This is an optimization exercise on Yosys and OpenROAD, whose aim is small area, a short achievable clock period and few clock cycles, not a production implementation.
RTL that was checked went through simulation tests only; none was proved equivalent to the original.
Some runs may be left out. An edit can pass the tests and still lose a function that they never use.
No functional check of the RTL was part of runs 3 to 6 and 8 to 10.
No activity file was given, so power comes from the tool's default toggle rates.

Figure 1. PDN straps and rails (run 1).
Scale: 2 px per µm. Pins as bars on the die edge.
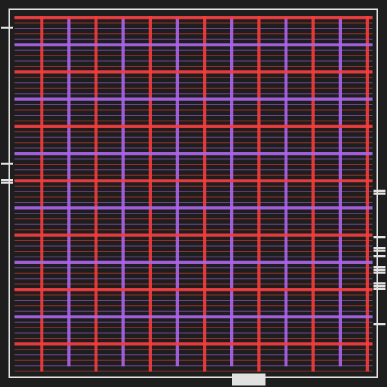
Figure 2. Placement by cell class (run 1).
Scale: 2 px per µm.
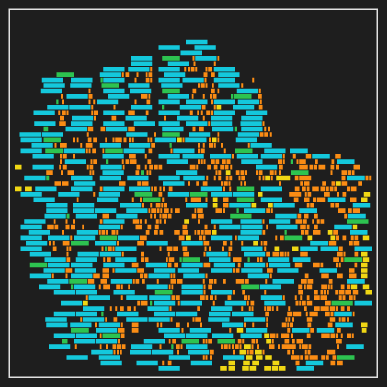
Figure 3. Clock network drawn from the DEF (run 1).
Scale: 2 px per µm.
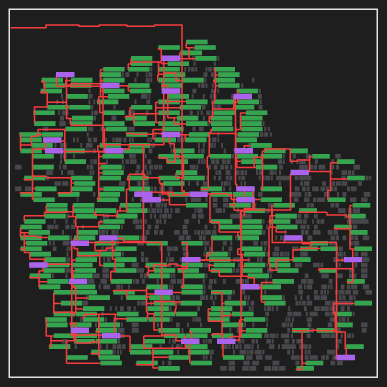
==> flow/run.sh <==
#!/bin/bash
# synth_recipe.tcl (not shown) runs the flow's synth.tcl, then flattens the netlist and writes it again
# the make line also repeats each setting of config.mk as NAME=value (left out here)
make -C /OpenROAD-flow-scripts/flow DESIGN_CONFIG=/design/flow/config.mk WORK_HOME=/design/flow/orfs CLKGATE_MAP_FILE= SYNTH_SCRIPT=/design/flow/synth_recipe.tcl finish
==> flow/config.mk <==
export PLATFORM = sky130hd
export DESIGN_NAME = Integrate
export DESIGN_NICKNAME = Integrate
export VERILOG_FILES = /design/flow/design.v
export SDC_FILE = /design/flow/constraint.sdc
export NUM_CORES = 4
export LEC_CHECK = 0
export CAP_MARGIN = 20
export CORE_MARGIN = 2
export CORE_UTILIZATION = 40
export SLEW_MARGIN = 20
==> flow/constraint.sdc <==
create_clock -name core_clock -period 5.0 [get_ports {clock}]
set_input_delay 1.0000 -clock core_clock [delete_from_list [all_inputs] [get_ports {clock}]]
set_output_delay 1.0000 -clock core_clock [all_outputs]
set_load 0.01 [all_outputs]
==> flow/design.v <==
module ModuleReg(clock,load,clear,IN,OUT);
  parameter size =8;
	input clock;
	input load,clear;
	input [size-1:0]IN;
	output reg[size-1:0]OUT;
	always@(posedge clock,negedge clear)
	if(~clear)
		OUT<=0;
	else
		if(load)
			OUT<=IN;
		else
			OUT<=OUT;
endmodule
module RamReg(
	input clock,
	input [4:0]address,
	input WE,
	input [7:0]D,
	input prog_we,
	input [4:0]prog_addr,
	input [7:0]prog_data,
	output reg[7:0]Q);
	reg [7:0]RAM[31:0];
	always@(posedge clock)begin
	if(prog_we)begin
		RAM[prog_addr]<=prog_data;
		end
	else if(!WE)begin
		Q<=RAM[address];
		end
	else begin
		RAM[address]<=D;
		end
	end
endmodule
module lab_cu(
 input clock,
 input reset,enter,Aeq0,Apos,
 input [2:0]IR,
 output reg IRload,JMPmux,PCload,Meminst,MemWr,
 output reg [1:0]Asel,
 output reg Aload,Sub,Halt,
 output  [3:0]StateNo
 );
reg [3:0]state,n_state;
reg [9:0]temp;
wire clkoutput;
parameter S0=4'b0000,S1=4'b0001,S2=4'b0010,S3=4'b1000,S4=4'b1001,S5=4'b1010,S6=4'b1011,S7=4'b1100,S8=4'b1101,S9=4'b1110,S10=4'b1111;
always @ (posedge clock, negedge reset) begin
	if(reset==0) 
		state<=S0;
	else
		state<=n_state;
	end
always@* begin
	{IRload,JMPmux,PCload,Meminst,MemWr,Asel,Aload,Sub,Halt}=10'b0000000000;
	case(state)
	S0:begin
		{IRload,JMPmux,PCload,Meminst,MemWr,Asel,Aload,Sub,Halt}=10'b0000000000;
		n_state=S1;
		end
	S1:begin
		{IRload,JMPmux,PCload,Meminst,MemWr,Asel,Aload,Sub,Halt}=10'b1010000000;
		n_state=S2;
		end
	S2:begin
		{IRload,JMPmux,PCload,Meminst,MemWr,Asel,Aload,Sub,Halt}=10'b0001000000;
		case(IR)
		3'b000:n_state=S3;
		3'b001:n_state=S4;
		3'b010:n_state=S5;
		3'b011:n_state=S6;
		3'b100:n_state=S7;
		3'b101:n_state=S8;
		3'b110:n_state=S9;
		3'b111:n_state=S10;
		endcase
		end
	S3:begin
		{IRload,JMPmux,PCload,Meminst,MemWr,Asel,Aload,Sub,Halt}=10'b0000010100;
		n_state=S0;
		end
	S4:begin
		{IRload,JMPmux,PCload,Meminst,MemWr,Asel,Aload,Sub,Halt}=10'b0001100000;
		n_state=S0;
		end
	S5:begin
		{IRload,JMPmux,PCload,Meminst,MemWr,Asel,Aload,Sub,Halt}=10'b0000000100;
		n_state=S0;
		end
	S6:begin
		{IRload,JMPmux,PCload,Meminst,MemWr,Asel,Aload,Sub,Halt}=10'b0000000110;
		n_state=S0;
		end
	S7:begin
		{IRload,JMPmux,PCload,Meminst,MemWr,Asel,Aload,Sub,Halt}=10'b0000001100;
		if(enter==1)
			n_state=S0;
		else
			n_state=S7;
		end
	S8:begin
		if(Aeq0==0)
		{IRload,JMPmux,PCload,Meminst,MemWr,Asel,Aload,Sub,Halt}=10'b0100000000;
		else
		{IRload,JMPmux,PCload,Meminst,MemWr,Asel,Aload,Sub,Halt}=10'b0110000000;
		n_state=S0;
		end
	S9:begin
		if(Apos==0)
		{IRload,JMPmux,PCload,Meminst,MemWr,Asel,Aload,Sub,Halt}=10'b0100000000;
		else
		{IRload,JMPmux,PCload,Meminst,MemWr,Asel,Aload,Sub,Halt}=10'b0110000000;
		n_state=S0;
		end
	S10:begin
		{IRload,JMPmux,PCload,Meminst,MemWr,Asel,Aload,Sub,Halt}=10'b0000000001;
		n_state=S10;
		end
	default:n_state=S0;
	endcase
	end
 assign StateNo=state;
endmodule
module lab_dp_pro(
input clock,
input reset,
input [7:0]Input,
input IRload,JMPmux,PCload,Meminst,MemWr,
input [1:0]Asel,
input Aload,Sub,
input prog_we,
input [4:0]prog_addr,
input [7:0]prog_data,
output  Aeq0,Apos,
output [2:0]IR75,
output [7:0]OUT,
output [4:0]meminst,
output [7:0]da70,q70,ir70,
output [4:0]pc40,a70
);
wire [4:0]PC40;
wire [7:0]A70,IR70,Q70;
wire [7:0]addSubOUT,XOROUT;
reg [7:0]DA70;
reg [4:0]address;
reg [4:0]JMPm,Memm;
reg [7:0]Aselm,DIR,SubData;
ModuleReg #(8)IRregister(clock,IRload,reset,DIR,IR70);
ModuleReg #(5)PCregister(clock,PCload,reset,JMPm,PC40);
ModuleReg #(8)Aregister(clock,Aload,reset,DA70,A70);
RamReg RAM(clock,address,MemWr,A70,prog_we,prog_addr,prog_data,Q70);
always@* begin
	if(Meminst)
		address=IR70[4:0];
	else
		address=PC40;
	if(JMPmux)
		JMPm=IR70[4:0];
	else
		JMPm=PC40+1;
	if(Sub)
		SubData=A70-Q70;
	else
		SubData=A70+Q70;
	DIR=Q70;
	end
always@(Asel,SubData,Input,Q70)begin
	case(Asel)
	0:DA70=SubData;
	1:DA70=Input;
	2:DA70=Q70;
	default:DA70=0;
	endcase
	end
	assign Aeq0=~(|A70);
	assign Apos=~(A70>>7);  
	assign OUT=A70;
	assign IR75=IR70[7:5];
	assign meminst=address;
	assign da70=DA70;
	assign q70=Q70;
	assign ir70=IR70;
  assign pc40=PC40;
  assign a70=A70;
	endmodule
module Integrate(
input clock,
input reset,enter,
input [7:0]Nin,
input prog_we,
input [4:0]prog_addr,
input [7:0]prog_data,
output halt,
output [7:0]Nout,
output inwait
);
wire IRload,JMPmux,PCload,Meminst,MemWr;
wire [1:0]Asel;
wire Aload,Sub;
wire  Aeq0,Apos;
wire [2:0]IR75;
wire [3:0]StateNo;
wire [4:0]meminst;
wire [7:0]da70,q70,ir70;
wire [4:0]pc40,a70;
lab_cu CU(clock,reset,enter,Aeq0,Apos,IR75,IRload,JMPmux,PCload,Meminst,MemWr,Asel,Aload,Sub,halt,StateNo);
lab_dp_pro DP(clock,reset,Nin,IRload,JMPmux,PCload,Meminst,MemWr,Asel,Aload,Sub,prog_we,prog_addr,prog_data,Aeq0,Apos,IR75,Nout,meminst,da70,q70,ir70,pc40,a70);
assign inwait=(StateNo==4'b1100);
endmodule
==> out/results.ini, run 1 <==
[outcome]
status=finished clean

[sta]
worst_slew_pin_slew_ns=0.959
max_freq_ghz=0.282
setup_viol=0
slew_viol_final=0
rsz0062_at_grt=no
slew_headroom=0.358

[setup_path]
crit_chain=a21oi_2 > o21ai_0 > and3_2 > buf_4 > nand2_1 > and3_1 > a31oi_1 > o22ai_1 > a211oi_1
crit_fanout=24
path_class=flop to flop
cp.buffers_inverters=1
cpMaxStageDelayCell=dfrtp_1

[layout]
syn_to_final_growth_pct=12.9
nets=1112

[routing]
vias=8594
drc=0
dr.pass1.iters=6
drt_iter0_drc=844
wire_per_inst_um=22.3

[clock_tree]
cts.sink_count=289
clkTransAtPathRegs_ns=0.06
ctsHoldBuffers=0
h-tree-depth=1
cts_tree=done
cts-root-buf=clkbuf_16
clk_path_buf_depth=3

[synthesis]
syn_avg_cell_area_um2=12.3
synthFlopType=edfxtp_1
synth-async-reset-ratio=0.0865
ys_types=62
synth_area_mm2=0.0129
netlist_instances=1048
yosysWarnings=5

[die]
initial_core_util=0.406
die_area_mm2=0.0336

[pwr]
powerDensity_mw_per_mm2=706
leakage_nw=5.09

[place]
dp_hpwl_um=21000

[global_route]
grt_usage=0.199
grt_pass1_wl_um=50500
grt_max_degree=93

Testbench counts for the RTL of run 1, summed over its fixed seeds: cycles 44,568.
Back to the opening pictures, Figure 1:
Red marks VSS. Purple marks VDD.
66 met1 rails follow the rows. 35 signal pins sit on the boundary. The core has 65 rows.
height of the die: 183 µm
DIE WIDTH: 183 µm
Worst VDD drop: 0.409 mV
Core Area: 0.0316 mm²

Back to the opening pictures, Figure 2:
Green marks clock drivers and dummy loads, cells 55, share of their area 6.7%. Orange marks all other logic, cells 697, share of their area 28%. Yellow marks other buffers and delay cells, cells 59, share of their area 3.9%. Cyan marks flops, cells 289, share of their area 61%.
row count: 65
register share of the cell area: 0.589
Final Core Density: 0.459
Finished Cell Area: 0.0145 mm²

Back to the opening pictures, Figure 3:
Red marks clock wires, length 3,350 µm. Purple marks cells driving clock nets, count 30. Green marks flip-flops, count 289.
There are 31 routed clock nets. Position of the flops: all over the die.
worst-skew pair later-pin latency: 0.58 ns
Power Clock: 2.13 mW
proportion of power drawn by the clock network: 0.207
Worst Skew: 0.0379 ns

run 1: layer usage:
layer,global-route usage,up-vias,wire [µm]
li1,-,3943,-
met1,0.288,4258,15100
met2,0.320,333,15700
met3,0.0210,60,2000
met4,0.0557,0,792
met5,0,-,0
run 1: cell type report:
cell class	instances	area (µm²)	area share
Sequential cell	289	8550	0.589
Multi-Input combinational cell	689	3950	0.272
Clock buffer	40	788	0.0543
Timing Repair Buffer	59	541	0.0372
Tap cell	402	503	0.0347
Clock inverter	15	148	0.0102
Inverter	8	30.0	0.00207
run 1: cells in the final DEF, fill, tap and decap left out, drive strengths merged, types with 8 or more instances in the layout:
master / n
nor3: 14
a21oi: 38
clkinv: 12
nor2b: 10
ha: 9
o21ai: 29
mux2: 8
buf: 25
a31oi: 49
edfxtp: 264
mux2i: 42
a211oi: 8
and3: 48
nand2b: 9
nand2: 252
clkdlybuf4s50: 34
o221ai: 9
nor2: 58
dfrtp: 25
clkbuf: 40
nor4: 12
o22ai: 14
inv: 8
run 1: cells in the mapped netlist (3+ instances only):
master	instances	share of area
a31o_2	4	0.0027
mux2i_1	42	0.033
o21ai_0	24	0.0093
ha_1	9	0.0088
nor4_1	10	0.0049
o221ai_1	9	0.0061
nand4_1	3	0.0015
o21ai_1	5	0.0019
a211oi_1	8	0.0047
nor4b_1	4	0.0027
o32ai_1	3	0.0020
edfxtp_1	264	0.62
nor2_1	58	0.017
nand2b_1	9	0.0044
o211ai_1	4	0.0023
inv_1	8	0.0023
a21oi_1	36	0.014
clkbuf_1	17	0.0050
buf_6	3	0.0026
dfrtp_1	25	0.049
buf_2	21	0.0082
and2_1	4	0.0019
or3_1	5	0.0024
mux2_2	8	0.0070
a31oi_1	49	0.024
o22a_1	5	0.0034
o22ai_1	14	0.0068
and3_1	48	0.023
nor2b_1	10	0.0049
buf_4	17	0.0099
a32oi_1	4	0.0027
xor2_1	5	0.0034
a21o_1	6	0.0035
nand2_1	251	0.073
nor3_2	3	0.0023
nor3_1	11	0.0043
nand3_1	3	0.0012
xnor2_1	7	0.0048
run 1: cell families (layout without fill, tap and decap cells):
logic type / count (synthesis) / count (layout) / synth area share
fa+ha+maj: 10 / 10 / 0.0103
flops: 289 / 289 / 0.665
simple gates: 428 / 428 / 0.151
compound gates: 189 / 189 / 0.0953
xor+xnor: 12 / 12 / 0.00817
buf+inv: 70 / 122 / 0.0302
mux: 50 / 50 / 0.0397
run 1: path summary, 6_finish.rpt:
check / from / to / slack [ns] / cells after the start
worst max-delay path: CU.state[3] / DP.RAM.Q[0] / 1.45 / 9
worst min-delay path: DP.IRregister.OUT[6] / DP.IRregister.OUT[6] / 0.51 / 1
worst max register to register: CU.state[3] / DP.RAM.Q[0] / 1.45 / 9
worst min register to register: DP.IRregister.OUT[6] / DP.IRregister.OUT[6] / 0.51 / 1
max in group asynchronous: reset / DP.IRregister.OUT[2] / 3.90 / 2
min in group asynchronous: reset / DP.Aregister.OUT[5] / 0.83 / 2
run 1: stage by stage:
stage / worst slack (ns) / std cells / utilization / power (mW) / hold WS, ns
4_1_cts: 1.50 / 1502 / 0.459 / 10.2 / 0.513
6_report: 1.45 / 1502 / 0.459 / 10.3 / 0.511
2_1_floorplan: 1.48 / 1048 / - / 6.68 / 0.468
3_5_place_dp: 1.12 / 1447 / 0.429 / 8.09 / 0.499
3_3_place_gp: 1.20 / 1447 / 0.429 / 8.07 / 0.488
5_1_grt: 1.25 / 1502 / 0.459 / 10.8 / 0.527
run 1: flip-flops by register name, indices dropped and copies added, names as in the netlist:
name and flops:
CU.state 4, DP.Aregister.OUT 8, DP.IRregister.OUT 8, DP.PCregister.OUT 5, DP.RAM.Q 8, DP.RAM.RAM 256
run 1: where the power goes:
part	internal (mW)	switching (mW)
combinational	1.78	3.16
sequential	2.93	0.258
clock	1.21	0.915
Figure 4. Metal layers overlaid (run 1).
Scale: 3 px per µm. Two of the layers only.
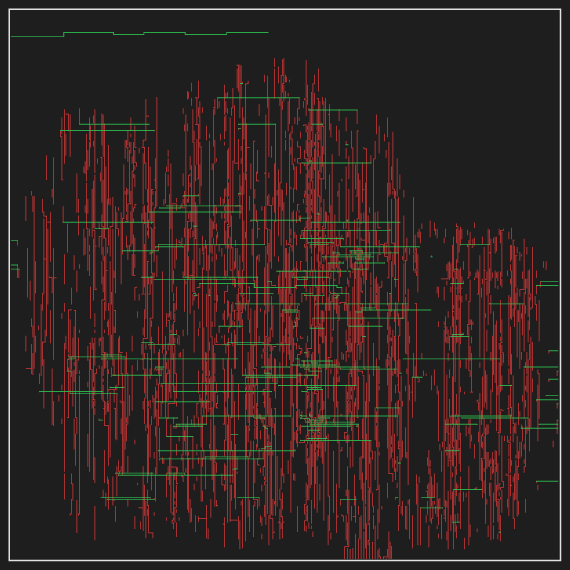

==> inputs of run 2 (changes only) <==
==> flow/design.v (replaced) <==
module Integrate(
input clock,
input reset,enter,
input [7:0]Nin,
input prog_we,
input [4:0]prog_addr,
input [7:0]prog_data,
output halt,
output [7:0]Nout,
output inwait
);
reg [7:0] mem [0:31];
reg [7:0] IR;
reg [7:0] A;
reg [4:0] pcn;       
reg       started;   
wire [2:0] op = IR[7:5];
wire [4:0] a  = IR[4:0];
wire is_load  = (op == 3'd0);
wire is_store = (op == 3'd1);
wire is_add   = (op == 3'd2);
wire is_sub   = (op == 3'd3);
wire is_in    = (op == 3'd4);
wire is_jz    = (op == 3'd5);
wire is_jpos  = (op == 3'd6);
wire is_halt  = (op == 3'd7);
assign inwait = is_in & started;
assign halt   = is_halt & started;
assign Nout   = A;
wire [7:0] opnd  = mem[a];
wire       taken = (is_jz & (A == 8'd0)) | (is_jpos & ~A[7]);
wire       stall = is_halt | (is_in & ~(started & enter));
wire [4:0] fa    = taken ? a : pcn;
wire [7:0] fetch = (is_store && a == fa) ? A : mem[fa];
always @(posedge clock) begin
	if (prog_we)
		mem[prog_addr] <= prog_data;
	else if (reset && is_store)
		mem[a] <= A;
end
always @(posedge clock) begin
	if (!reset)
		IR <= (prog_we && prog_addr == 5'd0) ? prog_data : mem[0];
	else if (!stall)
		IR <= fetch;
end
always @(posedge clock, negedge reset) begin
	if (!reset) begin
		A <= 8'd0;
		pcn <= 5'd1;
		started <= 1'b0;
	end else begin
		started <= 1'b1;
		if (!stall)
			pcn <= fa + 5'd1;
		case (op)
		3'd0: A <= opnd;
		3'd2: A <= A + opnd;
		3'd3: A <= A - opnd;
		3'd4: if (started & enter) A <= Nin;
		default: ;
		endcase
	end
end
endmodule
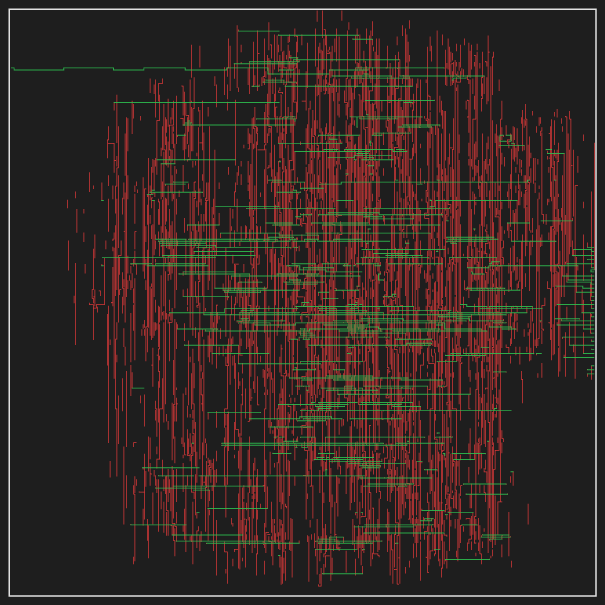
Figure 5: run 2, metal layers overlaid.
Scale: 3 px per µm. Two of the layers only.
Red marks met2, wire length 21.4 mm. Green marks met3, wire length 4,710 µm.
DR WL/cell: 29.5 µm
Via Count: 10,500
Post-Route WL: 47,900 µm
GR Util All Layers: 0.252

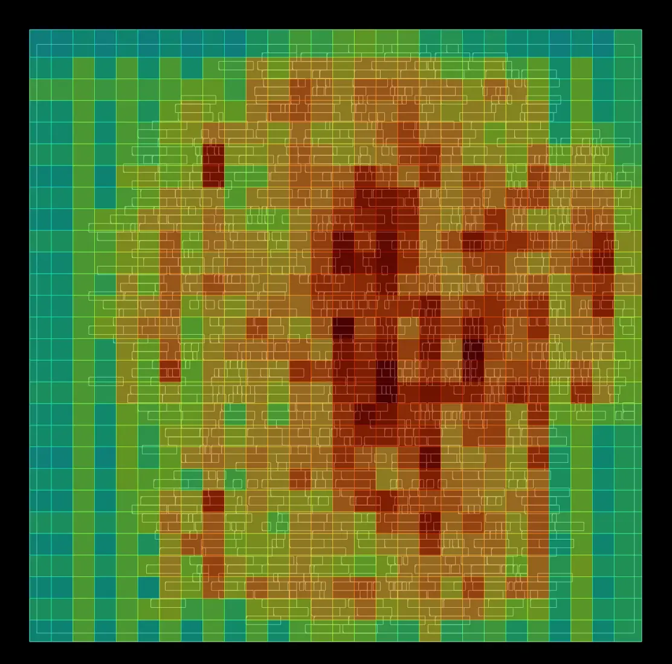
Figure 6: run 2, routing congestion map.
met3 Use GR: 0.0399
grt met2 use: 0.387
met1 usage: 0.359
GRT busiest layer: met2
Final Core Density: 0.470

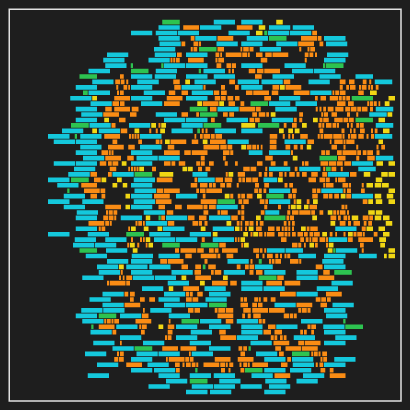
Figure 7: run 2, placement by cell class.
Scale: 2 px per µm.
Yellow marks other buffers and delay cells, cells 116, share of their area 6.0%. Cyan marks flops, cells 283, share of their area 52%. Green marks clock drivers and dummy loads, cells 52, share of their area 5.8%. Orange marks all other logic, cells 712, share of their area 36%.
Core Area: 0.0357 mm²
Finished Cell Area: 0.0168 mm²

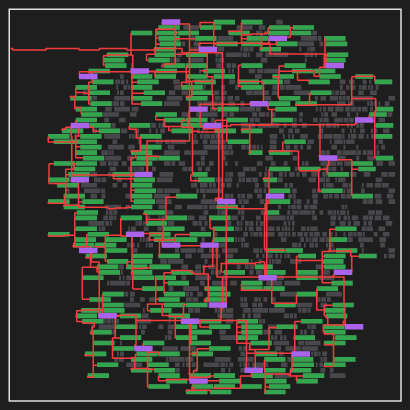
Figure 8: run 2, clock network drawn from the DEF.
Scale: 2 px per µm.
Red marks clock wires, length 3,600 µm. Purple marks cells driving clock nets, count 30. Green marks flip-flops, count 283.
There are 31 routed clock nets.
Power Clock: 2.19 mW
Worst Skew: 0.0166 ns
proportion of power drawn by the clock network: 0.196

==> out/results.ini, run 2 <==
[die]
die_x_um=195  ; was 183 µm
placementRows=69  ; was 65
initial_core_util=0.409  ; was 0.406
die_area_mm2=0.0381  ; was 0.0336 mm²

[synthesis]
synth_common_cells=edfxtp_1 (264), nand2_1 (78), mux2i_1 (77)  ; was edfxtp_1 (264), nand2_1 (251), nor2_1 (58)
netlist_instances=1062  ; was 1,048
synth_area_mm2=0.0146  ; was 0.0129 mm²
synth-seq-cells=283  ; was 289
syn_avg_cell_area_um2=13.8  ; was 12.3 µm²
ys_types=71  ; was 62
synthFlopType=edfxtp_1  ; unchanged
synth-async-reset-ratio=0.0495  ; was 0.0865
yosysMostFrequentCell=edfxtp_1  ; unchanged
synth_top_cell_by_area=edfxtp_1  ; unchanged
yosysWarnings=1  ; was 5
synth.area.top_cells=edfxtp_1 (54%), mux4_2 (11%), mux2i_1 (5.3%), dfrtp_1 (2.2%), nand2_1 (2.0%)  ; was edfxtp_1 (62%), nand2_1 (7.3%), dfrtp_1 (4.9%), mux2i_1 (3.3%), a31oi_1 (2.4%)
yosys.area.top_type_share=0.543  ; was 0.617

[layout]
diodes=0  ; unchanged
final_cells=1624  ; was 1,502
reg_top3=mem (256), A (8), IR (8)
regMostFlops=mem  ; was DP.RAM.RAM
nets=1178  ; was 1,112
final_cell_mix=edfxtp_1 (264), buf_4 (80), nand2_1 (78)  ; was edfxtp_1 (264), nand2_1 (246), nor2_1 (58)
layout_commonest_cell=edfxtp_1  ; unchanged
syn_to_final_growth_pct=15.0  ; was 12.9%
ff_latch_area_mm2=0.00838  ; was 0.00855 mm²
largest_register_ffs=256  ; unchanged

[setup_path]
regToRegStartpoint=A[2]  ; was CU.state[3]
cpMaxStageDelayCell=a221oi_1  ; was dfrtp_1
rrSetupSlack_ns=0.45  ; was 1.45 ns
crit_fanout=24  ; unchanged
crit_chain=or3_1 > o31ai_4 > and2_1 > nor2_4 > inv_2 > buf_12 > nand3_1 > o22ai_1 > or3_1 > o31ai_1 > a221oi_1  ; was a21oi_2 > o21ai_0 > and3_2 > buf_4 > nand2_1 > and3_1 > a31oi_1 > o22ai_1 > a211oi_1
worst-path-stages=11  ; was 9
worst-r2r-cell-count=11  ; was 9
path_class=flop to flop  ; unchanged
crit_path_start_kind=flop  ; unchanged
cp.buffers_inverters=2  ; was 1
cp-end-kind=flop  ; unchanged

[pwr]
seqPwrFrac=0.277  ; was 0.311
p_sw_frac=0.421  ; was 0.423
p_int_mw=6.46  ; was 5.92 mW
comb_power_share=0.527  ; was 0.482
vdd.ir_drop.worst_mv=0.312  ; was 0.409 mV
p_sw_mw=4.71  ; was 4.34 mW
total_power_mw=11.2  ; was 10.3 mW
powerDensity_mw_per_mm2=665  ; was 706 mW/mm²
leakage_nw=5.74  ; was 5.09 nW

[outcome]
status=finished clean  ; unchanged

[sta]
rsz0062_at_grt=no  ; unchanged
worst_slew_pin_slew_ns=1.18  ; was 0.959 ns
slew_viol_final=0  ; unchanged
setup_viol=0  ; unchanged
slew_headroom=0.217  ; was 0.358
period_minus_slack_ns=4.55  ; was 3.55 ns

[clock_tree]
cts-root-buf=clkbuf_16  ; unchanged
clkTransAtPathRegs_ns=0.07  ; was 0.06 ns
cts_tree=done  ; unchanged
worstSkewPairLatency_ns=0.58  ; about the same
clk_path_buf_depth=3  ; unchanged
h-tree-depth=1  ; unchanged
ctsHoldBuffers=0  ; unchanged
cts.sink_count=283  ; was 289

[routing]
dr.pass1.iters=7  ; was 6
drc=0  ; unchanged
drt_iter0_drc=1410  ; was 844
vias_per_cell=6.46  ; was 5.72

[global_route]
grt_pass1_wl_um=70400  ; was 50,500 µm
grt_max_degree=45  ; was 93

[place]
dp_hpwl_um=32800  ; was 21,000 µm

Testbench counts for the RTL of run 2, summed over its fixed seeds: cycles 10,845.
[run 2: cell types whose count changed after synthesis, sizes merged, moves of 15 or more]
cell,previous run,this run
nand3,5,38
a21oi,38,21
a211oi,8,38
nand2,252,78
a31oi,49,24
o21ai,29,45
mux4,0,73
clkbuf,18,33
mux2i,42,77
and3,48,32
[run 2: worst max path at each step]
stage / start / end / slack (ns)
floorplan: flop / A[7] / 0.92
global route: flop / A[7] / 0.15
finish: A[2] / flop / 0.45
detailed placement: flop / A[7] / 0.49
CTS: flop / A[7] / 0.47
global placement: flop / A[7] / 0.57
[run 2: per-layer routing]
| metal | up-vias | track usage | share of wire |
|---|---|---|---|
| met5 | - | 0 | 0 |
| met4 | 0 | 0.101 | 0.043 |
| met3 | 125 | 0.0399 | 0.098 |
| met2 | 659 | 0.387 | 0.45 |
| met1 | 5258 | 0.359 | 0.41 |
| li1 | 4454 | - | - |
[run 2: logic make-up (layout without fill, tap and decap cells)]
logic type,Yosys count,after routing,share of synthesized area
AO/OA/AOI/OAI,236,236,0.114
flip-flops,283,283,0.574
multiplexers,162,162,0.175
XOR/XNOR,18,18,0.0108
adder cells (fa/ha/maj),10,10,0.00908
buffers and inverters,81,182,0.0258
AND/OR/NAND/NOR,271,271,0.0916
other,1,1,0.000257
[run 2: cell type report]
| cell class | count | share of cell area |
|---|---|---|
| inverters | 14 | 0.00320 |
| clock inverters | 17 | 0.00924 |
| flip-flops and latches | 283 | 0.499 |
| repair buffers | 116 | 0.0581 |
| clock buffers | 35 | 0.0471 |
| well taps | 461 | 0.0343 |
| multi-input cells | 698 | 0.349 |
[run 2: power by group through the flow]
stage	registers [mW]	logic, mW	clock network [mW]
6_report	3.10	5.88	2.19
5_1_grt	3.12	6.23	2.31
4_1_cts	3.09	5.76	2.21
3_5_place_dp	3.14	5.74	0
3_3_place_gp	3.14	5.70	0
2_1_floorplan	2.99	3.95	0
[run 2: stage by stage]
| stage | hold slack, ns | setup slack [ns] | area, µm² | util |
|---|---|---|---|---|
| 3_5_place_dp | 0.501 | 0.488 | 15800 | 0.443 |
| 4_1_cts | 0.492 | 0.472 | 16800 | 0.470 |
| 5_1_grt | 0.526 | 0.151 | 16800 | 0.470 |
| 2_1_floorplan | 0.478 | 0.919 | 14600 | - |
| 3_3_place_gp | 0.495 | 0.566 | 15800 | 0.443 |
| 6_report | 0.488 | 0.446 | 16800 | 0.470 |
Figure 9. PDN straps and rails (run 2).
Scale: 2 px per µm. Pins as bars on the die edge.
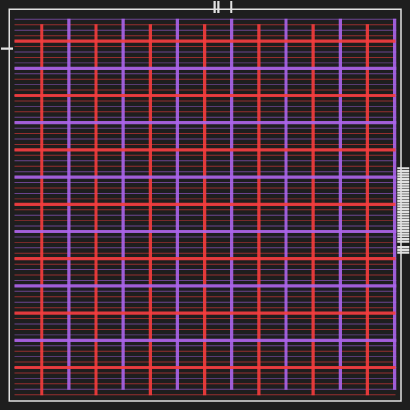

==> inputs of run 3 (changes only) <==
==> flow/design.v (replaced) <==
module Integrate(
input clock,
input reset,enter,
input [7:0]Nin,
input prog_we,
input [4:0]prog_addr,
input [7:0]prog_data,
output halt,
output [7:0]Nout,
output inwait
);
reg [7:0] mem [0:31];
reg [4:0] PC;       
reg [7:0] IR;       
reg       iok;      
reg [7:0] XI;       
reg       vX;       
reg [7:0] OPR;      
reg [4:0] XAP1;     
reg       hz;       
reg       ok;       
reg       inr;      
reg       started;  
reg [7:0] A;
reg       Z;        
wire [2:0] xop = XI[7:5];
wire [4:0] xa  = XI[4:0];
assign halt   = started & vX & (xop == 3'd7);
assign inwait = started & vX & (xop == 3'd4);
assign Nout   = A;
wire taken  = vX & (((xop == 3'd5) & Z) | ((xop == 3'd6) & ~A[7]));
wire stall  = vX & ((xop == 3'd7) | ((xop == 3'd4) & ~(enter & started)));
wire xstore = vX & (xop == 3'd1) & reset;
wire [7:0] axo = A ^ OPR;
wire [7:0] aor = A | OPR;
wire       sum0 = (axo == {aor[6:0], 1'b0});
wire [7:0] Oi    = taken ? OPR : IR;
wire       vO    = taken | (iok & ~hz);
wire [4:0] oaddr = Oi[4:0];
wire [7:0] opnd  = (xstore && xa == oaddr) ? A : mem[oaddr];
wire [4:0] faddr = taken ? XAP1 : (hz ? PC - 5'd1 : PC);
wire [7:0] fword = (xstore && xa == faddr) ? A : mem[faddr];
wire [7:0] w0 = (prog_we && prog_addr == 5'd0) ? prog_data : mem[0];
wire [7:0] w1 = (prog_we && prog_addr == 5'd1) ? prog_data : mem[1];
wire       cap = prog_we && (prog_addr == w0[4:0]);
wire       ok_n = cap | (ok & inr & ~(prog_we && prog_addr == 5'd0));
always @(posedge clock) begin
	if (prog_we)
		mem[prog_addr] <= prog_data;
	else if (xstore)
		mem[xa] <= A;
end
always @(posedge clock) begin
	inr <= ~reset;
	if (!reset) begin
		ok <= ok_n;
		if (cap)
			OPR <= prog_data;
		XI <= w0;
		XAP1 <= w0[4:0] + 5'd1;
		IR <= ok_n ? w1 : w0;
		PC <= ok_n ? 5'd2 : 5'd1;
		vX <= ok_n;
		iok <= 1'b1;
		hz <= ok_n & (w0[7:5] == 3'd1) & (w0[4:0] == 5'd1);
	end else if (!stall) begin
		IR <= fword;
		XI <= Oi;
		OPR <= opnd;
		XAP1 <= oaddr + 5'd1;
		PC <= faddr + 5'd1;
		vX <= vO;
		iok <= 1'b1;
		hz <= vO & (Oi[7:5] == 3'd1) & (oaddr == faddr);
	end
end
always @(posedge clock, negedge reset) begin
	if (!reset) begin
		started <= 1'b0;
		A <= 8'd0;
		Z <= 1'b1;
	end else begin
		started <= 1'b1;
		if (vX)
			case (xop)
			3'd0: begin A <= OPR; Z <= (OPR == 8'd0); end
			3'd2: begin A <= A + OPR; Z <= sum0; end
			3'd3: begin A <= A - OPR; Z <= (A == OPR); end
			3'd4: if (enter & started) begin A <= Nin; Z <= (Nin == 8'd0); end
			default: ;
			endcase
	end
end
endmodule
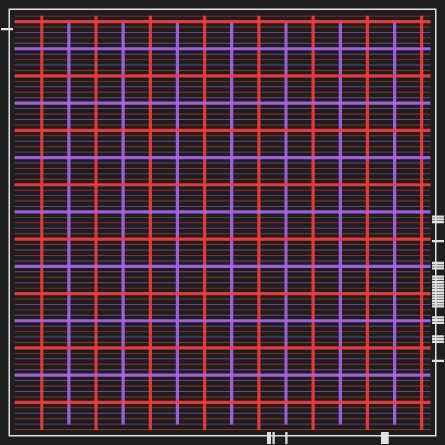
Figure 10: run 3, PDN straps and rails.
Scale: 2 px per µm. Pins as bars on the die edge.
Purple marks VDD. Red marks VSS.
15 straps on met4. 15 straps on met5.
DIE WIDTH: 212 µm
Worst VDD drop: 0.330 mV
Core Area: 0.0430 mm²
height of the die: 212 µm

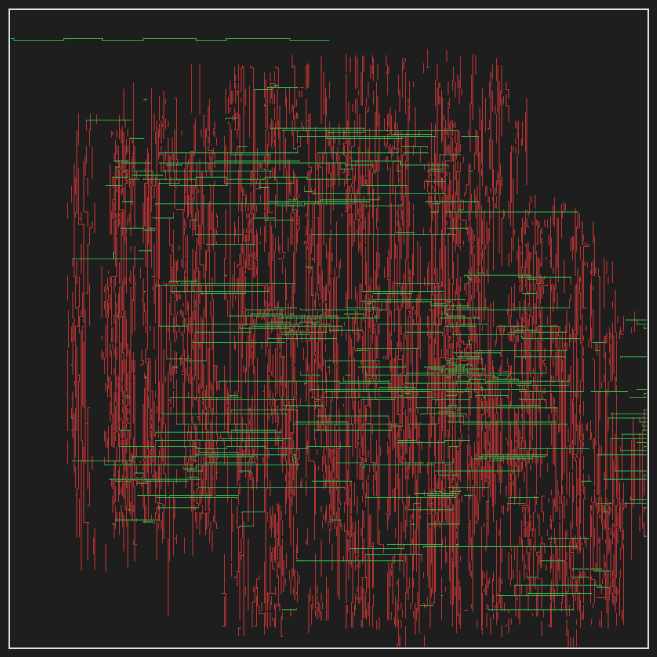
Figure 11: run 3, metal layers overlaid.
Scale: 3 px per µm. Two of the layers only.
Green marks met3, wire length 4,740 µm. Red marks met2, wire length 26.1 mm.
DR WL/cell: 26.5 µm
GR Util All Layers: 0.259

==> out/results.ini, run 3 <==
[clock_tree]
h-tree-depth=2  ; was 1
clkTransAtPathRegs_ns=0.07  ; about the same
cts_resized=0  ; unchanged
post-cts-setup-buffer-count=0  ; unchanged
clk_path_buf_depth=3  ; unchanged
cts_tree=done  ; unchanged
ctsHoldBuffers=0  ; unchanged
cts-root-buf=clkbuf_16  ; unchanged
cts.sink_count=304  ; was 283
worstSkewPairLatency_ns=0.56  ; was 0.58 ns

[layout]
syn_to_final_growth_pct=14.0  ; was 15.0%
largest_register_ffs=256  ; unchanged
regMostFlops=mem  ; unchanged
layout-drive-gt1-share=0.116  ; was 0.195
layout_commonest_cell=edfxtp_1  ; unchanged
nets=1613  ; was 1,178
final_cell_mix=edfxtp_1 (293), mux2i_1 (214), nand2_1 (187)  ; was edfxtp_1 (264), buf_4 (80), nand2_1 (78)
final_cells=2172  ; was 1,624
diodes=0  ; unchanged

[synthesis]
synth-edff-count=293  ; was 264
synth_top_cell_by_area=edfxtp_1  ; unchanged
synth_area_mm2=0.0174  ; was 0.0146 mm²
synthSimpleGateAreaFrac=0.116  ; was 0.0916
synth_compound_area_frac=0.150  ; was 0.114
seq_area_frac_synth=0.522  ; was 0.574
syn_avg_cell_area_um2=11.4  ; was 13.8 µm²
synth-seq-cells=304  ; was 283
yosysMostFrequentCell=edfxtp_1  ; unchanged
synthAdderAreaFrac=0.0196  ; was 0.00908
synth.area.top_cells=edfxtp_1 (51%), mux2i_1 (12%), nand2_1 (4.0%), a211oi_1 (2.1%), a311oi_1 (1.9%)  ; was edfxtp_1 (54%), mux4_2 (11%), mux2i_1 (5.3%), dfrtp_1 (2.2%), nand2_1 (2.0%)
synth_mux_area_frac=0.136  ; was 0.175
yosys.area.top_type_share=0.506  ; was 0.543
synthXorXnorAreaFrac=0.0181  ; was 0.0108
synth_top_family_by_area=compound AO/OA/AOI/OAI gates  ; was multiplexers
yosysWarnings=1  ; unchanged
netlist_instances=1522  ; was 1,062
ys_types=95  ; was 71
synthesis.nets=1573  ; was 1,097
synth_common_cells=edfxtp_1 (293), mux2i_1 (217), nand2_1 (187)  ; was edfxtp_1 (264), nand2_1 (78), mux2i_1 (77)
synthFlopType=edfxtp_1  ; unchanged
synth-async-reset-ratio=0.0329  ; was 0.0495

[sta]
setup_viol=0  ; unchanged
tns_ns=0  ; unchanged
slew_viol_final=0  ; unchanged
max_freq_ghz=0.243  ; was 0.220 GHz
worst_slew_pin_slew_ns=1.18  ; about the same
skew_ns=0.0194  ; was 0.0166 ns
hold_viol_final=0  ; unchanged
slew_headroom=0.211  ; was 0.217
rsz0062_at_grt=no  ; unchanged
period_minus_slack_ns=4.11  ; was 4.55 ns
period_share=0.822  ; was 0.911

[place]
routabilityCongestion=0.991  ; was 0.915
io_buffers=34  ; unchanged
placedInstanceArea_mm2=0.0187  ; was 0.0158 mm²
dp_hpwl_um=39700  ; was 32,800 µm
dp_cells=2109  ; was 1,572

[setup_path]
crit_fanout=56  ; was 24
crit_path_start_kind=flop  ; unchanged
cp-end-kind=flop  ; unchanged
path_class=flop to flop  ; unchanged
cp_data_required_time_ns=5.36  ; was 5.41 ns
cpMaxStageDelayCell=o21ai_2  ; was a221oi_1
crit_chain=buf_4 > nor3b_2 > o21ai_2 > mux2i_4 > buf_12 > mux2i_1 > o221ai_1 > o22ai_1 > or3_2 > o311ai_1  ; was or3_1 > o31ai_4 > and2_1 > nor2_4 > inv_2 > buf_12 > nand3_1 > o22ai_1 > or3_1 > o31ai_1 > a221oi_1
arrival_ns=4.47  ; was 4.96 ns
max_stage_delay_ns=0.77  ; was 0.58 ns

[routing]
drc=0  ; unchanged
drt-total-wl_um=57600  ; was 47,900 µm
drt_iter0_drc=1565  ; was 1,410
drtAntennaViolNets=0  ; unchanged
dr.pass1.iters=5  ; was 7
vias=13500  ; was 10,500
vias_per_cell=6.22  ; was 6.46

[outcome]
status=finished clean  ; unchanged

[global_route]
grt_pass1_vias=13100  ; was 10,100
overflow=0  ; unchanged
grt_max_degree=66  ; was 45
grt_pass1_wl_um=85900  ; was 70,400 µm
antenna_found_initial=0  ; was 2

[die]
initial_core_util=0.405  ; was 0.409
die_area_mm2=0.0452  ; was 0.0381 mm²
ios=35  ; unchanged

[pwr]
powerDensity_mw_per_mm2=624  ; was 665 mW/mm²
leakage_nw=7.33  ; was 5.74 nW

[flow_run]
maxCapViolations=0  ; unchanged

[hold_path]
hold_path_class=flop to flop  ; was primary input to asynchronous set/reset pin

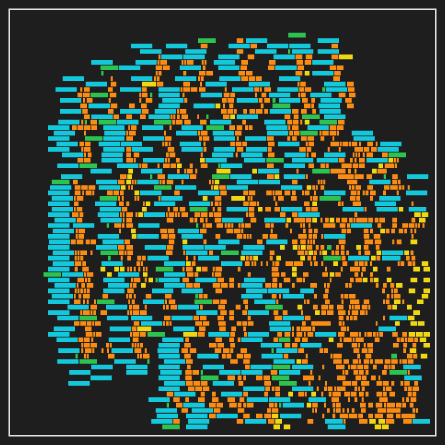
Figure 12: run 3, placement by cell class.
Scale: 2 px per µm.
Yellow marks other buffers and delay cells, cells 113, share of their area 5.3%. Cyan marks flops, cells 304, share of their area 47%. Orange marks all other logic, cells 1,107, share of their area 41%. Green marks clock drivers and dummy loads, cells 63, share of their area 5.7%.
Final Core Density: 0.461
register share of the cell area: 0.457
Finished Cell Area: 0.0198 mm²
row count: 76

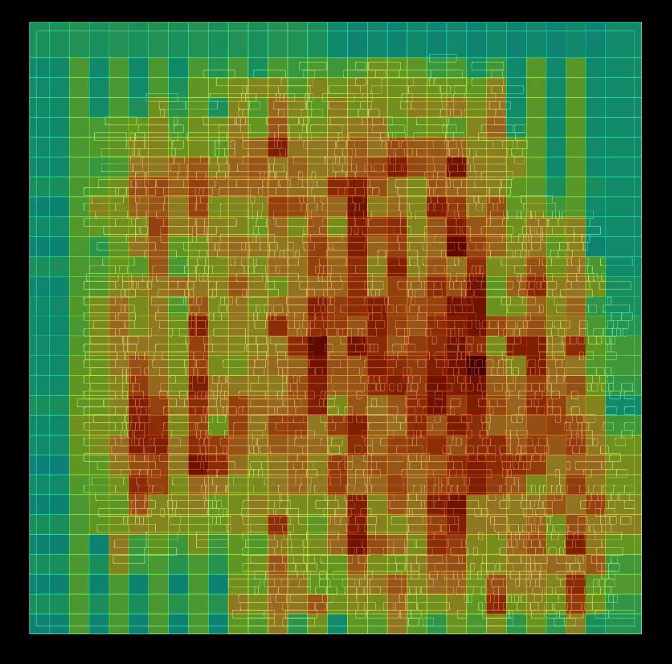
Figure 13: run 3, routing congestion map.
grt met2 use: 0.408
met1 usage: 0.354
met3 Use GR: 0.0402

run 3: changes by cell type after synthesis, sizes merged, moves of 15 or more:
cell,before,now
o221ai,6,21
o31a,1,24
nand3,38,55
clkbuf,33,71
inv,14,34
nand2,78,189
mux4,73,0
a311oi,7,38
mux2i,77,219
and3,32,12
edfxtp,264,293
ha,9,24
a21oi,21,44
run 3: cells by family (layout without fill, tap and decap cells):
logic type,after synthesis,count (layout)
buf+inv,145,210
other cells,1,1
xor+xnor,36,36
fa+ha+maj,26,26
simple gates,426,426
flops,304,304
mux,233,233
compound gates,351,351
run 3: area by class of cell:
| cell class | instances | area, µm² |
|---|---|---|
| well taps | 585 | 732 |
| fillers | 3924 | 23200 |
| repair buffers | 113 | 1010 |
| clock inverters | 15 | 109 |
| multi-input cells | 1073 | 7790 |
| inverters | 34 | 128 |
| flip-flops and latches | 304 | 9070 |
| clock buffers | 48 | 988 |
run 3: per-layer routing:
layer  track usage  part of all wire  up-vias  routed length [µm]
li1              -                 -     5977                   -
met1         0.354              0.42     6749               24300
met2         0.408              0.45      661               26100
met3        0.0402             0.082      128                4740
met4         0.114             0.043        0                2490
met5             0                 0        -                   0
run 3: final timing paths:
kind                       start       to  slack, ns  cells after the start
max                        XI[5]    IR[0]       0.89                     10
max in group asynchronous  reset        Z       3.75                      2
max reg2reg                XI[5]    IR[0]       0.89                     10
min reg2reg                    Z        Z       0.54                      2
min in group asynchronous  reset  started       0.93                      2
min                            Z        Z       0.54                      2
run 3: critical path: cells and delay by family (launching register included):
| kind | cells | cell delay (ns) |
|---|---|---|
| buf+inv | 2 | 0.67 |
| compound gates | 4 | 1.56 |
| flops | 1 | 0.34 |
| mux | 2 | 0.59 |
| simple gates | 2 | 0.68 |
run 3: per-stage QoR:
stage,total power [mW],hold WS [ns],setup slack [ns]
floorplan,7.55,0.498,1.29
global placement,9.77,0.533,0.620
detailed placement,9.79,0.522,0.546
CTS,12.3,0.541,0.993
global route,12.9,0.553,0.716
finish,12.4,0.538,0.888
run 3: where the power goes:
part / switching, mW / internal (mW)
combinational: 4.09 / 2.41
sequential: 0.309 / 3.07
clock: 1.06 / 1.44
Figure 14. Clock network drawn from the DEF (run 3).
Scale: 2 px per µm.
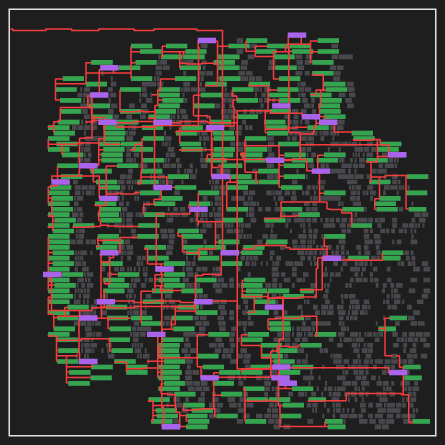

==> inputs of run 4 (changes only) <==
--- a/flow/config.mk
+++ b/flow/config.mk
@@ -8,4 +8,5 @@
 export CAP_MARGIN = 20
 export CORE_MARGIN = 2
 export CORE_UTILIZATION = 40
+export SETUP_SLACK_MARGIN = 1.5
 export SLEW_MARGIN = 20
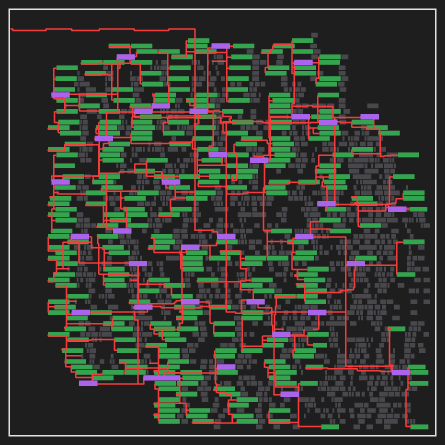
Figure 15: run 4, clock network drawn from the DEF.
Scale: 2 px per µm.
Purple marks cells driving clock nets, count 36. Green marks flip-flops, count 304. Red marks clock wires, length 4,250 µm.
Position of the flops: all over the die.
Worst Skew: 0.0216 ns
worst-skew pair later-pin latency: 0.57 ns
Power Clock: 2.47 mW

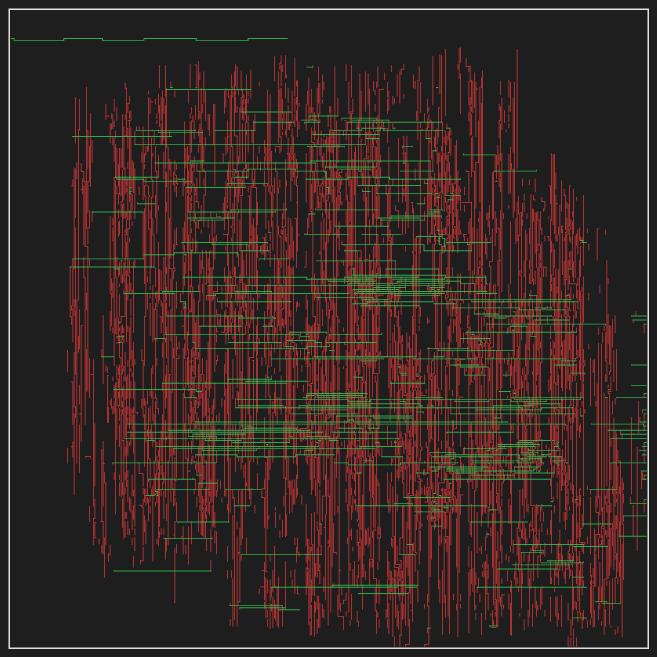
Figure 16: run 4, metal layers overlaid.
Scale: 3 px per µm. Two of the layers only.
Green marks met3, wire length 5,360 µm. Red marks met2, wire length 26.6 mm.
Post-Route WL: 58,400 µm
GR Util All Layers: 0.260
Via Count: 13,700
DR WL/cell: 26.5 µm

==> out/results.ini, run 4 <==
[setup_path]
cpMaxStageDelayCell=edfxtp_1  ; was o21ai_2
max_stage_delay_ns=0.49  ; was 0.77 ns
crit_path_start_kind=flop  ; unchanged
crit_fanout=12  ; was 56
crit_chain=and3b_1 > o21ai_4 > buf_4 > mux2i_2 > xnor2_1 > nor4_2 > buf_4 > a22o_1 > a2111oi_0 > nor3_1  ; was buf_4 > nor3b_2 > o21ai_2 > mux2i_4 > buf_12 > mux2i_1 > o221ai_1 > o22ai_1 > or3_2 > o311ai_1
crit_top_cell=buf_4
path_class=flop to flop  ; unchanged
cp_data_required_time_ns=5.31  ; was 5.36 ns
cp.buffers_inverters=2  ; unchanged
cp-end-kind=flop  ; unchanged
critPathTopFamily=simple AND/OR/NAND/NOR gates  ; was compound AO/OA/AOI/OAI gates
arrival_ns=3.83  ; was 4.47 ns

[pwr]
clkPwrFrac=0.196  ; was 0.202
leakage_nw=7.53  ; was 7.33 nW
seqPwrFrac=0.270  ; was 0.273
comb_power_share=0.534  ; was 0.525
powerDensity_mw_per_mm2=620  ; was 624 mW/mm²
p_sw_mw=5.59  ; was 5.45 mW
p_int_mw=7.03  ; was 6.91 mW
total_power_mw=12.6  ; was 12.4 mW
p_sw_frac=0.443  ; was 0.441

[synthesis]
synth-edff-count=293  ; unchanged
synth_top_cell_by_area=edfxtp_1  ; unchanged
ys_types=95  ; unchanged
synth_area_mm2=0.0174  ; unchanged
yosysMostFrequentCell=edfxtp_1  ; unchanged
yosysWarnings=1  ; unchanged
synthesis.nets=1573  ; unchanged
netlist_instances=1522  ; unchanged
synth-seq-cells=304  ; unchanged
synth-async-reset-ratio=0.0329  ; unchanged
synthFlopType=edfxtp_1  ; unchanged
seq_area_frac_synth=0.522  ; unchanged
syn_avg_cell_area_um2=11.4  ; unchanged
synth.area.top_cells=edfxtp_1 (51%), mux2i_1 (12%), nand2_1 (4.0%), a211oi_1 (2.1%), a311oi_1 (1.9%)  ; unchanged
synth_common_cells=edfxtp_1 (293), mux2i_1 (217), nand2_1 (187)  ; unchanged
yosys.area.top_type_share=0.506  ; unchanged

[die]
initial_core_util=0.405  ; unchanged
placementRows=76  ; unchanged
core_mm2=0.0430  ; unchanged
chipHeight_um=212  ; unchanged
die_x_um=212  ; unchanged
die_area_mm2=0.0452  ; unchanged
ios=35  ; unchanged

[outcome]
status=finished clean  ; unchanged

[routing]
dr.pass1.iters=8  ; was 5
vias_per_cell=6.22  ; about the same
drt_iter0_drc=1386  ; was 1,565
drc=0  ; unchanged
drtAntennaViolNets=0  ; unchanged

[clock_tree]
cts_tree=done  ; unchanged
clkTransAtPathRegs_ns=0.06  ; was 0.07 ns
cts.sink_count=304  ; unchanged
cts-root-buf=clkbuf_16  ; unchanged
h-tree-depth=2  ; unchanged
clk_path_buf_depth=3  ; unchanged
cts_buffers=36  ; unchanged

[sta]
hold_viol_final=0  ; unchanged
period_minus_slack_ns=3.52  ; was 4.11 ns
slew_viol_final=0  ; unchanged
period_share=0.704  ; was 0.822
rsz0062_at_grt=yes  ; was no
setup_viol=0  ; unchanged
worst_slew_pin_slew_ns=1.07  ; was 1.18 ns
tns_ns=0  ; unchanged
slew_headroom=0.284  ; was 0.211
fin_hold_ws_ns=0.546  ; was 0.538 ns
max_freq_ghz=0.284  ; was 0.243 GHz

[global_route]
grt_max_degree=72  ; was 66
grt_pass1_wl_um=86000  ; was 85,900 µm
overflow=0  ; unchanged
antenna_found_initial=0  ; unchanged
grt_pass1_vias=13400  ; was 13,100

[layout]
final_cell_mix=edfxtp_1 (293), mux2i_1 (213), nand2_1 (187)  ; was edfxtp_1 (293), mux2i_1 (214), nand2_1 (187)
diodes=0  ; unchanged
largest_register_ffs=256  ; unchanged
layout-drive-gt1-share=0.159  ; was 0.116
syn_to_final_growth_pct=17.0  ; was 14.0%
nets=1639  ; was 1,613
regMostFlops=mem  ; unchanged
final_cells=2200  ; was 2,172
layout_commonest_cell=edfxtp_1  ; unchanged

[hold_path]
hold_path_class=flop to flop  ; unchanged

[place]
routabilityCongestion=0.963  ; was 0.991
dp_hpwl_um=39000  ; was 39,700 µm
io_buffers=34  ; unchanged
dp_cells=2103  ; was 2,109

[flow_run]
maxCapViolations=0  ; unchanged

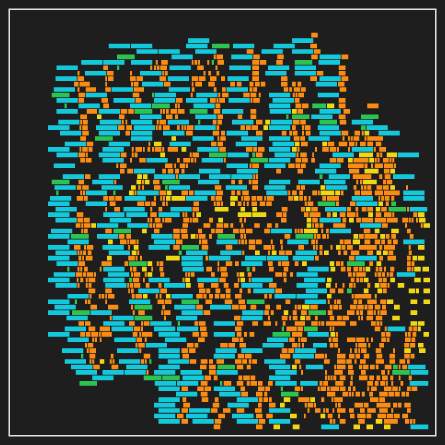
Figure 17: run 4, placement by cell class.
Scale: 2 px per µm.
Orange marks all other logic, cells 1,109, share of their area 42%. Yellow marks other buffers and delay cells, cells 137, share of their area 6.4%. Green marks clock drivers and dummy loads, cells 65, share of their area 5.5%. Cyan marks flops, cells 304, share of their area 46%.
Final Core Density: 0.473
Finished Cell Area: 0.0203 mm²
register share of the cell area: 0.446

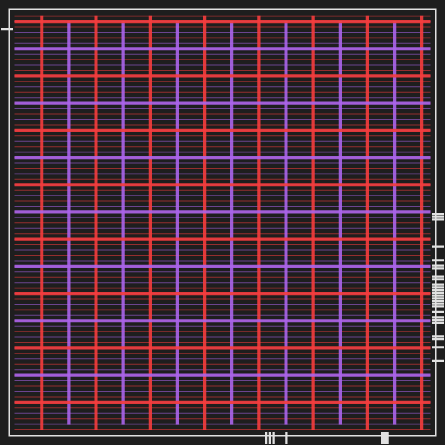
Figure 18: run 4, PDN straps and rails.
Scale: 2 px per µm. Pins as bars on the die edge.
Red marks VSS. Purple marks VDD.
The core has 76 rows. 35 signal pins sit on the boundary. 15 straps on met4.
Worst VDD drop: 0.393 mV

[run 4: cell counts after synthesis]
No cell type changed its count.
[run 4: tightest hold or removal path, delay by kind of cell, from the launching register on]
kind | cells | cell delay, ns
AO/OA/AOI/OAI | 1 | 0.05
flip-flops | 1 | 0.40
AND/OR/NAND/NOR | 1 | 0.10
[run 4: worst paths after layout]
kind	start	end	slack (ns)	cells after the start
max in group asynchronous	reset	Z	3.72	2
worst max-delay path	XI[5]	OPR[6]	1.48	10
min in group asynchronous	reset	A[6]	0.95	2
worst min-delay path	Z	Z	0.55	2
worst min register to register	Z	Z	0.55	2
worst max register to register	XI[5]	OPR[6]	1.48	10
[run 4: metrics by stage]
step | area (µm²) | worst slack (ns)
detailed placement | 18700 | 0.599
CTS | 20000 | 1.51
global route | 20300 | 1.42
global placement | 18700 | 0.653
finish | 20300 | 1.48
floorplan | 17400 | 1.41
[run 4: area by class of cell]
cell class | instances | area [µm²]
timing repair buffer | 137 | 1260
multi-input combinational | 1075 | 8070
fill | 3911 | 22600
inverter | 34 | 130
sequential | 304 | 9070
tap | 585 | 732
clock buffer | 45 | 956
clock inverter | 20 | 130
[run 4: layer usage]
| metal | global-route usage | part of all wire |
|---|---|---|
| met1 | 0.341 | 0.41 |
| met3 | 0.0665 | 0.092 |
| met4 | 0.106 | 0.041 |
| met5 | 0 | 0 |
| met2 | 0.412 | 0.46 |
[run 4: kinds of logic (layout without fill, tap and decap cells)]
kind of cell | Yosys count | in the layout | synth area share
simple gates | 426 | 428 | 0.116
mux | 233 | 233 | 0.136
buf+inv | 145 | 236 | 0.0375
xor+xnor | 36 | 36 | 0.0181
flops | 304 | 304 | 0.522
compound gates | 351 | 351 | 0.150
other cells | 1 | 1 | 0.000216
fa+ha+maj | 26 | 26 | 0.0196
[run 4: power groups by stage]
stage	registers, mW	clock network [mW]	logic, mW
2_1_floorplan	3.28	0	4.28
3_3_place_gp	3.42	0	6.17
3_5_place_dp	3.43	0	6.22
4_1_cts	3.38	2.50	6.43
5_1_grt	3.42	2.61	7.13
6_report	3.40	2.47	6.74
[run 4: what timing repair did]
item,CTS,global route
gates resized for setup,32,40
endpoints found under the setup margin,79,129
cloned,2,0
setup buffers,15,15
hold buffers,0,0
pin swaps,8,8
Figure 19. Routing congestion map (run 4).
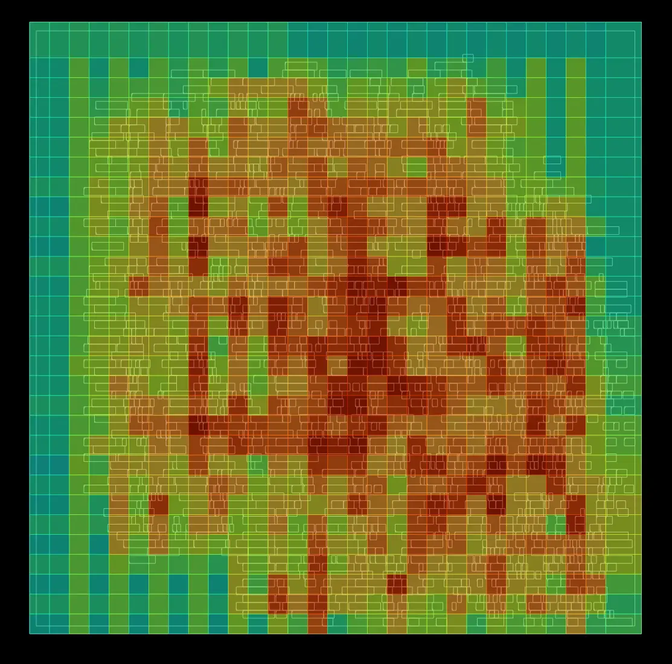

==> inputs of run 5 (changes only) <==
==> flow/design.v (replaced) <==
module Integrate(
input clock,
input reset,enter,
input [7:0]Nin,
input prog_we,
input [4:0]prog_addr,
input [7:0]prog_data,
output halt,
output [7:0]Nout,
output inwait
);
reg [7:0] mem [0:31];
reg [4:0] PC;       
reg [7:0] IR;       
reg       iok;      
reg [7:0] XI;       
reg       vX;       
reg [7:0] OPR;      
reg [4:0] XAP1;     
reg       tk;       
reg       ok;       
reg       inr;      
reg       started;  
reg [7:0] A;
reg       Z;        
wire [2:0] xop = XI[7:5];
wire [4:0] xa  = XI[4:0];
assign halt   = started & vX & (xop == 3'd7);
assign inwait = started & vX & (xop == 3'd4);
assign Nout   = A;
wire stall  = vX & ((xop == 3'd7) | ((xop == 3'd4) & ~(enter & started)));
wire xstore = vX & (xop == 3'd1) & reset;
reg [7:0] An;
reg       Zn;
wire [7:0] axo = A ^ OPR;
wire [7:0] aor = A | OPR;
wire       sum0 = (axo == {aor[6:0], 1'b0});
always @* begin
	An = A;
	Zn = Z;
	if (vX)
		case (xop)
		3'd0: begin An = OPR; Zn = (OPR == 8'd0); end
		3'd2: begin An = A + OPR; Zn = sum0; end
		3'd3: begin An = A - OPR; Zn = (A == OPR); end
		3'd4: if (enter & started) begin An = Nin; Zn = (Nin == 8'd0); end
		default: ;
		endcase
end
wire [7:0] Oi    = tk ? OPR : IR;
wire       vO    = tk | iok;
wire [4:0] oaddr = Oi[4:0];
wire [7:0] opnd  = (xstore && xa == IR[4:0]) ? A : mem[oaddr];
wire [4:0] faddr = tk ? XAP1 : PC;
wire [7:0] fword = (xstore && xa == PC) ? A : mem[faddr];
wire       hzn   = (Oi[7:5] == 3'd1) & (oaddr == faddr);
wire       tkn   = vO & (((Oi[7:5] == 3'd5) & Zn) | ((Oi[7:5] == 3'd6) & ~An[7]));
wire [7:0] w0 = (prog_we && prog_addr == 5'd0) ? prog_data : mem[0];
wire [7:0] w1 = (prog_we && prog_addr == 5'd1) ? prog_data : mem[1];
wire       cap = prog_we && (prog_addr == w0[4:0]);
wire       ok_n = cap | (ok & inr & ~(prog_we && prog_addr == 5'd0));
always @(posedge clock) begin
	if (prog_we)
		mem[prog_addr] <= prog_data;
	else if (xstore)
		mem[xa] <= A;
end
always @(posedge clock) begin
	inr <= ~reset;
	if (!reset) begin
		ok <= ok_n;
		if (cap)
			OPR <= prog_data;
		XI <= w0;
		XAP1 <= w0[4:0] + 5'd1;
		IR <= ok_n ? w1 : w0;
		iok <= ~(ok_n & (w0[7:5] == 3'd1) & (w0[4:0] == 5'd1));
		PC <= (ok_n & ~((w0[7:5] == 3'd1) & (w0[4:0] == 5'd1))) ? 5'd2 : 5'd1;
		vX <= ok_n;
		tk <= ok_n & ((w0[7:5] == 3'd5) | (w0[7:5] == 3'd6));
	end else if (!stall) begin
		IR <= fword;
		XI <= Oi;
		OPR <= opnd;
		XAP1 <= oaddr + 5'd1;
		PC <= vO & hzn ? faddr : faddr + 5'd1;
		vX <= vO;
		iok <= ~(vO & hzn);
		tk <= tkn;
	end
end
always @(posedge clock, negedge reset) begin
	if (!reset) begin
		started <= 1'b0;
		A <= 8'd0;
		Z <= 1'b1;
	end else begin
		started <= 1'b1;
		A <= An;
		Z <= Zn;
	end
end
endmodule
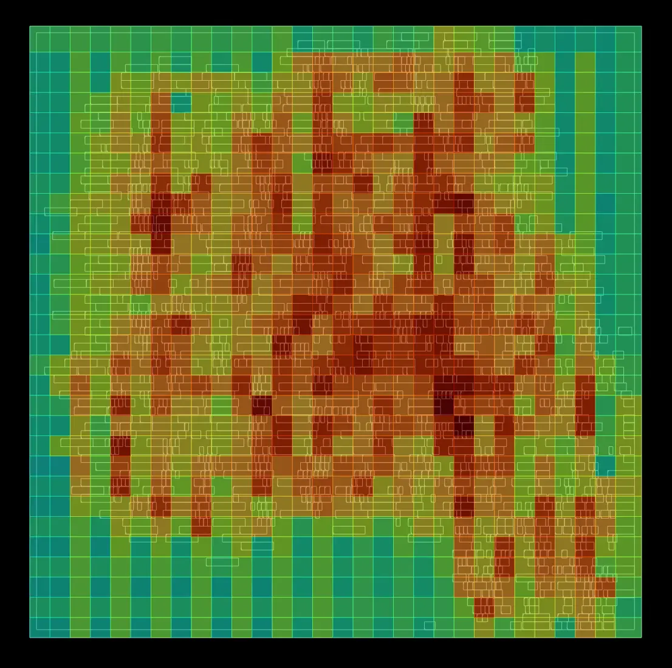
Figure 20: run 5, routing congestion map.
GR Util All Layers: 0.261
Final Core Density: 0.468
grt met2 use: 0.404
DR WL/cell: 25.8 µm
met3 Use GR: 0.0565

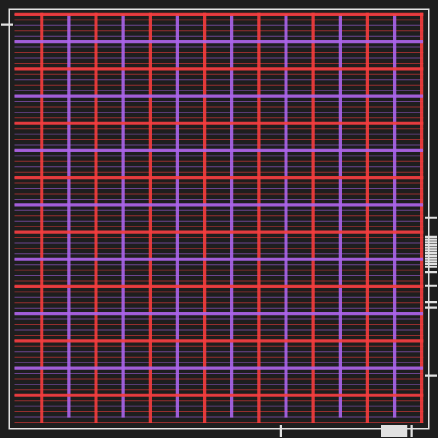
Figure 21: run 5, PDN straps and rails.
Scale: 2 px per µm. Pins as bars on the die edge.
Red marks VSS. Purple marks VDD.
76 met1 rails follow the rows. 35 signal pins sit on the boundary. 15 straps on met5.
height of the die: 209 µm
DIE WIDTH: 209 µm
Worst VDD drop: 0.336 mV
Core Area: 0.0417 mm²

==> out/results.ini, run 5 <==
[routing]
drt_iter0_drc=2108  ; was 1,386
vias=14100  ; was 13,700
drt-total-wl_um=58200  ; was 58,400 µm
vias_per_cell=6.27  ; was 6.22
drc=0  ; unchanged
drtAntennaViolNets=0  ; unchanged

[layout]
nets=1737  ; was 1,639
final_cell_mix=nand2_1 (461), edfxtp_1 (294), nand3_1 (130)  ; was edfxtp_1 (293), mux2i_1 (213), nand2_1 (187)
layout-drive-gt1-share=0.127  ; was 0.159
layout_commonest_cell=nand2_1  ; was edfxtp_1
diodes=0  ; unchanged
syn_to_final_growth_pct=16.0  ; was 17.0%

[setup_path]
r2r_end=IR[2]  ; was OPR[6]
critPathTopFamily=compound AO/OA/AOI/OAI gates  ; was simple AND/OR/NAND/NOR gates
crit_top_cell=a21oi_1  ; was buf_4
crit_chain=buf_4 > and3b_1 > o21ai_2 > a21oi_1 > a2111oi_0 > a21oi_1 > a21oi_1 > a22oi_1  ; was and3b_1 > o21ai_4 > buf_4 > mux2i_2 > xnor2_1 > nor4_2 > buf_4 > a22o_1 > a2111oi_0 > nor3_1
path_class=flop to flop  ; unchanged
rrSetupSlack_ns=1.54  ; was 1.48 ns
max_stage_delay_ns=0.80  ; was 0.49 ns
worst-r2r-cell-count=8  ; was 10
cp-end-kind=flop  ; unchanged
crit_path_start_kind=flop  ; unchanged
cp.buffers_inverters=1  ; was 2
regToRegStartpoint=tk  ; was XI[5]
arrival_ns=3.72  ; was 3.83 ns

[pwr]
powerDensity_mw_per_mm2=646  ; was 620 mW/mm²
seqPwrFrac=0.270  ; about the same
p_int_mw=6.99  ; was 7.03 mW
p_sw_frac=0.445  ; was 0.443
p_sw_mw=5.60  ; was 5.59 mW

[clock_tree]
clkTransAtPathRegs_ns=0.06  ; about the same
clk_path_buf_depth=3  ; unchanged
cts_buffers=36  ; unchanged
cts-root-buf=clkbuf_16  ; unchanged
h-tree-depth=2  ; unchanged
cts_tree=done  ; unchanged

[synthesis]
synth-async-reset-ratio=0.0328  ; was 0.0329
yosysWarnings=1  ; unchanged
seq_area_frac_synth=0.542  ; was 0.522
synthesis.nets=1709  ; was 1,573
synth_common_cells=nand2_1 (462), edfxtp_1 (294), nand3_1 (130)  ; was edfxtp_1 (293), mux2i_1 (217), nand2_1 (187)
synthFlopType=edfxtp_1  ; unchanged
yosysMostFrequentCell=nand2_1  ; was edfxtp_1
synth-edff-count=294  ; was 293
synth_area_mm2=0.0168  ; was 0.0174 mm²
syn_avg_cell_area_um2=10.1  ; was 11.4 µm²
synth_top_cell_by_area=edfxtp_1  ; unchanged
synth.area.top_cells=edfxtp_1 (53%), nand2_1 (10%), nand3_1 (3.9%), mux4_2 (2.4%), a21oi_1 (2.3%)  ; was edfxtp_1 (51%), mux2i_1 (12%), nand2_1 (4.0%), a211oi_1 (2.1%), a311oi_1 (1.9%)
ys_types=76  ; was 95
netlist_instances=1659  ; was 1,522

[sta]
hold_viol_final=0  ; unchanged
slew_headroom=0.0210  ; was 0.284
tns_ns=0  ; unchanged
setup_viol=0  ; unchanged

[die]
ios=35  ; unchanged
initial_core_util=0.403  ; was 0.405

[hold_path]
hold_path_class=primary input to asynchronous set/reset pin  ; was flop to flop

[outcome]
status=finished clean  ; unchanged

[place]
dp_slack_ns=0.864  ; was 0.599 ns
dp_hpwl_um=37700  ; was 39,000 µm
io_buffers=34  ; unchanged

[global_route]
overflow=0  ; unchanged
grt_max_degree=100  ; was 72

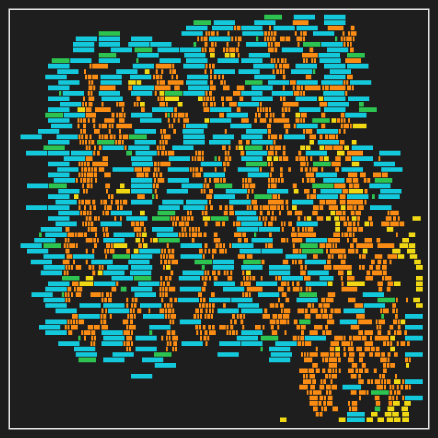
Figure 22: run 5, placement by cell class.
Scale: 2 px per µm.
Cyan marks flops, cells 305, share of their area 48%. Green marks clock drivers and dummy loads, cells 65, share of their area 6.4%. Orange marks all other logic, cells 1,244, share of their area 40%. Yellow marks other buffers and delay cells, cells 100, share of their area 5.1%.
register share of the cell area: 0.467
Finished Cell Area: 0.0195 mm²
row count: 75

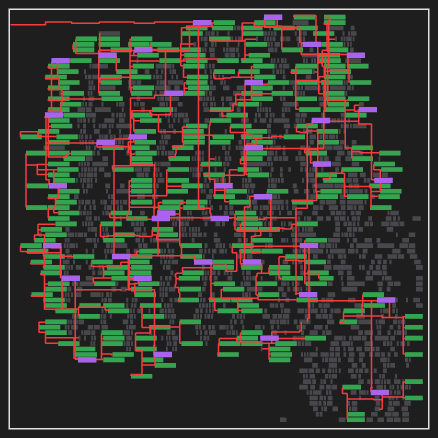
Figure 23: run 5, clock network drawn from the DEF.
Scale: 2 px per µm.
Green marks flip-flops, count 305. Red marks clock wires, length 4,180 µm. Purple marks cells driving clock nets, count 36.
There are 37 routed clock nets.
proportion of power drawn by the clock network: 0.216
Worst Skew: 0.0224 ns
worst-skew pair later-pin latency: 0.55 ns

-- run 5: layout make-up --
class,instances,area (µm²)
clock buffer,42,923
tap,539,674
sequential,305,9100
timing repair buffer,100,960
multi-input combinational,1208,7410
fill,3842,22200
inverter,36,143
clock inverter,23,283
-- run 5: cell families after synthesis --
kind of cell	count (synthesis)	synth area share
adders and majority gates	25	0.0195
muxes	60	0.0511
buffers and inverters	146	0.0357
AOI/OAI and AO/OA	292	0.124
and+or+nand+nor	792	0.208
other	1	0.000223
DFF	305	0.542
xor gates and xnor gates	38	0.0198
-- run 5: worst max path at each step --
stage	start	end	slack, ns
finish	tk	IR[2]	1.54
CTS	XI[5]	mem[26][6]	1.36
detailed placement	prog_addr[2]	tk	0.86
floorplan	reset	mem[0][4]	1.53
global route	XI[6]	mem[16][1]	1.43
global placement	prog_addr[2]	IR[4]	0.91
-- run 5: metal layers --
| metal | up-vias | wire length [µm] | track usage |
|---|---|---|---|
| met3 | 173 | 5850 | 0.0565 |
| li1 | 6188 | - | - |
| met2 | 887 | 26200 | 0.404 |
| met1 | 6872 | 23200 | 0.350 |
| met5 | - | 0 | 0 |
| met4 | 0 | 2920 | 0.127 |
-- run 5: what timing repair did --
action	4_1_cts	5_1_grt
gates cloned	0	1
endpoints found under the setup margin	161	209
buffers inserted	6	5
gates resized for setup	18	54
pin swaps	0	3
-- run 5: power by group through the flow --
stage                     registers [mW]  logic (mW)  clock network, mW
final                               3.40        6.48               2.72
after global routing                3.42        6.86               2.84
after CTS                           3.40        6.19               2.75
after detailed placement            3.45        6.07                  0
after global placement              3.46        6.03                  0
after floorplan                     3.27        3.95                  0
-- run 5: metrics by stage --
step,instances,cell area (µm²),total power [mW]
finish,2253,19500,12.6
global route,2253,19500,13.1
CTS,2247,19200,12.3
detailed placement,2176,17900,9.52
global placement,2176,17900,9.48
floorplan,1659,16800,7.22
Figure 24. Metal layers overlaid (run 5).
Scale: 3 px per µm. Two of the layers only.
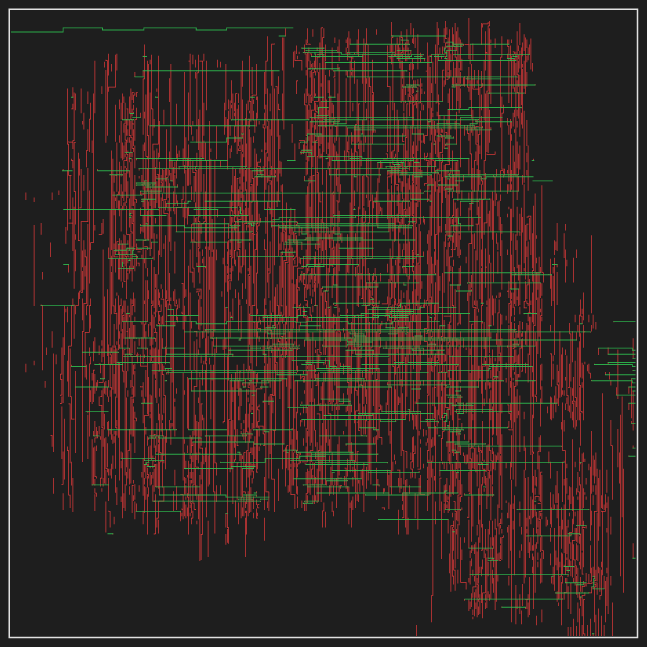

==> inputs of run 6 (changes only) <==
--- a/flow/config.mk
+++ b/flow/config.mk
@@ -8,5 +8,5 @@
 export CAP_MARGIN = 20
 export CORE_MARGIN = 2
 export CORE_UTILIZATION = 40
-export SETUP_SLACK_MARGIN = 1.5
+export SETUP_SLACK_MARGIN = 2.0
 export SLEW_MARGIN = 20
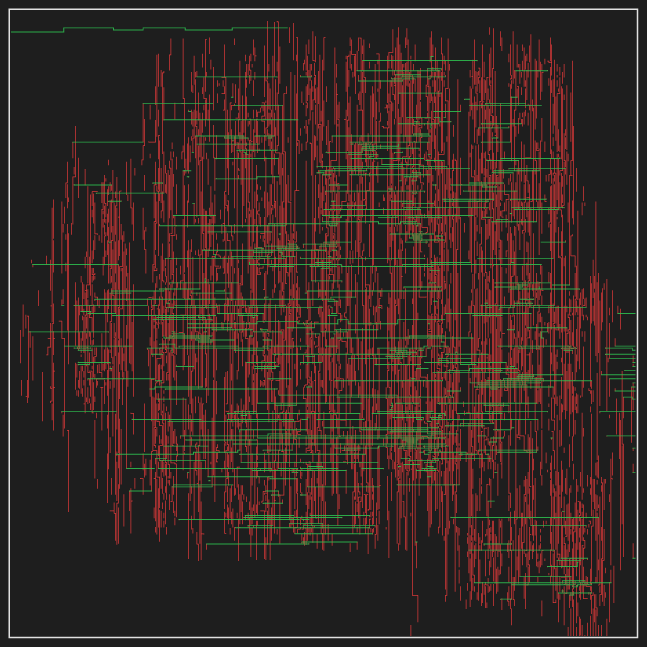
Figure 25: run 6, metal layers overlaid.
Scale: 3 px per µm. Two of the layers only.
Red marks met2, wire length 27.8 mm. Green marks met3, wire length 5,780 µm.
DR WL/cell: 26.5 µm
Post-Route WL: 60,200 µm

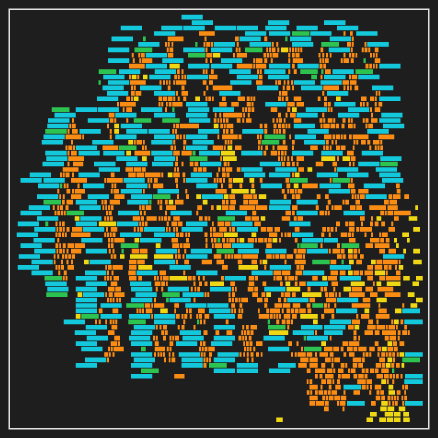
Figure 26: run 6, placement by cell class.
Scale: 2 px per µm.
Cyan marks flops, cells 305, share of their area 46%. Orange marks all other logic, cells 1,247, share of their area 41%. Yellow marks other buffers and delay cells, cells 119, share of their area 6.6%. Green marks clock drivers and dummy loads, cells 62, share of their area 5.6%.
register share of the cell area: 0.449
Finished Cell Area: 0.0203 mm²
Final Core Density: 0.486

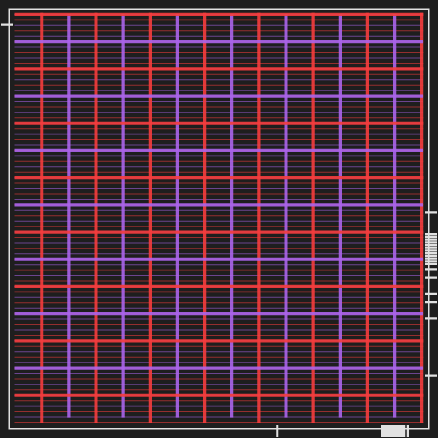
Figure 27: run 6, PDN straps and rails.
Scale: 2 px per µm. Pins as bars on the die edge.
Red marks VSS. Purple marks VDD.
15 straps on met4. 35 signal pins sit on the boundary. The core has 75 rows. 15 straps on met5.
Worst VDD drop: 0.330 mV

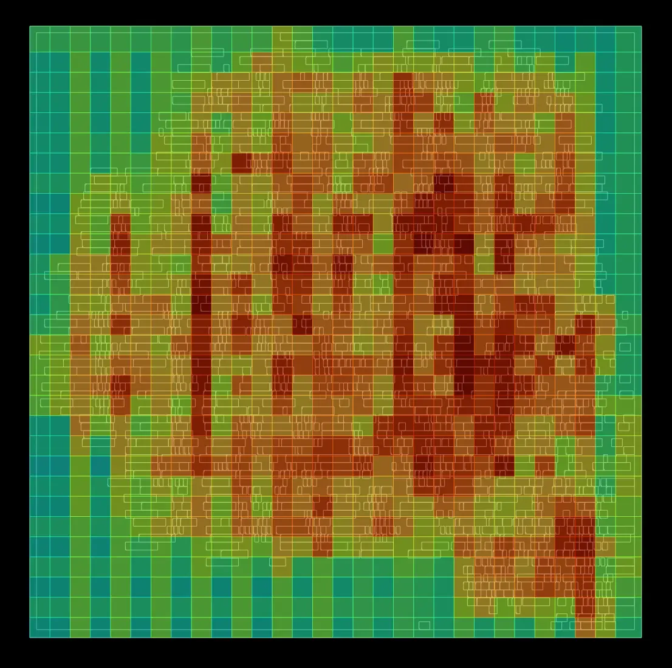
Figure 28: run 6, routing congestion map.
grt met2 use: 0.428
GR Util All Layers: 0.266
met1 usage: 0.363
met3 Use GR: 0.0437

==> out/results.ini, run 6 <==
[clock_tree]
h-tree-depth=2  ; unchanged
worstSkewPairLatency_ns=0.56  ; was 0.55 ns

[synthesis]
synthesis.nets=1709  ; unchanged
yosysMostFrequentCell=nand2_1  ; unchanged
synth-async-reset-ratio=0.0328  ; unchanged
seq_area_frac_synth=0.542  ; unchanged
synth-seq-cells=305  ; unchanged
synthAdderAreaFrac=0.0195  ; unchanged
yosysWarnings=1  ; unchanged
yosys.area.top_type_share=0.525  ; unchanged
netlist_instances=1659  ; unchanged
synth_area_mm2=0.0168  ; unchanged
synthFlopType=edfxtp_1  ; unchanged
synth_compound_area_frac=0.124  ; unchanged
synth-edff-count=294  ; unchanged
ys_types=76  ; unchanged
synthXorXnorAreaFrac=0.0198  ; unchanged
synthSimpleGateAreaFrac=0.208  ; unchanged

[place]
io_buffers=34  ; unchanged
dp_slack_ns=0.773  ; was 0.864 ns
dp_hpwl_um=37200  ; was 37,700 µm
dp_cells=2163  ; was 2,176

[layout]
layout_commonest_cell=nand2_1  ; unchanged
n_fill_cell=3781  ; was 3,842
final_cells=2272  ; was 2,253

[sta]
max_freq_ghz=0.326  ; was 0.289 GHz
rsz0062_at_grt=yes  ; unchanged
worst_slew_pin_slew_ns=1.06  ; was 1.46 ns
period_minus_slack_ns=3.06  ; was 3.46 ns
setup_viol=0  ; unchanged
slew_headroom=0.290  ; was 0.0210
slew_viol_final=0  ; unchanged
period_share=0.613  ; was 0.691
hold_viol_final=0  ; unchanged
setup_ws_ns=1.94  ; was 1.54 ns
skew_ns=0.0263  ; was 0.0224 ns
tns_ns=0  ; unchanged

[pwr]
clkPwrFrac=0.192  ; was 0.216
p_sw_mw=6.03  ; was 5.60 mW
p_int_mw=7.25  ; was 6.99 mW
total_power_mw=13.3  ; was 12.6 mW
p_sw_frac=0.454  ; was 0.445
powerDensity_mw_per_mm2=656  ; was 646 mW/mm²

[setup_path]
cp_data_required_time_ns=5.27  ; about the same
worst-r2r-cell-count=10  ; was 8
crit_fanout=15  ; unchanged
crit_path_start_kind=flop  ; unchanged
cp-end-kind=flop  ; unchanged

[flow_run]
maxCapViolations=0  ; unchanged

[routing]
drt_iter0_drc=1819  ; was 2,108
vias=14200  ; was 14,100
vias_per_cell=6.24  ; was 6.27

[global_route]
overflow=0  ; unchanged
grt_pass1_vias=13400  ; was 13,500

[outcome]
status=finished clean  ; unchanged

[die]
ios=35  ; unchanged
initial_core_util=0.403  ; unchanged
die_area_mm2=0.0437  ; unchanged

-- run 6: cell count changes in the layout (fill, tap and decap cells not counted), moves of 5 or more --
| cell | previous run | this run |
|---|---|---|
| nor2_2 | 14 | 8 |
| a311oi_2 | 2 | 18 |
| nor2_4 | 13 | 31 |
| o21ai_0 | 22 | 17 |
| a2111oi_2 | 2 | 10 |
| a311oi_1 | 37 | 21 |
| nor2_1 | 50 | 38 |
| buf_4 | 52 | 58 |
| clkdlybuf4s50_1 | 29 | 23 |
| a2111oi_0 | 11 | 0 |
-- run 6: cells by family after synthesis --
family,after synthesis
AOI/OAI and AO/OA,292
xor gates and xnor gates,38
adders and majority gates,25
buffers and inverters,146
DFF,305
muxes,60
other,1
and+or+nand+nor,792
-- run 6: area by class of cell --
| type | count | area [µm²] | area share |
|---|---|---|---|
| Clock buffer | 43 | 927 | 0.0458 |
| Multi-Input combinational cell | 1210 | 7940 | 0.392 |
| Clock inverter | 19 | 178 | 0.00877 |
| Sequential cell | 305 | 9100 | 0.449 |
| Timing Repair Buffer | 119 | 1280 | 0.0634 |
| Inverter | 36 | 148 | 0.00729 |
| Timing Repair inverter | 1 | 6.26 | 0.000309 |
| Tap cell | 539 | 674 | 0.0333 |
-- run 6: repair_timing --
item | 4_1_cts | 5_1_grt
setup buffers | 27 | 12
hold buffers | 0 | 0
gates resized for setup | 100 | 73
cloned | 2 | 6
pin swaps | 9 | 23
endpoints found under the setup margin | 478 | 154
-- run 6: power groups by stage --
stage	registers (mW)	logic (mW)	clock network, mW
2_1_floorplan	3.27	3.97	0
3_3_place_gp	3.46	6.06	0
3_5_place_dp	3.46	6.10	0
4_1_cts	3.38	6.65	2.57
5_1_grt	3.41	7.70	2.66
6_report	3.39	7.34	2.54
-- run 6: per-layer routing --
metal,routed length [µm],vias up,share of wire,global-route usage
met4,2180,0,0.036,0.0973
met1,24400,6947,0.41,0.363
met2,27800,842,0.46,0.428
li1,-,6234,-,-
met5,0,-,0,0
met3,5780,143,0.096,0.0437
-- run 6: worst max-delay path by stage --
stage | startpoint | end | slack, ns | cells past startpoint
6_report | tk | IR[3] | 1.94 | 10
5_1_grt | prog_addr[2] | IR[3] | 1.90 | 9
4_1_cts | tk | OPR[5] | 1.95 | 12
3_5_place_dp | prog_we | PC[1] | 0.77 | 8
3_3_place_gp | prog_we | tk | 0.86 | 10
2_1_floorplan | prog_addr[2] | IR[6] | 1.95 | 9
-- run 6: worst max-delay path, cell delays in order, from the launching register on --
cell and delay [ns]:
edfxtp_1 0.48, buf_4 0.21, buf_4 0.15, and3b_1 0.24, o21ai_1 0.17, buf_4 0.28, a21oi_1 0.10, a2111oi_2 0.48
o211ai_1 0.28, a31oi_1 0.27, a22oi_1 0.12
Figure 29. Clock network drawn from the DEF (run 6).
Scale: 2 px per µm.
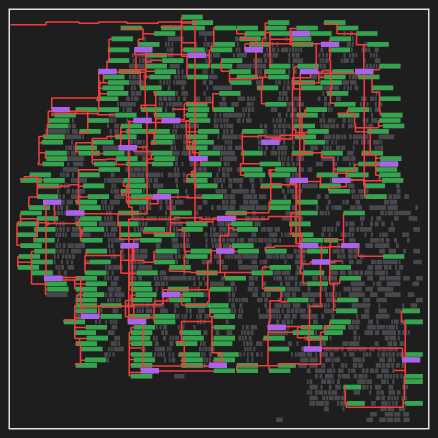

==> inputs of run 7 (changes only) <==
--- a/flow/design.v
+++ b/flow/design.v
@@ -59,12 +59,11 @@
 wire [7:0] w1 = (prog_we && prog_addr == 5'd1) ? prog_data : mem[1];
 wire       cap = prog_we && (prog_addr == w0[4:0]);
 wire       ok_n = cap | (ok & inr & ~(prog_we && prog_addr == 5'd0));
-always @(posedge clock) begin
-	if (prog_we)
-		mem[prog_addr] <= prog_data;
-	else if (xstore)
-		mem[xa] <= A;
-end
+wire [4:0] waddr = prog_we ? prog_addr : xa;
+wire [7:0] wdata = prog_we ? prog_data : A;
+always @(posedge clock)
+	if (prog_we | xstore)
+		mem[waddr] <= wdata;
 always @(posedge clock) begin
 	inr <= ~reset;
 	if (!reset) begin
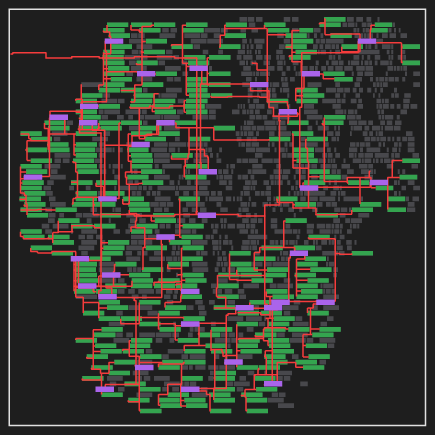
Figure 30: run 7, clock network drawn from the DEF.
Scale: 2 px per µm.
Purple marks cells driving clock nets, count 35. Green marks flip-flops, count 305. Red marks clock wires, length 4,040 µm.
There are 36 routed clock nets.
Worst Skew: 0.0315 ns
Power Clock: 2.51 mW
proportion of power drawn by the clock network: 0.191

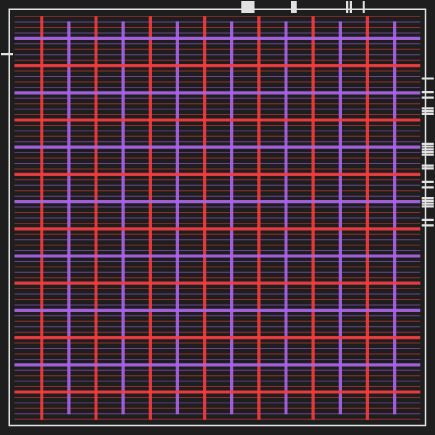
Figure 31: run 7, PDN straps and rails.
Scale: 2 px per µm. Pins as bars on the die edge.
Purple marks VDD. Red marks VSS.
14 straps on met4. 75 met1 rails follow the rows. The core has 74 rows. 14 straps on met5.
height of the die: 207 µm
DIE WIDTH: 207 µm

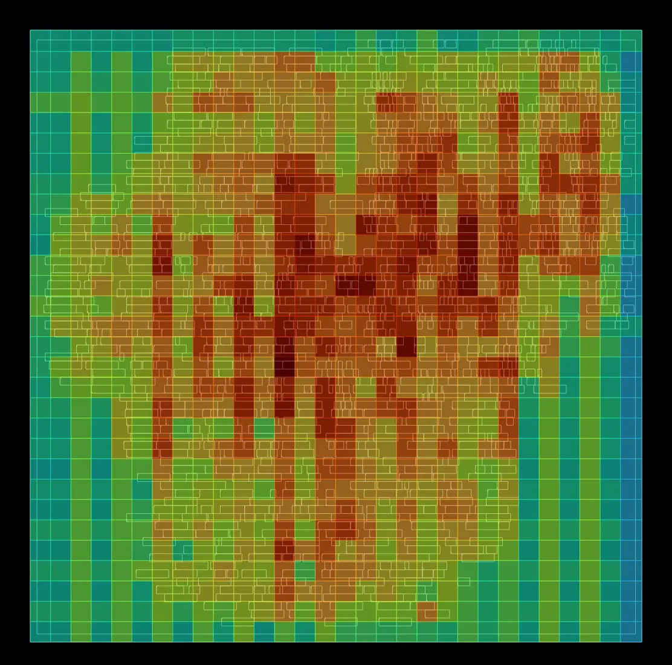
Figure 32: run 7, routing congestion map.
grt met2 use: 0.366
met3 Use GR: 0.0327
DR WL/cell: 28.4 µm
Final Core Density: 0.489
GR Util All Layers: 0.238

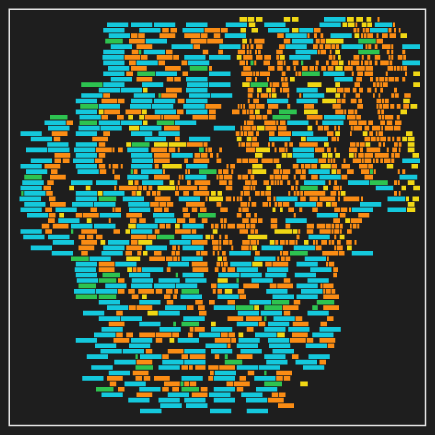
Figure 33: run 7, placement by cell class.
Scale: 2 px per µm.
Orange marks all other logic, cells 828, share of their area 40%. Yellow marks other buffers and delay cells, cells 140, share of their area 7.4%. Green marks clock drivers and dummy loads, cells 58, share of their area 5.7%. Cyan marks flops, cells 305, share of their area 47%.
Finished Cell Area: 0.0200 mm²
row count: 74

==> out/results.ini, run 7 <==
[outcome]
status=finished clean  ; unchanged

[setup_path]
cp.buffers_inverters=3  ; unchanged
regToRegStartpoint=tk  ; unchanged
critPathTopFamily=compound AO/OA/AOI/OAI gates  ; unchanged
worst-r2r-cell-count=10  ; unchanged
cpMaxStageDelayCell=a222oi_1  ; was edfxtp_1
arrival_ns=3.50  ; was 3.33 ns
cp-end-kind=flop  ; unchanged
r2r_end=IR[4]  ; was IR[3]
max_stage_delay_ns=0.60  ; was 0.48 ns
crit_end=IR[4]  ; was IR[3]
crit_chain=buf_4 > mux2i_4 > bufinv_16 > buf_8 > mux4_2 > a222oi_1 > nand3_1 > o21ai_1 > nand2_1 > o211a_1  ; was buf_4 > buf_4 > and3b_1 > o21ai_1 > buf_4 > a21oi_1 > a2111oi_2 > o211ai_1 > a31oi_1 > a22oi_1
cp_data_required_time_ns=5.29  ; was 5.27 ns

[sta]
period_share=0.642  ; was 0.613
setup_viol=0  ; unchanged
rsz0062_at_grt=yes  ; unchanged
slew_headroom=0.105  ; was 0.290
slew_viol_final=0  ; unchanged
tns_ns=0  ; unchanged

[routing]
drt_iter0_drc=1378  ; was 1,819
vias=11700  ; was 14,200
drt-total-wl_um=52900  ; was 60,200 µm
vias_per_cell=6.27  ; was 6.24
dr.pass1.iters=6  ; was 8
met2WireLength_um=23800  ; was 27,800 µm

[layout]
final_cells=1865  ; was 2,272
largest_register_ffs=256  ; unchanged
final_cell_mix=edfxtp_1 (294), mux2i_1 (134), mux4_2 (88)  ; was nand2_1 (461), edfxtp_1 (294), nand3_1 (126)
regMostFlops=mem  ; unchanged
nets=1360  ; was 1,758
multi_input_area_mm2=0.00748  ; was 0.00794 mm²
ff_latch_area_mm2=0.00910  ; about the same
syn_to_final_growth_pct=20.7  ; was 20.6%

[synthesis]
syn_avg_cell_area_um2=13.8  ; was 10.1 µm²
synth_top_cell_by_area=edfxtp_1  ; unchanged
ys_types=76  ; unchanged
synth_common_cells=edfxtp_1 (294), mux2i_1 (139), nor2_1 (89)  ; was nand2_1 (462), edfxtp_1 (294), nand3_1 (130)
synthFlopType=edfxtp_1  ; unchanged
yosysWarnings=1  ; unchanged
synthesis.nets=1249  ; was 1,709
synth.area.top_cells=edfxtp_1 (53%), mux4_2 (12%), mux2i_1 (8.4%), nor2_1 (2.0%), ha_1 (1.7%)  ; was edfxtp_1 (53%), nand2_1 (10%), nand3_1 (3.9%), mux4_2 (2.4%), a21oi_1 (2.3%)
netlist_instances=1199  ; was 1,659
seq_area_frac_synth=0.550  ; was 0.542

[clock_tree]
h-tree-depth=2  ; unchanged
cts-root-buf=clkbuf_16  ; unchanged
cts_buffers=35  ; unchanged
clk_path_buf_depth=3  ; unchanged
cts_tree=done  ; unchanged
clkTransAtPathRegs_ns=0.06  ; about the same

[die]
initial_core_util=0.405  ; was 0.403
ios=35  ; unchanged
die_area_mm2=0.0430  ; was 0.0437 mm²
core_mm2=0.0408  ; was 0.0417 mm²

[global_route]
grt_pass1_vias=11100  ; was 13,400
grt_pass1_wl_um=75800  ; was 86,500 µm
grt_max_degree=49  ; was 84
antenna_found_initial=2  ; was 0

[place]
dp_cells=1738  ; was 2,163
io_buffers=34  ; unchanged
dp_hpwl_um=34300  ; was 37,200 µm
dp_slack_ns=0.672  ; was 0.773 ns
placedInstanceArea_mm2=0.0177  ; was 0.0180 mm²

[pwr]
vdd.ir_drop.worst_mv=0.287  ; was 0.330 mV
powerDensity_mw_per_mm2=659  ; was 656 mW/mm²

[flow_run]
maxCapViolations=0  ; unchanged

Testbench counts for the RTL of run 7, summed over its fixed seeds: cycles 10,862.
-- run 7: stage by stage --
stage,utilization,power (mW),hold WS [ns]
floorplan,-,7.38,0.471
global placement,0.434,9.43,0.501
detailed placement,0.434,9.46,0.499
CTS,0.471,12.4,0.506
global route,0.489,13.6,0.539
finish,0.489,13.2,0.512
-- run 7: cell families after synthesis --
logic type,Yosys count,share of synthesized area
simple gates,266,0.0753
buf+inv,107,0.0255
xor+xnor,35,0.0185
compound gates,210,0.0905
fa+ha+maj,25,0.0198
flops,305,0.550
other cells,1,0.000227
mux,250,0.220
-- run 7: cell type report --
cell class                 instances  share of cell area
sequential                       305               0.456
timing repair buffer             140              0.0713
antenna                            2            0.000251
clock inverter                    17             0.00790
tap                              532              0.0334
timing repair inverter             1            0.000439
clock buffer                      41              0.0471
inverter                          37             0.00853
multi-input combinational        790               0.375
-- run 7: where the power goes --
| part | internal, mW | total [mW] | switching (mW) |
|---|---|---|---|
| Sequential | 3.22 | 3.55 | 0.328 |
| Clock | 1.49 | 2.51 | 1.02 |
| Combinational | 3.15 | 7.09 | 3.94 |
| Total | 7.86 | 13.2 | 5.29 |
-- run 7: routing by layer --
layer,up-vias,GRT usage
met5,-,0
met4,0,0.114
met3,122,0.0327
met2,663,0.366
met1,5901,0.335
li1,5010,-
-- run 7: worst min-delay path by stage --
| stage | from | endpoint | slack (ns) | cells after the start |
|---|---|---|---|---|
| 2_1_floorplan | Z | Z | 0.47 | 1 |
| 3_3_place_gp | Z | Z | 0.50 | 1 |
| 3_5_place_dp | Z | Z | 0.50 | 1 |
| 4_1_cts | Z | Z | 0.51 | 1 |
| 5_1_grt | Z | Z | 0.54 | 1 |
| 6_report | Z | Z | 0.51 | 1 |
-- run 7: what timing repair did --
action / in CTS / in global routing
endpoints found under the setup margin: 300 / 138
resized for setup: 70 / 71
setup buffers: 17 / 40
hold buffers: 0 / 0
gates cloned: 5 / 5
pin swaps: 11 / 17
Figure 34. Metal layers overlaid (run 7).
Scale: 3 px per µm. Two of the layers only.
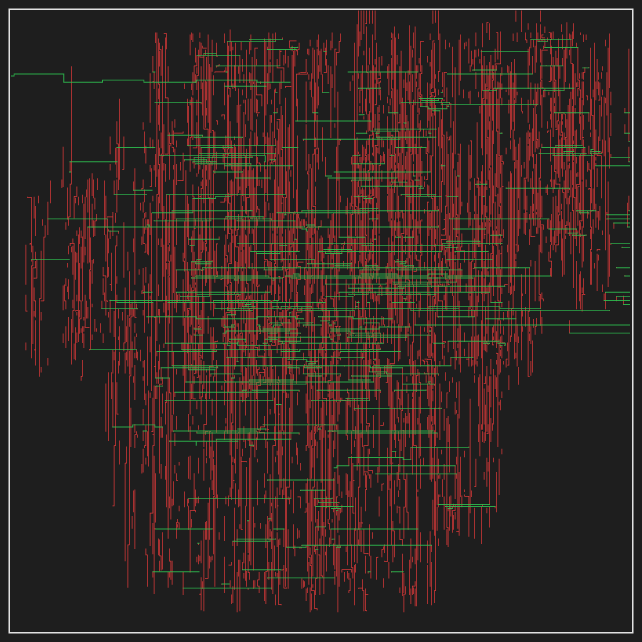

==> inputs of run 8 (changes only) <==
--- a/flow/design.v
+++ b/flow/design.v
@@ -10,13 +10,13 @@
 output inwait
 );
 reg [7:0] mem [0:31];
-reg [4:0] PC;       
+reg [4:0] FA;       
+reg [4:0] OA;       
 reg [7:0] IR;       
 reg       iok;      
 reg [7:0] XI;       
 reg       vX;       
 reg [7:0] OPR;      
-reg [4:0] XAP1;     
 reg       tk;       
 reg       ok;       
 reg       inr;      
@@ -49,16 +49,19 @@
 end
 wire [7:0] Oi    = tk ? OPR : IR;
 wire       vO    = tk | iok;
-wire [4:0] oaddr = Oi[4:0];
-wire [7:0] opnd  = (xstore && xa == IR[4:0]) ? A : mem[oaddr];
-wire [4:0] faddr = tk ? XAP1 : PC;
-wire [7:0] fword = (xstore && xa == PC) ? A : mem[faddr];
-wire       hzn   = (Oi[7:5] == 3'd1) & (oaddr == faddr);
+wire [7:0] opnd  = (xstore && xa == OA) ? A : mem[OA];
+wire [7:0] fword = (xstore && xa == FA) ? A : mem[FA];
+wire       hzn   = vO & (Oi[7:5] == 3'd1) & (Oi[4:0] == FA);
 wire       tkn   = vO & (((Oi[7:5] == 3'd5) & Zn) | ((Oi[7:5] == 3'd6) & ~An[7]));
+wire [4:0] OAn   = tkn ? opnd[4:0] : fword[4:0];
+wire [4:0] FAn   = tkn ? Oi[4:0] + 5'd1 : (hzn ? FA : FA + 5'd1);
 wire [7:0] w0 = (prog_we && prog_addr == 5'd0) ? prog_data : mem[0];
 wire [7:0] w1 = (prog_we && prog_addr == 5'd1) ? prog_data : mem[1];
 wire       cap = prog_we && (prog_addr == w0[4:0]);
 wire       ok_n = cap | (ok & inr & ~(prog_we && prog_addr == 5'd0));
+wire [7:0] opr_p = cap ? prog_data : OPR;
+wire       tk_p = ok_n & ((w0[7:5] == 3'd5) | (w0[7:5] == 3'd6));
+wire       hz_p = ok_n & (w0[7:5] == 3'd1) & (w0[4:0] == 5'd1);
 wire [4:0] waddr = prog_we ? prog_addr : xa;
 wire [7:0] wdata = prog_we ? prog_data : A;
 always @(posedge clock)
@@ -68,24 +71,23 @@
 	inr <= ~reset;
 	if (!reset) begin
 		ok <= ok_n;
-		if (cap)
-			OPR <= prog_data;
+		OPR <= opr_p;
 		XI <= w0;
-		XAP1 <= w0[4:0] + 5'd1;
 		IR <= ok_n ? w1 : w0;
-		iok <= ~(ok_n & (w0[7:5] == 3'd1) & (w0[4:0] == 5'd1));
-		PC <= (ok_n & ~((w0[7:5] == 3'd1) & (w0[4:0] == 5'd1))) ? 5'd2 : 5'd1;
 		vX <= ok_n;
-		tk <= ok_n & ((w0[7:5] == 3'd5) | (w0[7:5] == 3'd6));
+		iok <= ~hz_p;
+		tk <= tk_p;
+		FA <= tk_p ? w0[4:0] + 5'd1 : (ok_n & ~hz_p) ? 5'd2 : 5'd1;
+		OA <= tk_p ? opr_p[4:0] : ok_n ? w1[4:0] : w0[4:0];
 	end else if (!stall) begin
 		IR <= fword;
 		XI <= Oi;
 		OPR <= opnd;
-		XAP1 <= oaddr + 5'd1;
-		PC <= vO & hzn ? faddr : faddr + 5'd1;
 		vX <= vO;
-		iok <= ~(vO & hzn);
+		iok <= ~hzn;
 		tk <= tkn;
+		FA <= FAn;
+		OA <= OAn;
 	end
 end
 always @(posedge clock, negedge reset) begin
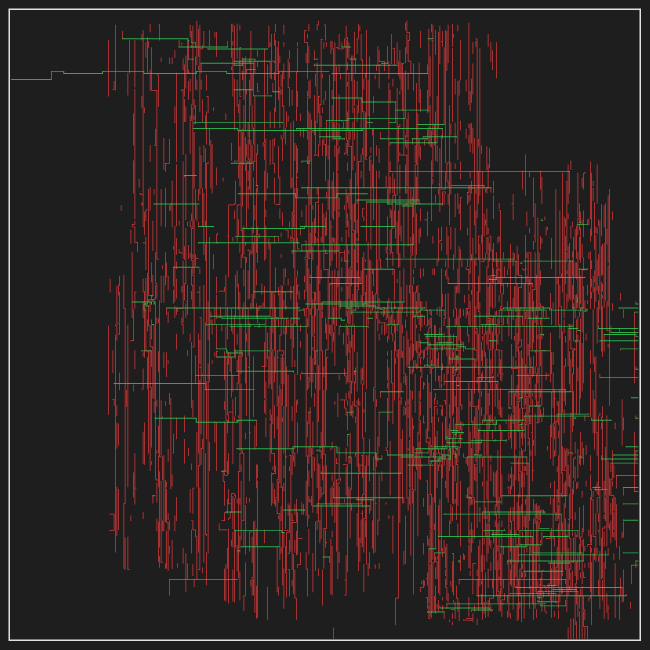
Figure 35: run 8, metal layers overlaid.
Scale: 3 px per µm. Two of the layers only.
Red marks met2, wire length 22.3 mm. Green marks met3, wire length 3,060 µm.
Via Count: 10,800
DR WL/cell: 26.9 µm

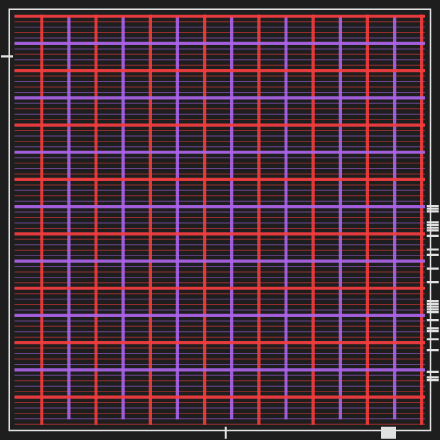
Figure 36: run 8, PDN straps and rails.
Scale: 2 px per µm. Pins as bars on the die edge.
Purple marks VDD. Red marks VSS.
15 straps on met5. 35 signal pins sit on the boundary. 76 met1 rails follow the rows. The core has 75 rows. 15 straps on met4.
DIE WIDTH: 210 µm
height of the die: 210 µm
Worst VDD drop: 0.256 mV

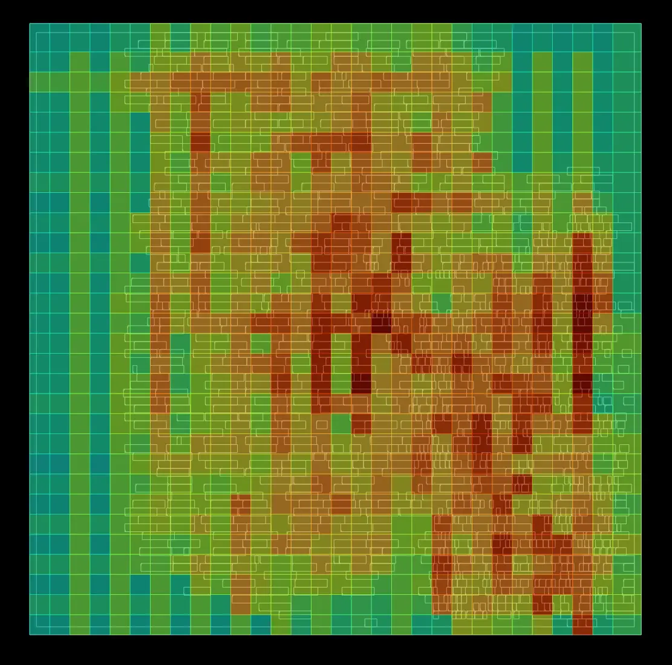
Figure 37: run 8, routing congestion map.
met3 Use GR: 0.0313
GR Util All Layers: 0.216

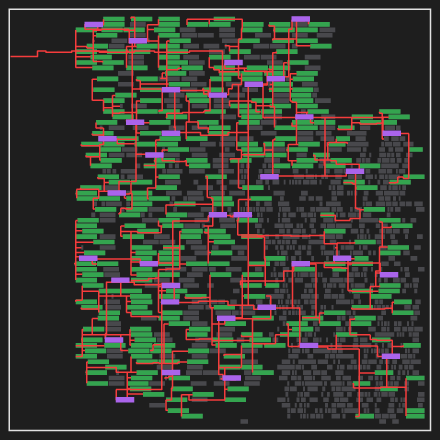
Figure 38: run 8, clock network drawn from the DEF.
Scale: 2 px per µm.
Purple marks cells driving clock nets, count 35. Green marks flip-flops, count 315. Red marks clock wires, length 4,240 µm.
There are 36 routed clock nets.
Power Clock: 2.61 mW
worst-skew pair later-pin latency: 0.53 ns
Worst Skew: 0.0180 ns
proportion of power drawn by the clock network: 0.218

==> out/results.ini, run 8 <==
[outcome]
status=finished clean  ; unchanged

[setup_path]
regToRegStartpoint=A[1]  ; was tk
cp-end-kind=flop  ; unchanged
worst-r2r-cell-count=15  ; was 10
crit_fanout=5  ; was 6
crit_path_start_kind=flop  ; unchanged
arrival_ns=4.10  ; was 3.50 ns
rrSetupSlack_ns=1.31  ; was 1.79 ns

[place]
placedInstanceArea_mm2=0.0181  ; was 0.0177 mm²
routabilityCongestion=0.890  ; was 0.937
dp_cells=1642  ; was 1,738
io_buffers=34  ; unchanged
dp_hpwl_um=31700  ; was 34,300 µm

[pwr]
total_power_mw=12.0  ; was 13.2 mW
leakage_nw=6.79  ; was 6.99 nW

[layout]
regMostFlops=mem  ; unchanged
largest_register_ffs=256  ; unchanged
nets=1246  ; was 1,360
fin_area_mm2=0.0201  ; was 0.0200 mm²
diodes=0  ; was 2
final_cell_mix=edfxtp_1 (294), mux4_2 (160), nor2_1 (74)  ; was edfxtp_1 (294), mux2i_1 (134), mux4_2 (88)
syn_to_final_growth_pct=18.7  ; was 20.7%
final_util=0.481  ; was 0.489
layout-drive-gt1-share=0.359  ; was 0.274

[sta]
slew_headroom=0.403  ; was 0.105
worst_slew_pin_slew_ns=0.892  ; was 1.34 ns
setup_ws_ns=1.31  ; was 1.79 ns
tns_ns=0  ; unchanged

[die]
core_mm2=0.0419  ; was 0.0408 mm²
die_area_mm2=0.0440  ; was 0.0430 mm²
initial_core_util=0.405  ; about the same
ios=35  ; unchanged

[synthesis]
synth-edff-count=294  ; unchanged
ys_types=73  ; was 76
synth_area_mm2=0.0170  ; was 0.0165 mm²
yosys.area.top_type_share=0.521  ; was 0.534
synth-async-reset-ratio=0.0317  ; was 0.0328
synth_top_cell_by_area=edfxtp_1  ; unchanged
synthesis.nets=1161  ; was 1,249
synth.area.top_cells=edfxtp_1 (52%), mux4_2 (21%), mux2i_1 (3.4%), nor2_1 (2.4%), ha_1 (1.8%)  ; was edfxtp_1 (53%), mux4_2 (12%), mux2i_1 (8.4%), nor2_1 (2.0%), ha_1 (1.7%)
synth-seq-cells=315  ; was 305
yosysMostFrequentCell=edfxtp_1  ; unchanged
syn_avg_cell_area_um2=15.3  ; was 13.8 µm²

[hold_path]
hold_path_class=flop to flop  ; unchanged

[clock_tree]
h-tree-depth=2  ; unchanged
cts-root-buf=clkbuf_16  ; unchanged
cts_tree=done  ; unchanged

[global_route]
grt_pass1_wl_um=70200  ; was 75,800 µm
antenna_found_initial=0  ; was 2
grt_max_degree=63  ; was 49

[routing]
drt_iter0_drc=1316  ; was 1,378
vias_per_cell=6.15  ; was 6.27

-- run 8: kinds of logic after synthesis --
family | synth area share
DFF | 0.549
AOI/OAI and AO/OA | 0.0600
adders and majority gates | 0.0201
muxes | 0.256
xor gates and xnor gates | 0.0191
buffers and inverters | 0.0269
and+or+nand+nor | 0.0687
other | 0.000221
-- run 8: per-layer routing --
| metal | up-vias | routed length (µm) | GRT usage | part of all wire |
|---|---|---|---|---|
| li1 | 4632 | - | - | - |
| met1 | 5630 | 20300 | 0.308 | 0.43 |
| met2 | 476 | 22300 | 0.339 | 0.47 |
| met3 | 75 | 3060 | 0.0313 | 0.065 |
| met4 | 0 | 1650 | 0.0783 | 0.035 |
| met5 | - | 0 | 0 | 0 |
-- run 8: layout make-up --
| cell class | instances | area (µm²) |
|---|---|---|
| Clock buffer | 42 | 945 |
| Clock inverter | 20 | 198 |
| Fill cell | 3562 | 21700 |
| Inverter | 30 | 120 |
| Multi-Input combinational cell | 689 | 7690 |
| Sequential cell | 315 | 9320 |
| Tap cell | 539 | 674 |
| Timing Repair Buffer | 123 | 1160 |
| Timing Repair inverter | 1 | 6.26 |
-- run 8: worst min path at each step --
stage	cells past startpoint	endpoint
3_3_place_gp	2	flop
5_1_grt	2	flop
3_5_place_dp	2	flop
6_report	2	flop
2_1_floorplan	2	flop
4_1_cts	2	flop
-- run 8: repair_timing --
action                                  4_1_cts  5_1_grt
endpoints found under the setup margin      301      137
buffers inserted                             36       18
cloned                                        1        0
resized for setup                            73       59
hold buffers                                  0        0
pin swaps                                    10       15
-- run 8: power breakdown --
| part | switching (mW) | internal [mW] |
|---|---|---|
| logic | 2.85 | 2.70 |
| registers | 0.481 | 3.35 |
| clock network | 1.06 | 1.55 |
-- run 8: worst max-delay path, stage by stage, from the launching register on --
cell and delay (ns):
dfrtp_2 0.42, inv_2 0.10, ha_4 0.30, nor3_4 0.04, o31a_1 0.27, or3_4 0.39
a32o_2 0.31, o32ai_4 0.39, mux2i_2 0.36, ha_4 0.21, buf_4 0.12, buf_6 0.08
nand3b_1 0.09, a21o_1 0.13, o211ai_1 0.10, mux2_4 0.27
Figure 39. Placement by cell class (run 8).
Scale: 2 px per µm.
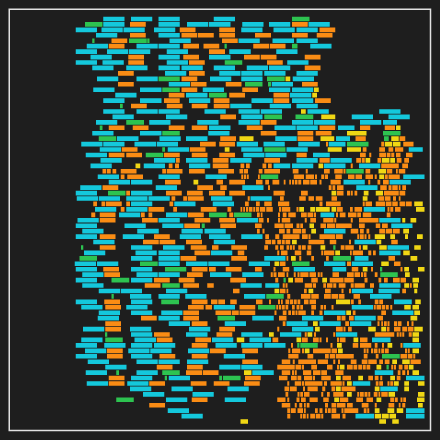

==> inputs of run 9 (changes only) <==
--- a/flow/design.v
+++ b/flow/design.v
@@ -35,6 +35,37 @@
 wire [7:0] axo = A ^ OPR;
 wire [7:0] aor = A | OPR;
 wire       sum0 = (axo == {aor[6:0], 1'b0});
+function c7;
+	input [6:0] a, b;
+	input ci;
+	reg [6:0] g, p;
+	integer i, j;
+	begin
+		g = a & b;
+		p = a | b;
+		g[0] = g[0] | (p[0] & ci);
+		for (i = 0; i < 3; i = i + 1)
+			for (j = 6; j >= (1 << i); j = j - 1) begin
+				g[j] = g[j] | (p[j] & g[j - (1 << i)]);
+				p[j] = p[j] & p[j - (1 << i)];
+			end
+		c7 = g[6];
+	end
+endfunction
+wire       sadd = A[7] ^ OPR[7] ^ c7(A[6:0], OPR[6:0], 1'b0);
+wire       ssub = A[7] ^ ~OPR[7] ^ c7(A[6:0], ~OPR[6:0], 1'b1);
+reg        Sn;
+always @* begin
+	Sn = A[7];
+	if (vX)
+		case (xop)
+		3'd0: Sn = OPR[7];
+		3'd2: Sn = sadd;
+		3'd3: Sn = ssub;
+		3'd4: if (enter & started) Sn = Nin[7];
+		default: ;
+		endcase
+end
 always @* begin
 	An = A;
 	Zn = Z;
@@ -52,7 +83,7 @@
 wire [7:0] opnd  = (xstore && xa == OA) ? A : mem[OA];
 wire [7:0] fword = (xstore && xa == FA) ? A : mem[FA];
 wire       hzn   = vO & (Oi[7:5] == 3'd1) & (Oi[4:0] == FA);
-wire       tkn   = vO & (((Oi[7:5] == 3'd5) & Zn) | ((Oi[7:5] == 3'd6) & ~An[7]));
+wire       tkn   = vO & (((Oi[7:5] == 3'd5) & Zn) | ((Oi[7:5] == 3'd6) & ~Sn));
 wire [4:0] OAn   = tkn ? opnd[4:0] : fword[4:0];
 wire [4:0] FAn   = tkn ? Oi[4:0] + 5'd1 : (hzn ? FA : FA + 5'd1);
 wire [7:0] w0 = (prog_we && prog_addr == 5'd0) ? prog_data : mem[0];
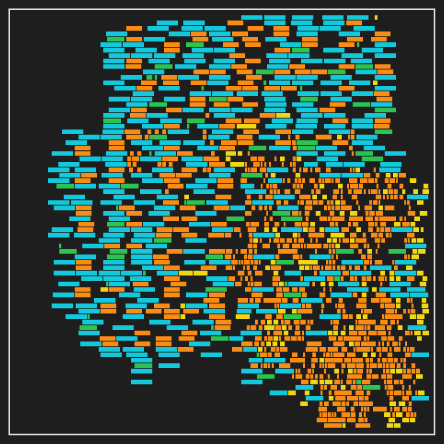
Figure 40: run 9, placement by cell class.
Scale: 2 px per µm.
Yellow marks other buffers and delay cells, cells 143, share of their area 6.4%. Cyan marks flops, cells 315, share of their area 46%. Green marks clock drivers and dummy loads, cells 64, share of their area 6.2%. Orange marks all other logic, cells 789, share of their area 41%.
Finished Cell Area: 0.0209 mm²
Final Core Density: 0.488
register share of the cell area: 0.445
Core Area: 0.0429 mm²

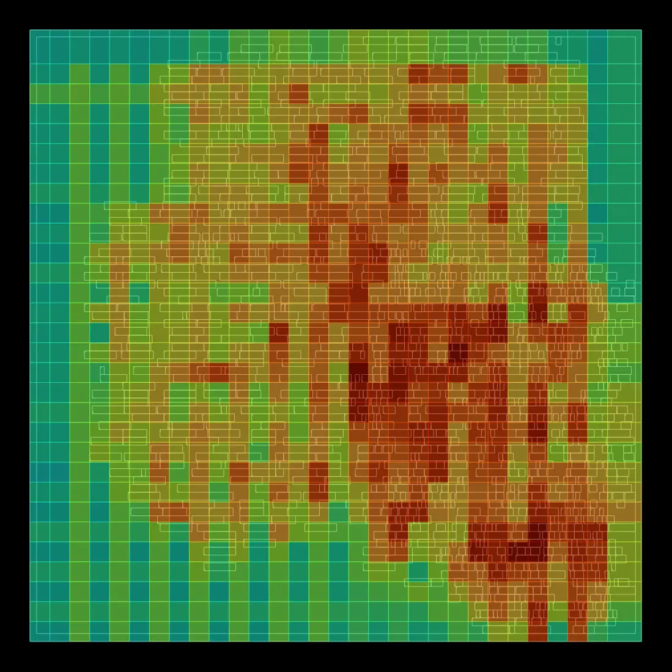
Figure 41: run 9, routing congestion map.
met1 usage: 0.334
grt met2 use: 0.370
DR WL/cell: 27.7 µm
GR Util All Layers: 0.239
met3 Use GR: 0.0528

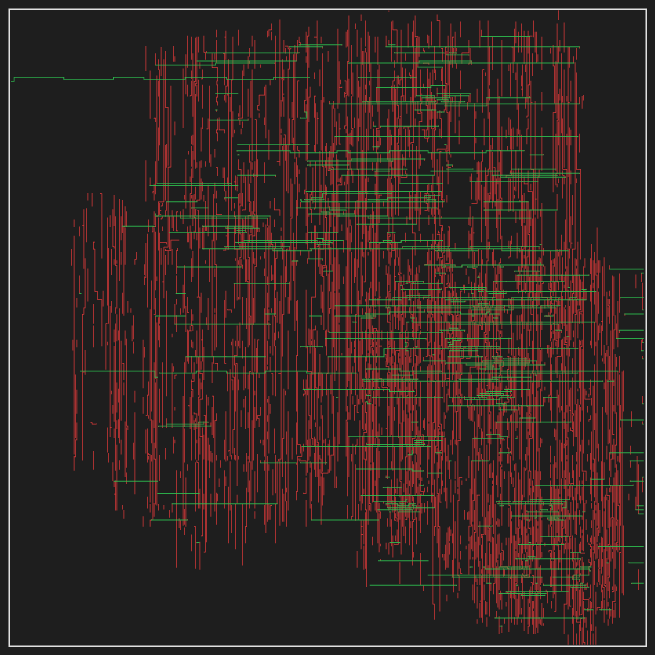
Figure 42: run 9, metal layers overlaid.
Scale: 3 px per µm. Two of the layers only.
Red marks met2, wire length 24.3 mm. Green marks met3, wire length 4,770 µm.
Post-Route WL: 52,600 µm
Via Count: 11,700

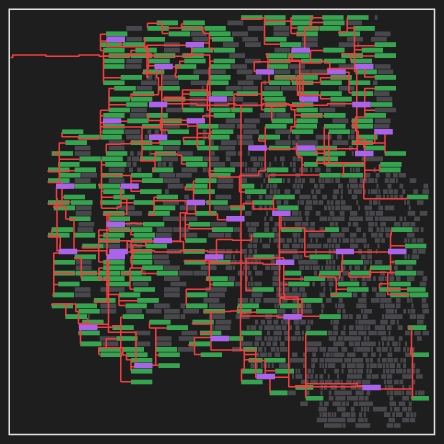
Figure 43: run 9, clock network drawn from the DEF.
Scale: 2 px per µm.
Red marks clock wires, length 4,410 µm. Green marks flip-flops, count 315. Purple marks cells driving clock nets, count 38.
There are 39 routed clock nets. Position of the flops: all over the die.
Worst Skew: 0.0391 ns
Power Clock: 2.83 mW

==> out/results.ini, run 9 <==
[die]
initial_core_util=0.403  ; was 0.405
die_x_um=212  ; was 210 µm
die_area_mm2=0.0449  ; was 0.0440 mm²
placementRows=76  ; was 75
ios=35  ; unchanged

[synthesis]
synth-edff-count=294  ; unchanged
synth_top_cell_by_area=edfxtp_1  ; unchanged
synth_common_cells=edfxtp_1 (294), mux4_2 (160), nor2_1 (91)  ; was edfxtp_1 (294), mux4_2 (160), nor2_1 (109)
ys_types=76  ; was 73
synth-seq-cells=315  ; unchanged
synth.area.top_cells=edfxtp_1 (51%), mux4_2 (21%), ha_1 (2.2%), mux2i_1 (2.1%), nor2_1 (2.0%)  ; was edfxtp_1 (52%), mux4_2 (21%), mux2i_1 (3.4%), nor2_1 (2.4%), ha_1 (1.8%)
synth-async-reset-ratio=0.0317  ; unchanged
synthFlopType=edfxtp_1  ; unchanged
yosysMostFrequentCell=edfxtp_1  ; unchanged
synthesis.nets=1235  ; was 1,161
yosysWarnings=1  ; unchanged
netlist_instances=1178  ; was 1,110
syn_avg_cell_area_um2=14.7  ; was 15.3 µm²

[routing]
drt_iter0_drc=1610  ; was 1,316
drc=0  ; unchanged
drtAntennaViolNets=0  ; unchanged

[setup_path]
rrSetupSlack_ns=1.45  ; was 1.31 ns
crit_fanout=5  ; unchanged
arrival_ns=4.00  ; was 4.10 ns
startpoint=A[2]  ; was A[1]
regToRegStartpoint=A[2]  ; was A[1]
crit_path_start_kind=flop  ; unchanged
cp-end-kind=flop  ; unchanged
path_class=flop to flop  ; unchanged

[pwr]
leakage_nw=7.06  ; was 6.79 nW
vdd.ir_drop.worst_mv=0.278  ; was 0.256 mV
p_int_mw=7.93  ; was 7.61 mW
p_sw_frac=0.372  ; was 0.366
p_sw_mw=4.69  ; was 4.39 mW
total_power_mw=12.6  ; was 12.0 mW
powerDensity_mw_per_mm2=603  ; was 597 mW/mm²
clkPwrFrac=0.224  ; was 0.218

[global_route]
overflow=0  ; unchanged
grt_max_degree=65  ; was 63
grt_pass1_wl_um=77200  ; was 70,200 µm
grt_pass1_vias=11600  ; was 10,700

[layout]
largest_register_ffs=256  ; unchanged
nets=1344  ; was 1,246
final_cells=1897  ; was 1,759
final_cell_mix=edfxtp_1 (294), mux4_2 (160), buf_4 (90)  ; was edfxtp_1 (294), mux4_2 (160), nor2_1 (74)
regMostFlops=mem  ; unchanged
layout-drive-gt1-share=0.376  ; was 0.359
syn_to_final_growth_pct=21.2  ; was 18.7%
n_fill_cell=3624  ; was 3,562
layout_commonest_cell=edfxtp_1  ; unchanged

[sta]
slew_viol_final=0  ; unchanged
worst_slew_pin_slew_ns=0.987  ; was 0.892 ns
rsz0062_at_grt=yes  ; unchanged
hold_viol_final=0  ; unchanged
period_share=0.710  ; was 0.737
slew_headroom=0.341  ; was 0.403
max_freq_ghz=0.282  ; was 0.271 GHz
tns_ns=0  ; unchanged
period_minus_slack_ns=3.55  ; was 3.69 ns

[clock_tree]
cts-root-buf=clkbuf_16  ; unchanged
cts.sink_count=315  ; unchanged
clk_path_buf_depth=3  ; unchanged
clkTransAtPathRegs_ns=0.06  ; about the same
ctsHoldBuffers=0  ; unchanged

[flow_run]
maxCapViolations=0  ; unchanged

[place]
dp_hpwl_um=35600  ; was 31,700 µm
routabilityCongestion=0.983  ; was 0.890
io_buffers=34  ; unchanged
dp_cells=1763  ; was 1,642

[outcome]
status=finished clean  ; unchanged

==> run 9: worst max-delay path, cell delays in order (launching register included) <==
cell and delay, ns:
dfrtp_1 0.35, buf_6 0.12, clkinvlp_4 0.16, ha_4 0.22, nor3b_2 0.27, nor3_2 0.08
o221a_4 0.27, o21a_4 0.21, o31a_4 0.29, or3_4 0.38, and2_4 0.15, ha_4 0.17
nor3b_1 0.14, o211ai_1 0.20, o211ai_1 0.14, mux2_2 0.27
==> run 9: how the worst min path moves through the flow <==
stage,startpoint,to,slack (ns),depth (start not counted)
2_1_floorplan,OA[0],flop,0.47,2
3_3_place_gp,OA[0],flop,0.49,2
3_5_place_dp,OA[0],flop,0.49,2
4_1_cts,OA[4],flop,0.50,2
5_1_grt,OA[0],flop,0.54,2
6_report,OA[4],flop,0.50,2
==> run 9: cell type report <==
type,instances,area (µm²),share of cell area
repair buffers,143,1300,0.0621
diodes,1,2.50,0.000120
multi-input cells,757,8200,0.392
clock inverters,20,251,0.0120
flip-flops and latches,315,9320,0.445
inverters,32,141,0.00675
well taps,585,732,0.0350
clock buffers,44,995,0.0475
==> run 9: timing repair <==
item                                    CTS  global route
hold endpoints to repair                  0             0
gates resized for setup                 102            58
endpoints found under the setup margin  290           192
pin swaps                                35            16
setup buffers                            54            15
==> run 9: logic make-up after synthesis <==
| logic type | after synthesis | share of synthesized area |
|---|---|---|
| mux | 215 | 0.242 |
| xor+xnor | 36 | 0.0183 |
| compound gates | 187 | 0.0723 |
| simple gates | 286 | 0.0794 |
| fa+ha+maj | 32 | 0.0240 |
| buf+inv | 106 | 0.0251 |
| other cells | 1 | 0.000217 |
| flops | 315 | 0.538 |
==> run 9: power by group through the flow <==
stage               clock [mW]  combinational [mW]  sequential, mW
global placement             0                4.97            3.96
floorplan                    0                3.63            3.56
global route              2.96                6.40            3.78
detailed placement           0                4.99            3.96
CTS                       2.85                5.75            3.75
finish                    2.83                6.04            3.75
==> run 9: per-layer routing <==
layer,track usage,part of all wire
met5,0,0.00025
met2,0.370,0.46
met4,0.0818,0.035
met1,0.334,0.41
met3,0.0528,0.091
==> run 9: through the flow <==
step | setup slack, ns | cell area, µm² | hold slack [ns]
2_1_floorplan | 1.56 | 17400 | 0.465
3_3_place_gp | 0.423 | 18600 | 0.488
3_5_place_dp | 0.439 | 18600 | 0.493
4_1_cts | 1.52 | 20700 | 0.503
5_1_grt | 1.32 | 20900 | 0.535
6_report | 1.45 | 20900 | 0.504
Figure 44. PDN straps and rails (run 9).
Scale: 2 px per µm. Pins as bars on the die edge.
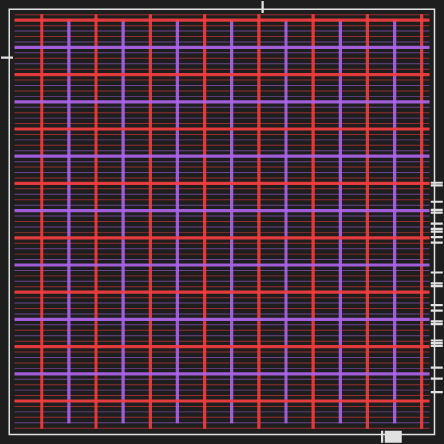

==> inputs of run 10 (changes only) <==
--- a/flow/design.v
+++ b/flow/design.v
@@ -35,6 +35,10 @@
 wire [7:0] axo = A ^ OPR;
 wire [7:0] aor = A | OPR;
 wire       sum0 = (axo == {aor[6:0], 1'b0});
+function [4:0] inc5;
+	input [4:0] x;
+	inc5 = {x[4] ^ (&x[3:0]), x[3] ^ (&x[2:0]), x[2] ^ (&x[1:0]), x[1] ^ x[0], ~x[0]};
+endfunction
 function c7;
 	input [6:0] a, b;
 	input ci;
@@ -85,14 +89,15 @@
 wire       hzn   = vO & (Oi[7:5] == 3'd1) & (Oi[4:0] == FA);
 wire       tkn   = vO & (((Oi[7:5] == 3'd5) & Zn) | ((Oi[7:5] == 3'd6) & ~Sn));
 wire [4:0] OAn   = tkn ? opnd[4:0] : fword[4:0];
-wire [4:0] FAn   = tkn ? Oi[4:0] + 5'd1 : (hzn ? FA : FA + 5'd1);
-wire [7:0] w0 = (prog_we && prog_addr == 5'd0) ? prog_data : mem[0];
+wire [4:0] FAn   = tkn ? inc5(Oi[4:0]) : (hzn ? FA : inc5(FA));
+wire       wr0 = prog_we && prog_addr == 5'd0;
+wire [7:0] w0 = wr0 ? prog_data : mem[0];
 wire [7:0] w1 = (prog_we && prog_addr == 5'd1) ? prog_data : mem[1];
-wire       cap = prog_we && (prog_addr == w0[4:0]);
-wire       ok_n = cap | (ok & inr & ~(prog_we && prog_addr == 5'd0));
+wire       cap = prog_we && inr && prog_addr == xa;
+wire       ok_n = ~wr0 & (cap | (ok & inr));
 wire [7:0] opr_p = cap ? prog_data : OPR;
-wire       tk_p = ok_n & ((w0[7:5] == 3'd5) | (w0[7:5] == 3'd6));
-wire       hz_p = ok_n & (w0[7:5] == 3'd1) & (w0[4:0] == 5'd1);
+wire       tk_p = ok_n & ((xop == 3'd5) | (xop == 3'd6));
+wire       hz_p = ok_n & (xop == 3'd1) & (xa == 5'd1);
 wire [4:0] waddr = prog_we ? prog_addr : xa;
 wire [7:0] wdata = prog_we ? prog_data : A;
 always @(posedge clock)
@@ -108,7 +113,7 @@
 		vX <= ok_n;
 		iok <= ~hz_p;
 		tk <= tk_p;
-		FA <= tk_p ? w0[4:0] + 5'd1 : (ok_n & ~hz_p) ? 5'd2 : 5'd1;
+		FA <= tk_p ? inc5(xa) : (ok_n & ~hz_p) ? 5'd2 : 5'd1;
 		OA <= tk_p ? opr_p[4:0] : ok_n ? w1[4:0] : w0[4:0];
 	end else if (!stall) begin
 		IR <= fword;
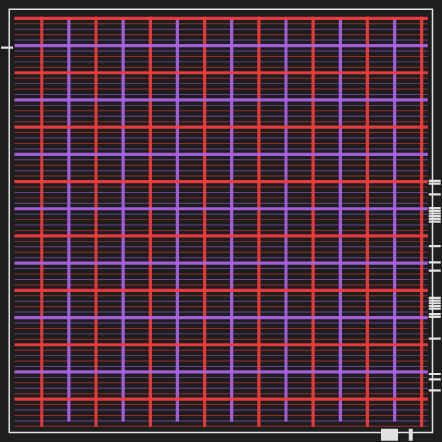
Figure 45: run 10, PDN straps and rails.
Scale: 2 px per µm. Pins as bars on the die edge.
Red marks VSS. Purple marks VDD.
The core has 75 rows. 76 met1 rails follow the rows.
Worst VDD drop: 0.224 mV
height of the die: 211 µm
DIE WIDTH: 211 µm
Core Area: 0.0421 mm²

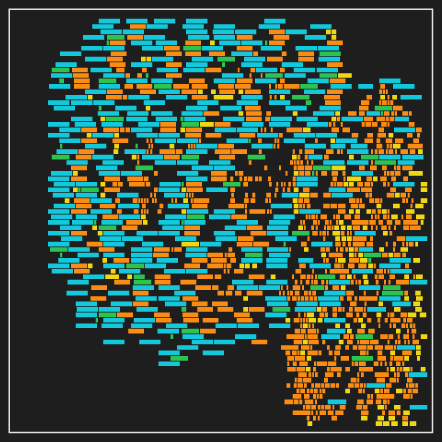
Figure 46: run 10, placement by cell class.
Scale: 2 px per µm.
Yellow marks other buffers and delay cells, cells 168, share of their area 7.5%. Cyan marks flops, cells 315, share of their area 47%. Orange marks all other logic, cells 800, share of their area 39%. Green marks clock drivers and dummy loads, cells 65, share of their area 5.9%.
register share of the cell area: 0.457
row count: 75
Finished Cell Area: 0.0204 mm²
Final Core Density: 0.485

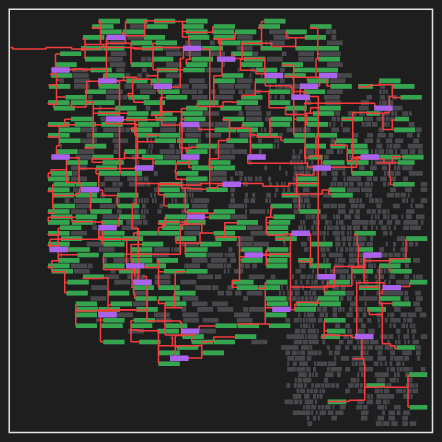
Figure 47: run 10, clock network drawn from the DEF.
Scale: 2 px per µm.
Green marks flip-flops, count 315. Red marks clock wires, length 4,200 µm. Purple marks cells driving clock nets, count 36.
There are 37 routed clock nets. Position of the flops: all over the die.
proportion of power drawn by the clock network: 0.212
worst-skew pair later-pin latency: 0.56 ns
Power Clock: 2.64 mW
Worst Skew: 0.0163 ns

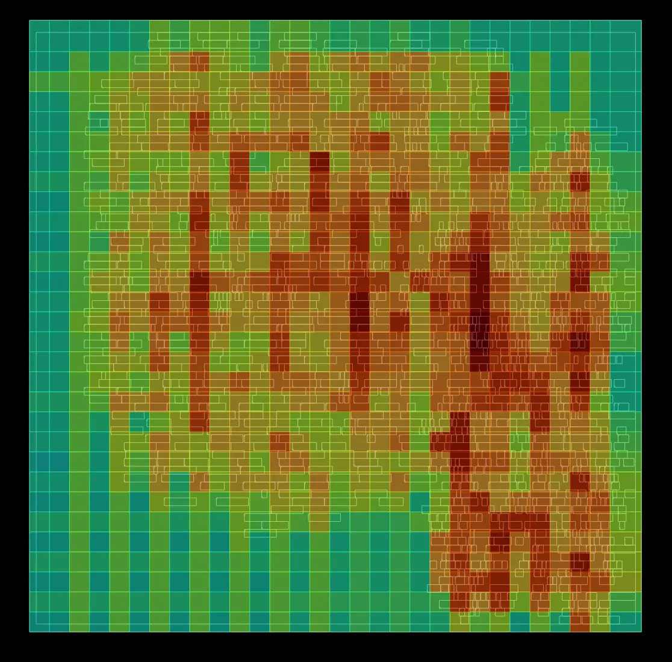
Figure 48: run 10, routing congestion map.
grt met2 use: 0.366
met3 Use GR: 0.0433

==> out/results.ini, run 10 <==
[outcome]
status=finished clean  ; unchanged

[synthesis]
seq_area_frac_synth=0.543  ; was 0.538
synth_common_cells=edfxtp_1 (294), mux4_2 (142), nor2_1 (96)  ; was edfxtp_1 (294), mux4_2 (160), nor2_1 (91)
synthesis.nets=1254  ; was 1,235
synth_area_mm2=0.0171  ; was 0.0173 mm²
synth-seq-cells=315  ; unchanged
yosysWarnings=1  ; unchanged
synthFlopType=edfxtp_1  ; unchanged
synth-async-reset-ratio=0.0317  ; unchanged
yosysMostFrequentCell=edfxtp_1  ; unchanged
synth_top_cell_by_area=edfxtp_1  ; unchanged

[routing]
wire_per_inst_um=27.3  ; was 27.7 µm
drt-total-wl_um=51500  ; was 52,600 µm
vias=11700  ; about the same
drtAntennaViolNets=0  ; unchanged
vias_per_cell=6.21  ; was 6.14
drt_iter0_drc=1409  ; was 1,610

[setup_path]
max_stage_delay_ns=0.49  ; was 0.38 ns
cp_data_required_time_ns=5.30  ; was 5.45 ns
worst-r2r-cell-count=12  ; was 15
crit_chain=buf_4 > ha_1 > o21bai_1 > a21oi_1 > o211ai_1 > mux2i_2 > a221oi_4 > buf_4 > o21bai_4 > buf_6 > a211oi_4 > nor2_1  ; was buf_6 > clkinvlp_4 > ha_4 > nor3b_2 > nor3_2 > o221a_4 > o21a_4 > o31a_4 > or3_4 > and2_4 > ha_4 > nor3b_1 > o211ai_1 > o211ai_1 > mux2_2
critPathTopFamily=compound AO/OA/AOI/OAI gates  ; unchanged
cp-end-kind=flop  ; unchanged
cpMaxStageDelayCell=edfxtp_1  ; was or3_4

[clock_tree]
cts.sink_count=315  ; unchanged
h-tree-depth=2  ; unchanged
cts_tree=done  ; unchanged
clk_path_buf_depth=3  ; unchanged

[sta]
rsz0062_at_grt=yes  ; unchanged
slew_viol_final=0  ; unchanged
period_share=0.618  ; was 0.710
slew_headroom=0.314  ; was 0.341
setup_ws_ns=1.91  ; was 1.45 ns
max_freq_ghz=0.323  ; was 0.282 GHz

[place]
io_buffers=34  ; unchanged
dp_slack_ns=0.903  ; was 0.439 ns
routabilityCongestion=0.968  ; was 0.983

[layout]
layout-drive-gt1-share=0.319  ; was 0.376
regMostFlops=mem  ; unchanged
multi_input_area_mm2=0.00762  ; was 0.00820 mm²
layout_commonest_cell=edfxtp_1  ; unchanged
diodes=0  ; was 1
n_fill_cell=3566  ; was 3,624

[hold_path]
hold_path_class=flop to flop  ; unchanged

[global_route]
grt_pass1_wl_um=76500  ; was 77,200 µm
grt_max_degree=53  ; was 65
met1_usage=0.330  ; was 0.334
antenna_found_initial=0  ; was 2
overflow=0  ; unchanged

[die]
ios=35  ; unchanged
die_area_mm2=0.0445  ; was 0.0449 mm²
initial_core_util=0.406  ; was 0.403

[pwr]
leakage_nw=7.05  ; was 7.06 nW
total_power_mw=12.5  ; was 12.6 mW

[flow_run]
maxCapViolations=0  ; unchanged

[run 10: cell types whose count changed in the layout (fill, tap and decap cells not counted), sizes merged, moves of 11 or more]
cell / before / now
a21oi: 38 / 58
o31ai: 13 / 2
nand2: 77 / 88
mux4: 160 / 142
a22oi: 3 / 33
nor3: 30 / 14
buf: 111 / 134
[run 10: per-layer routing]
| metal | up-vias | part of all wire |
|---|---|---|
| met5 | - | 0 |
| met4 | 0 | 0.033 |
| met3 | 103 | 0.082 |
| met2 | 592 | 0.46 |
| met1 | 5993 | 0.42 |
| li1 | 5032 | - |
[run 10: power breakdown]
group	switching (mW)	internal (mW)
clock network	1.10	1.54
logic	3.12	2.80
registers	0.551	3.35
[run 10: worst reg2reg max path, cell delays in order, from the launching register on]
cell	delay (ns)
edfxtp_1	0.49
buf_4	0.20
ha_1	0.20
o21bai_1	0.21
a21oi_1	0.11
o211ai_1	0.35
mux2i_2	0.34
a221oi_4	0.12
buf_4	0.16
o21bai_4	0.24
buf_6	0.16
a211oi_4	0.20
nor2_1	0.06
[run 10: repair_timing]
action / in CTS / in global routing
gates resized for setup: 60 / 48
pin swaps: 11 / 19
gates cloned: 1 / 1
setup buffers: 46 / 45
setup endpoints to repair: 224 / 81
[run 10: path summary, 6_finish.rpt]
kind,endpoint,slack [ns],from
min reg2reg,Z,0.54,Z
min in group asynchronous,A[7],0.56,reset
min,Z,0.54,Z
max reg2reg,OA[4],1.91,OPR[0]
max in group asynchronous,A[6],3.98,reset
max,OA[4],1.91,OPR[0]
[run 10: final cells by class]
class / instances / share of cell area
clock buffer: 40 / 0.0449
clock inverter: 25 / 0.0121
inverter: 36 / 0.00680
multi-input combinational: 764 / 0.373
sequential: 315 / 0.457
tap: 539 / 0.0330
timing repair buffer: 168 / 0.0729
[run 10: logic make-up after synthesis]
kind of cell	share of synthesized area
flops	0.543
simple gates	0.0764
compound gates	0.0933
mux	0.211
buf+inv	0.0300
xor+xnor	0.0189
fa+ha+maj	0.0272
other cells	0.000219
[run 10: through the flow]
step | hold WS, ns | std cells
3_5_place_dp | 0.534 | 1729
2_1_floorplan | 0.502 | 1193
5_1_grt | 0.565 | 1887
6_report | 0.544 | 1887
3_3_place_gp | 0.519 | 1729
4_1_cts | 0.548 | 1841

[port drivers added, routing unchanged]
In the flow no input, the clock included, has a driving cell. The finished layouts below were timed again as built, in two steps. Step 1: set_driving_cell puts a clkbuf_16 on clock and a buf_2 on each other input, an assumption about the parent block. Step 2 times the ports against the registers' clock, not the clock port: input delays grow and output delays shrink by t, the midpoint of the rising clock arrivals with the driver on. Slacks: ideal / step 1 / step 2; pairs: ideal / step 1.
run | t (ns) | slack for setup (ns) | hold slack, ns
run 1 | 0.613 | 1.454 / 1.454 / 1.069 | 0.511 / 0.511 / 0.511
run 2 | 0.627 | 0.446 / 0.446 / 0.446 | 0.488 / 0.460 / 0.512
run 3 | 0.609 | 0.888 / 0.888 / 0.459 | 0.538 / 0.538 / 0.538
run 4 | 0.613 | 1.482 / 1.482 / 1.039 | 0.546 / 0.546 / 0.546
run 5 | 0.593 | 1.543 / 1.543 / 1.042 | 0.594 / 0.570 / 0.600
run 6 | 0.600 | 1.936 / 1.936 / 1.453 | 0.544 / 0.518 / 0.621
run 7 | 0.585 | 1.792 / 1.792 / 1.416 | 0.512 / 0.512 / 0.512
run 8 | 0.577 | 1.313 / 1.313 / 0.969 | 0.647 / 0.647 / 0.647
run 9 | 0.603 | 1.452 / 1.452 / 0.964 | 0.504 / 0.504 / 0.504
run 10 | 0.605 | 1.909 / 1.883 / 1.358 | 0.544 / 0.534 / 0.544
After both steps setup and hold are still met in every run listed. The setup slack of run 10, which loses most, moves by -0.026 ns with the drivers and by -0.551 ns with both steps.
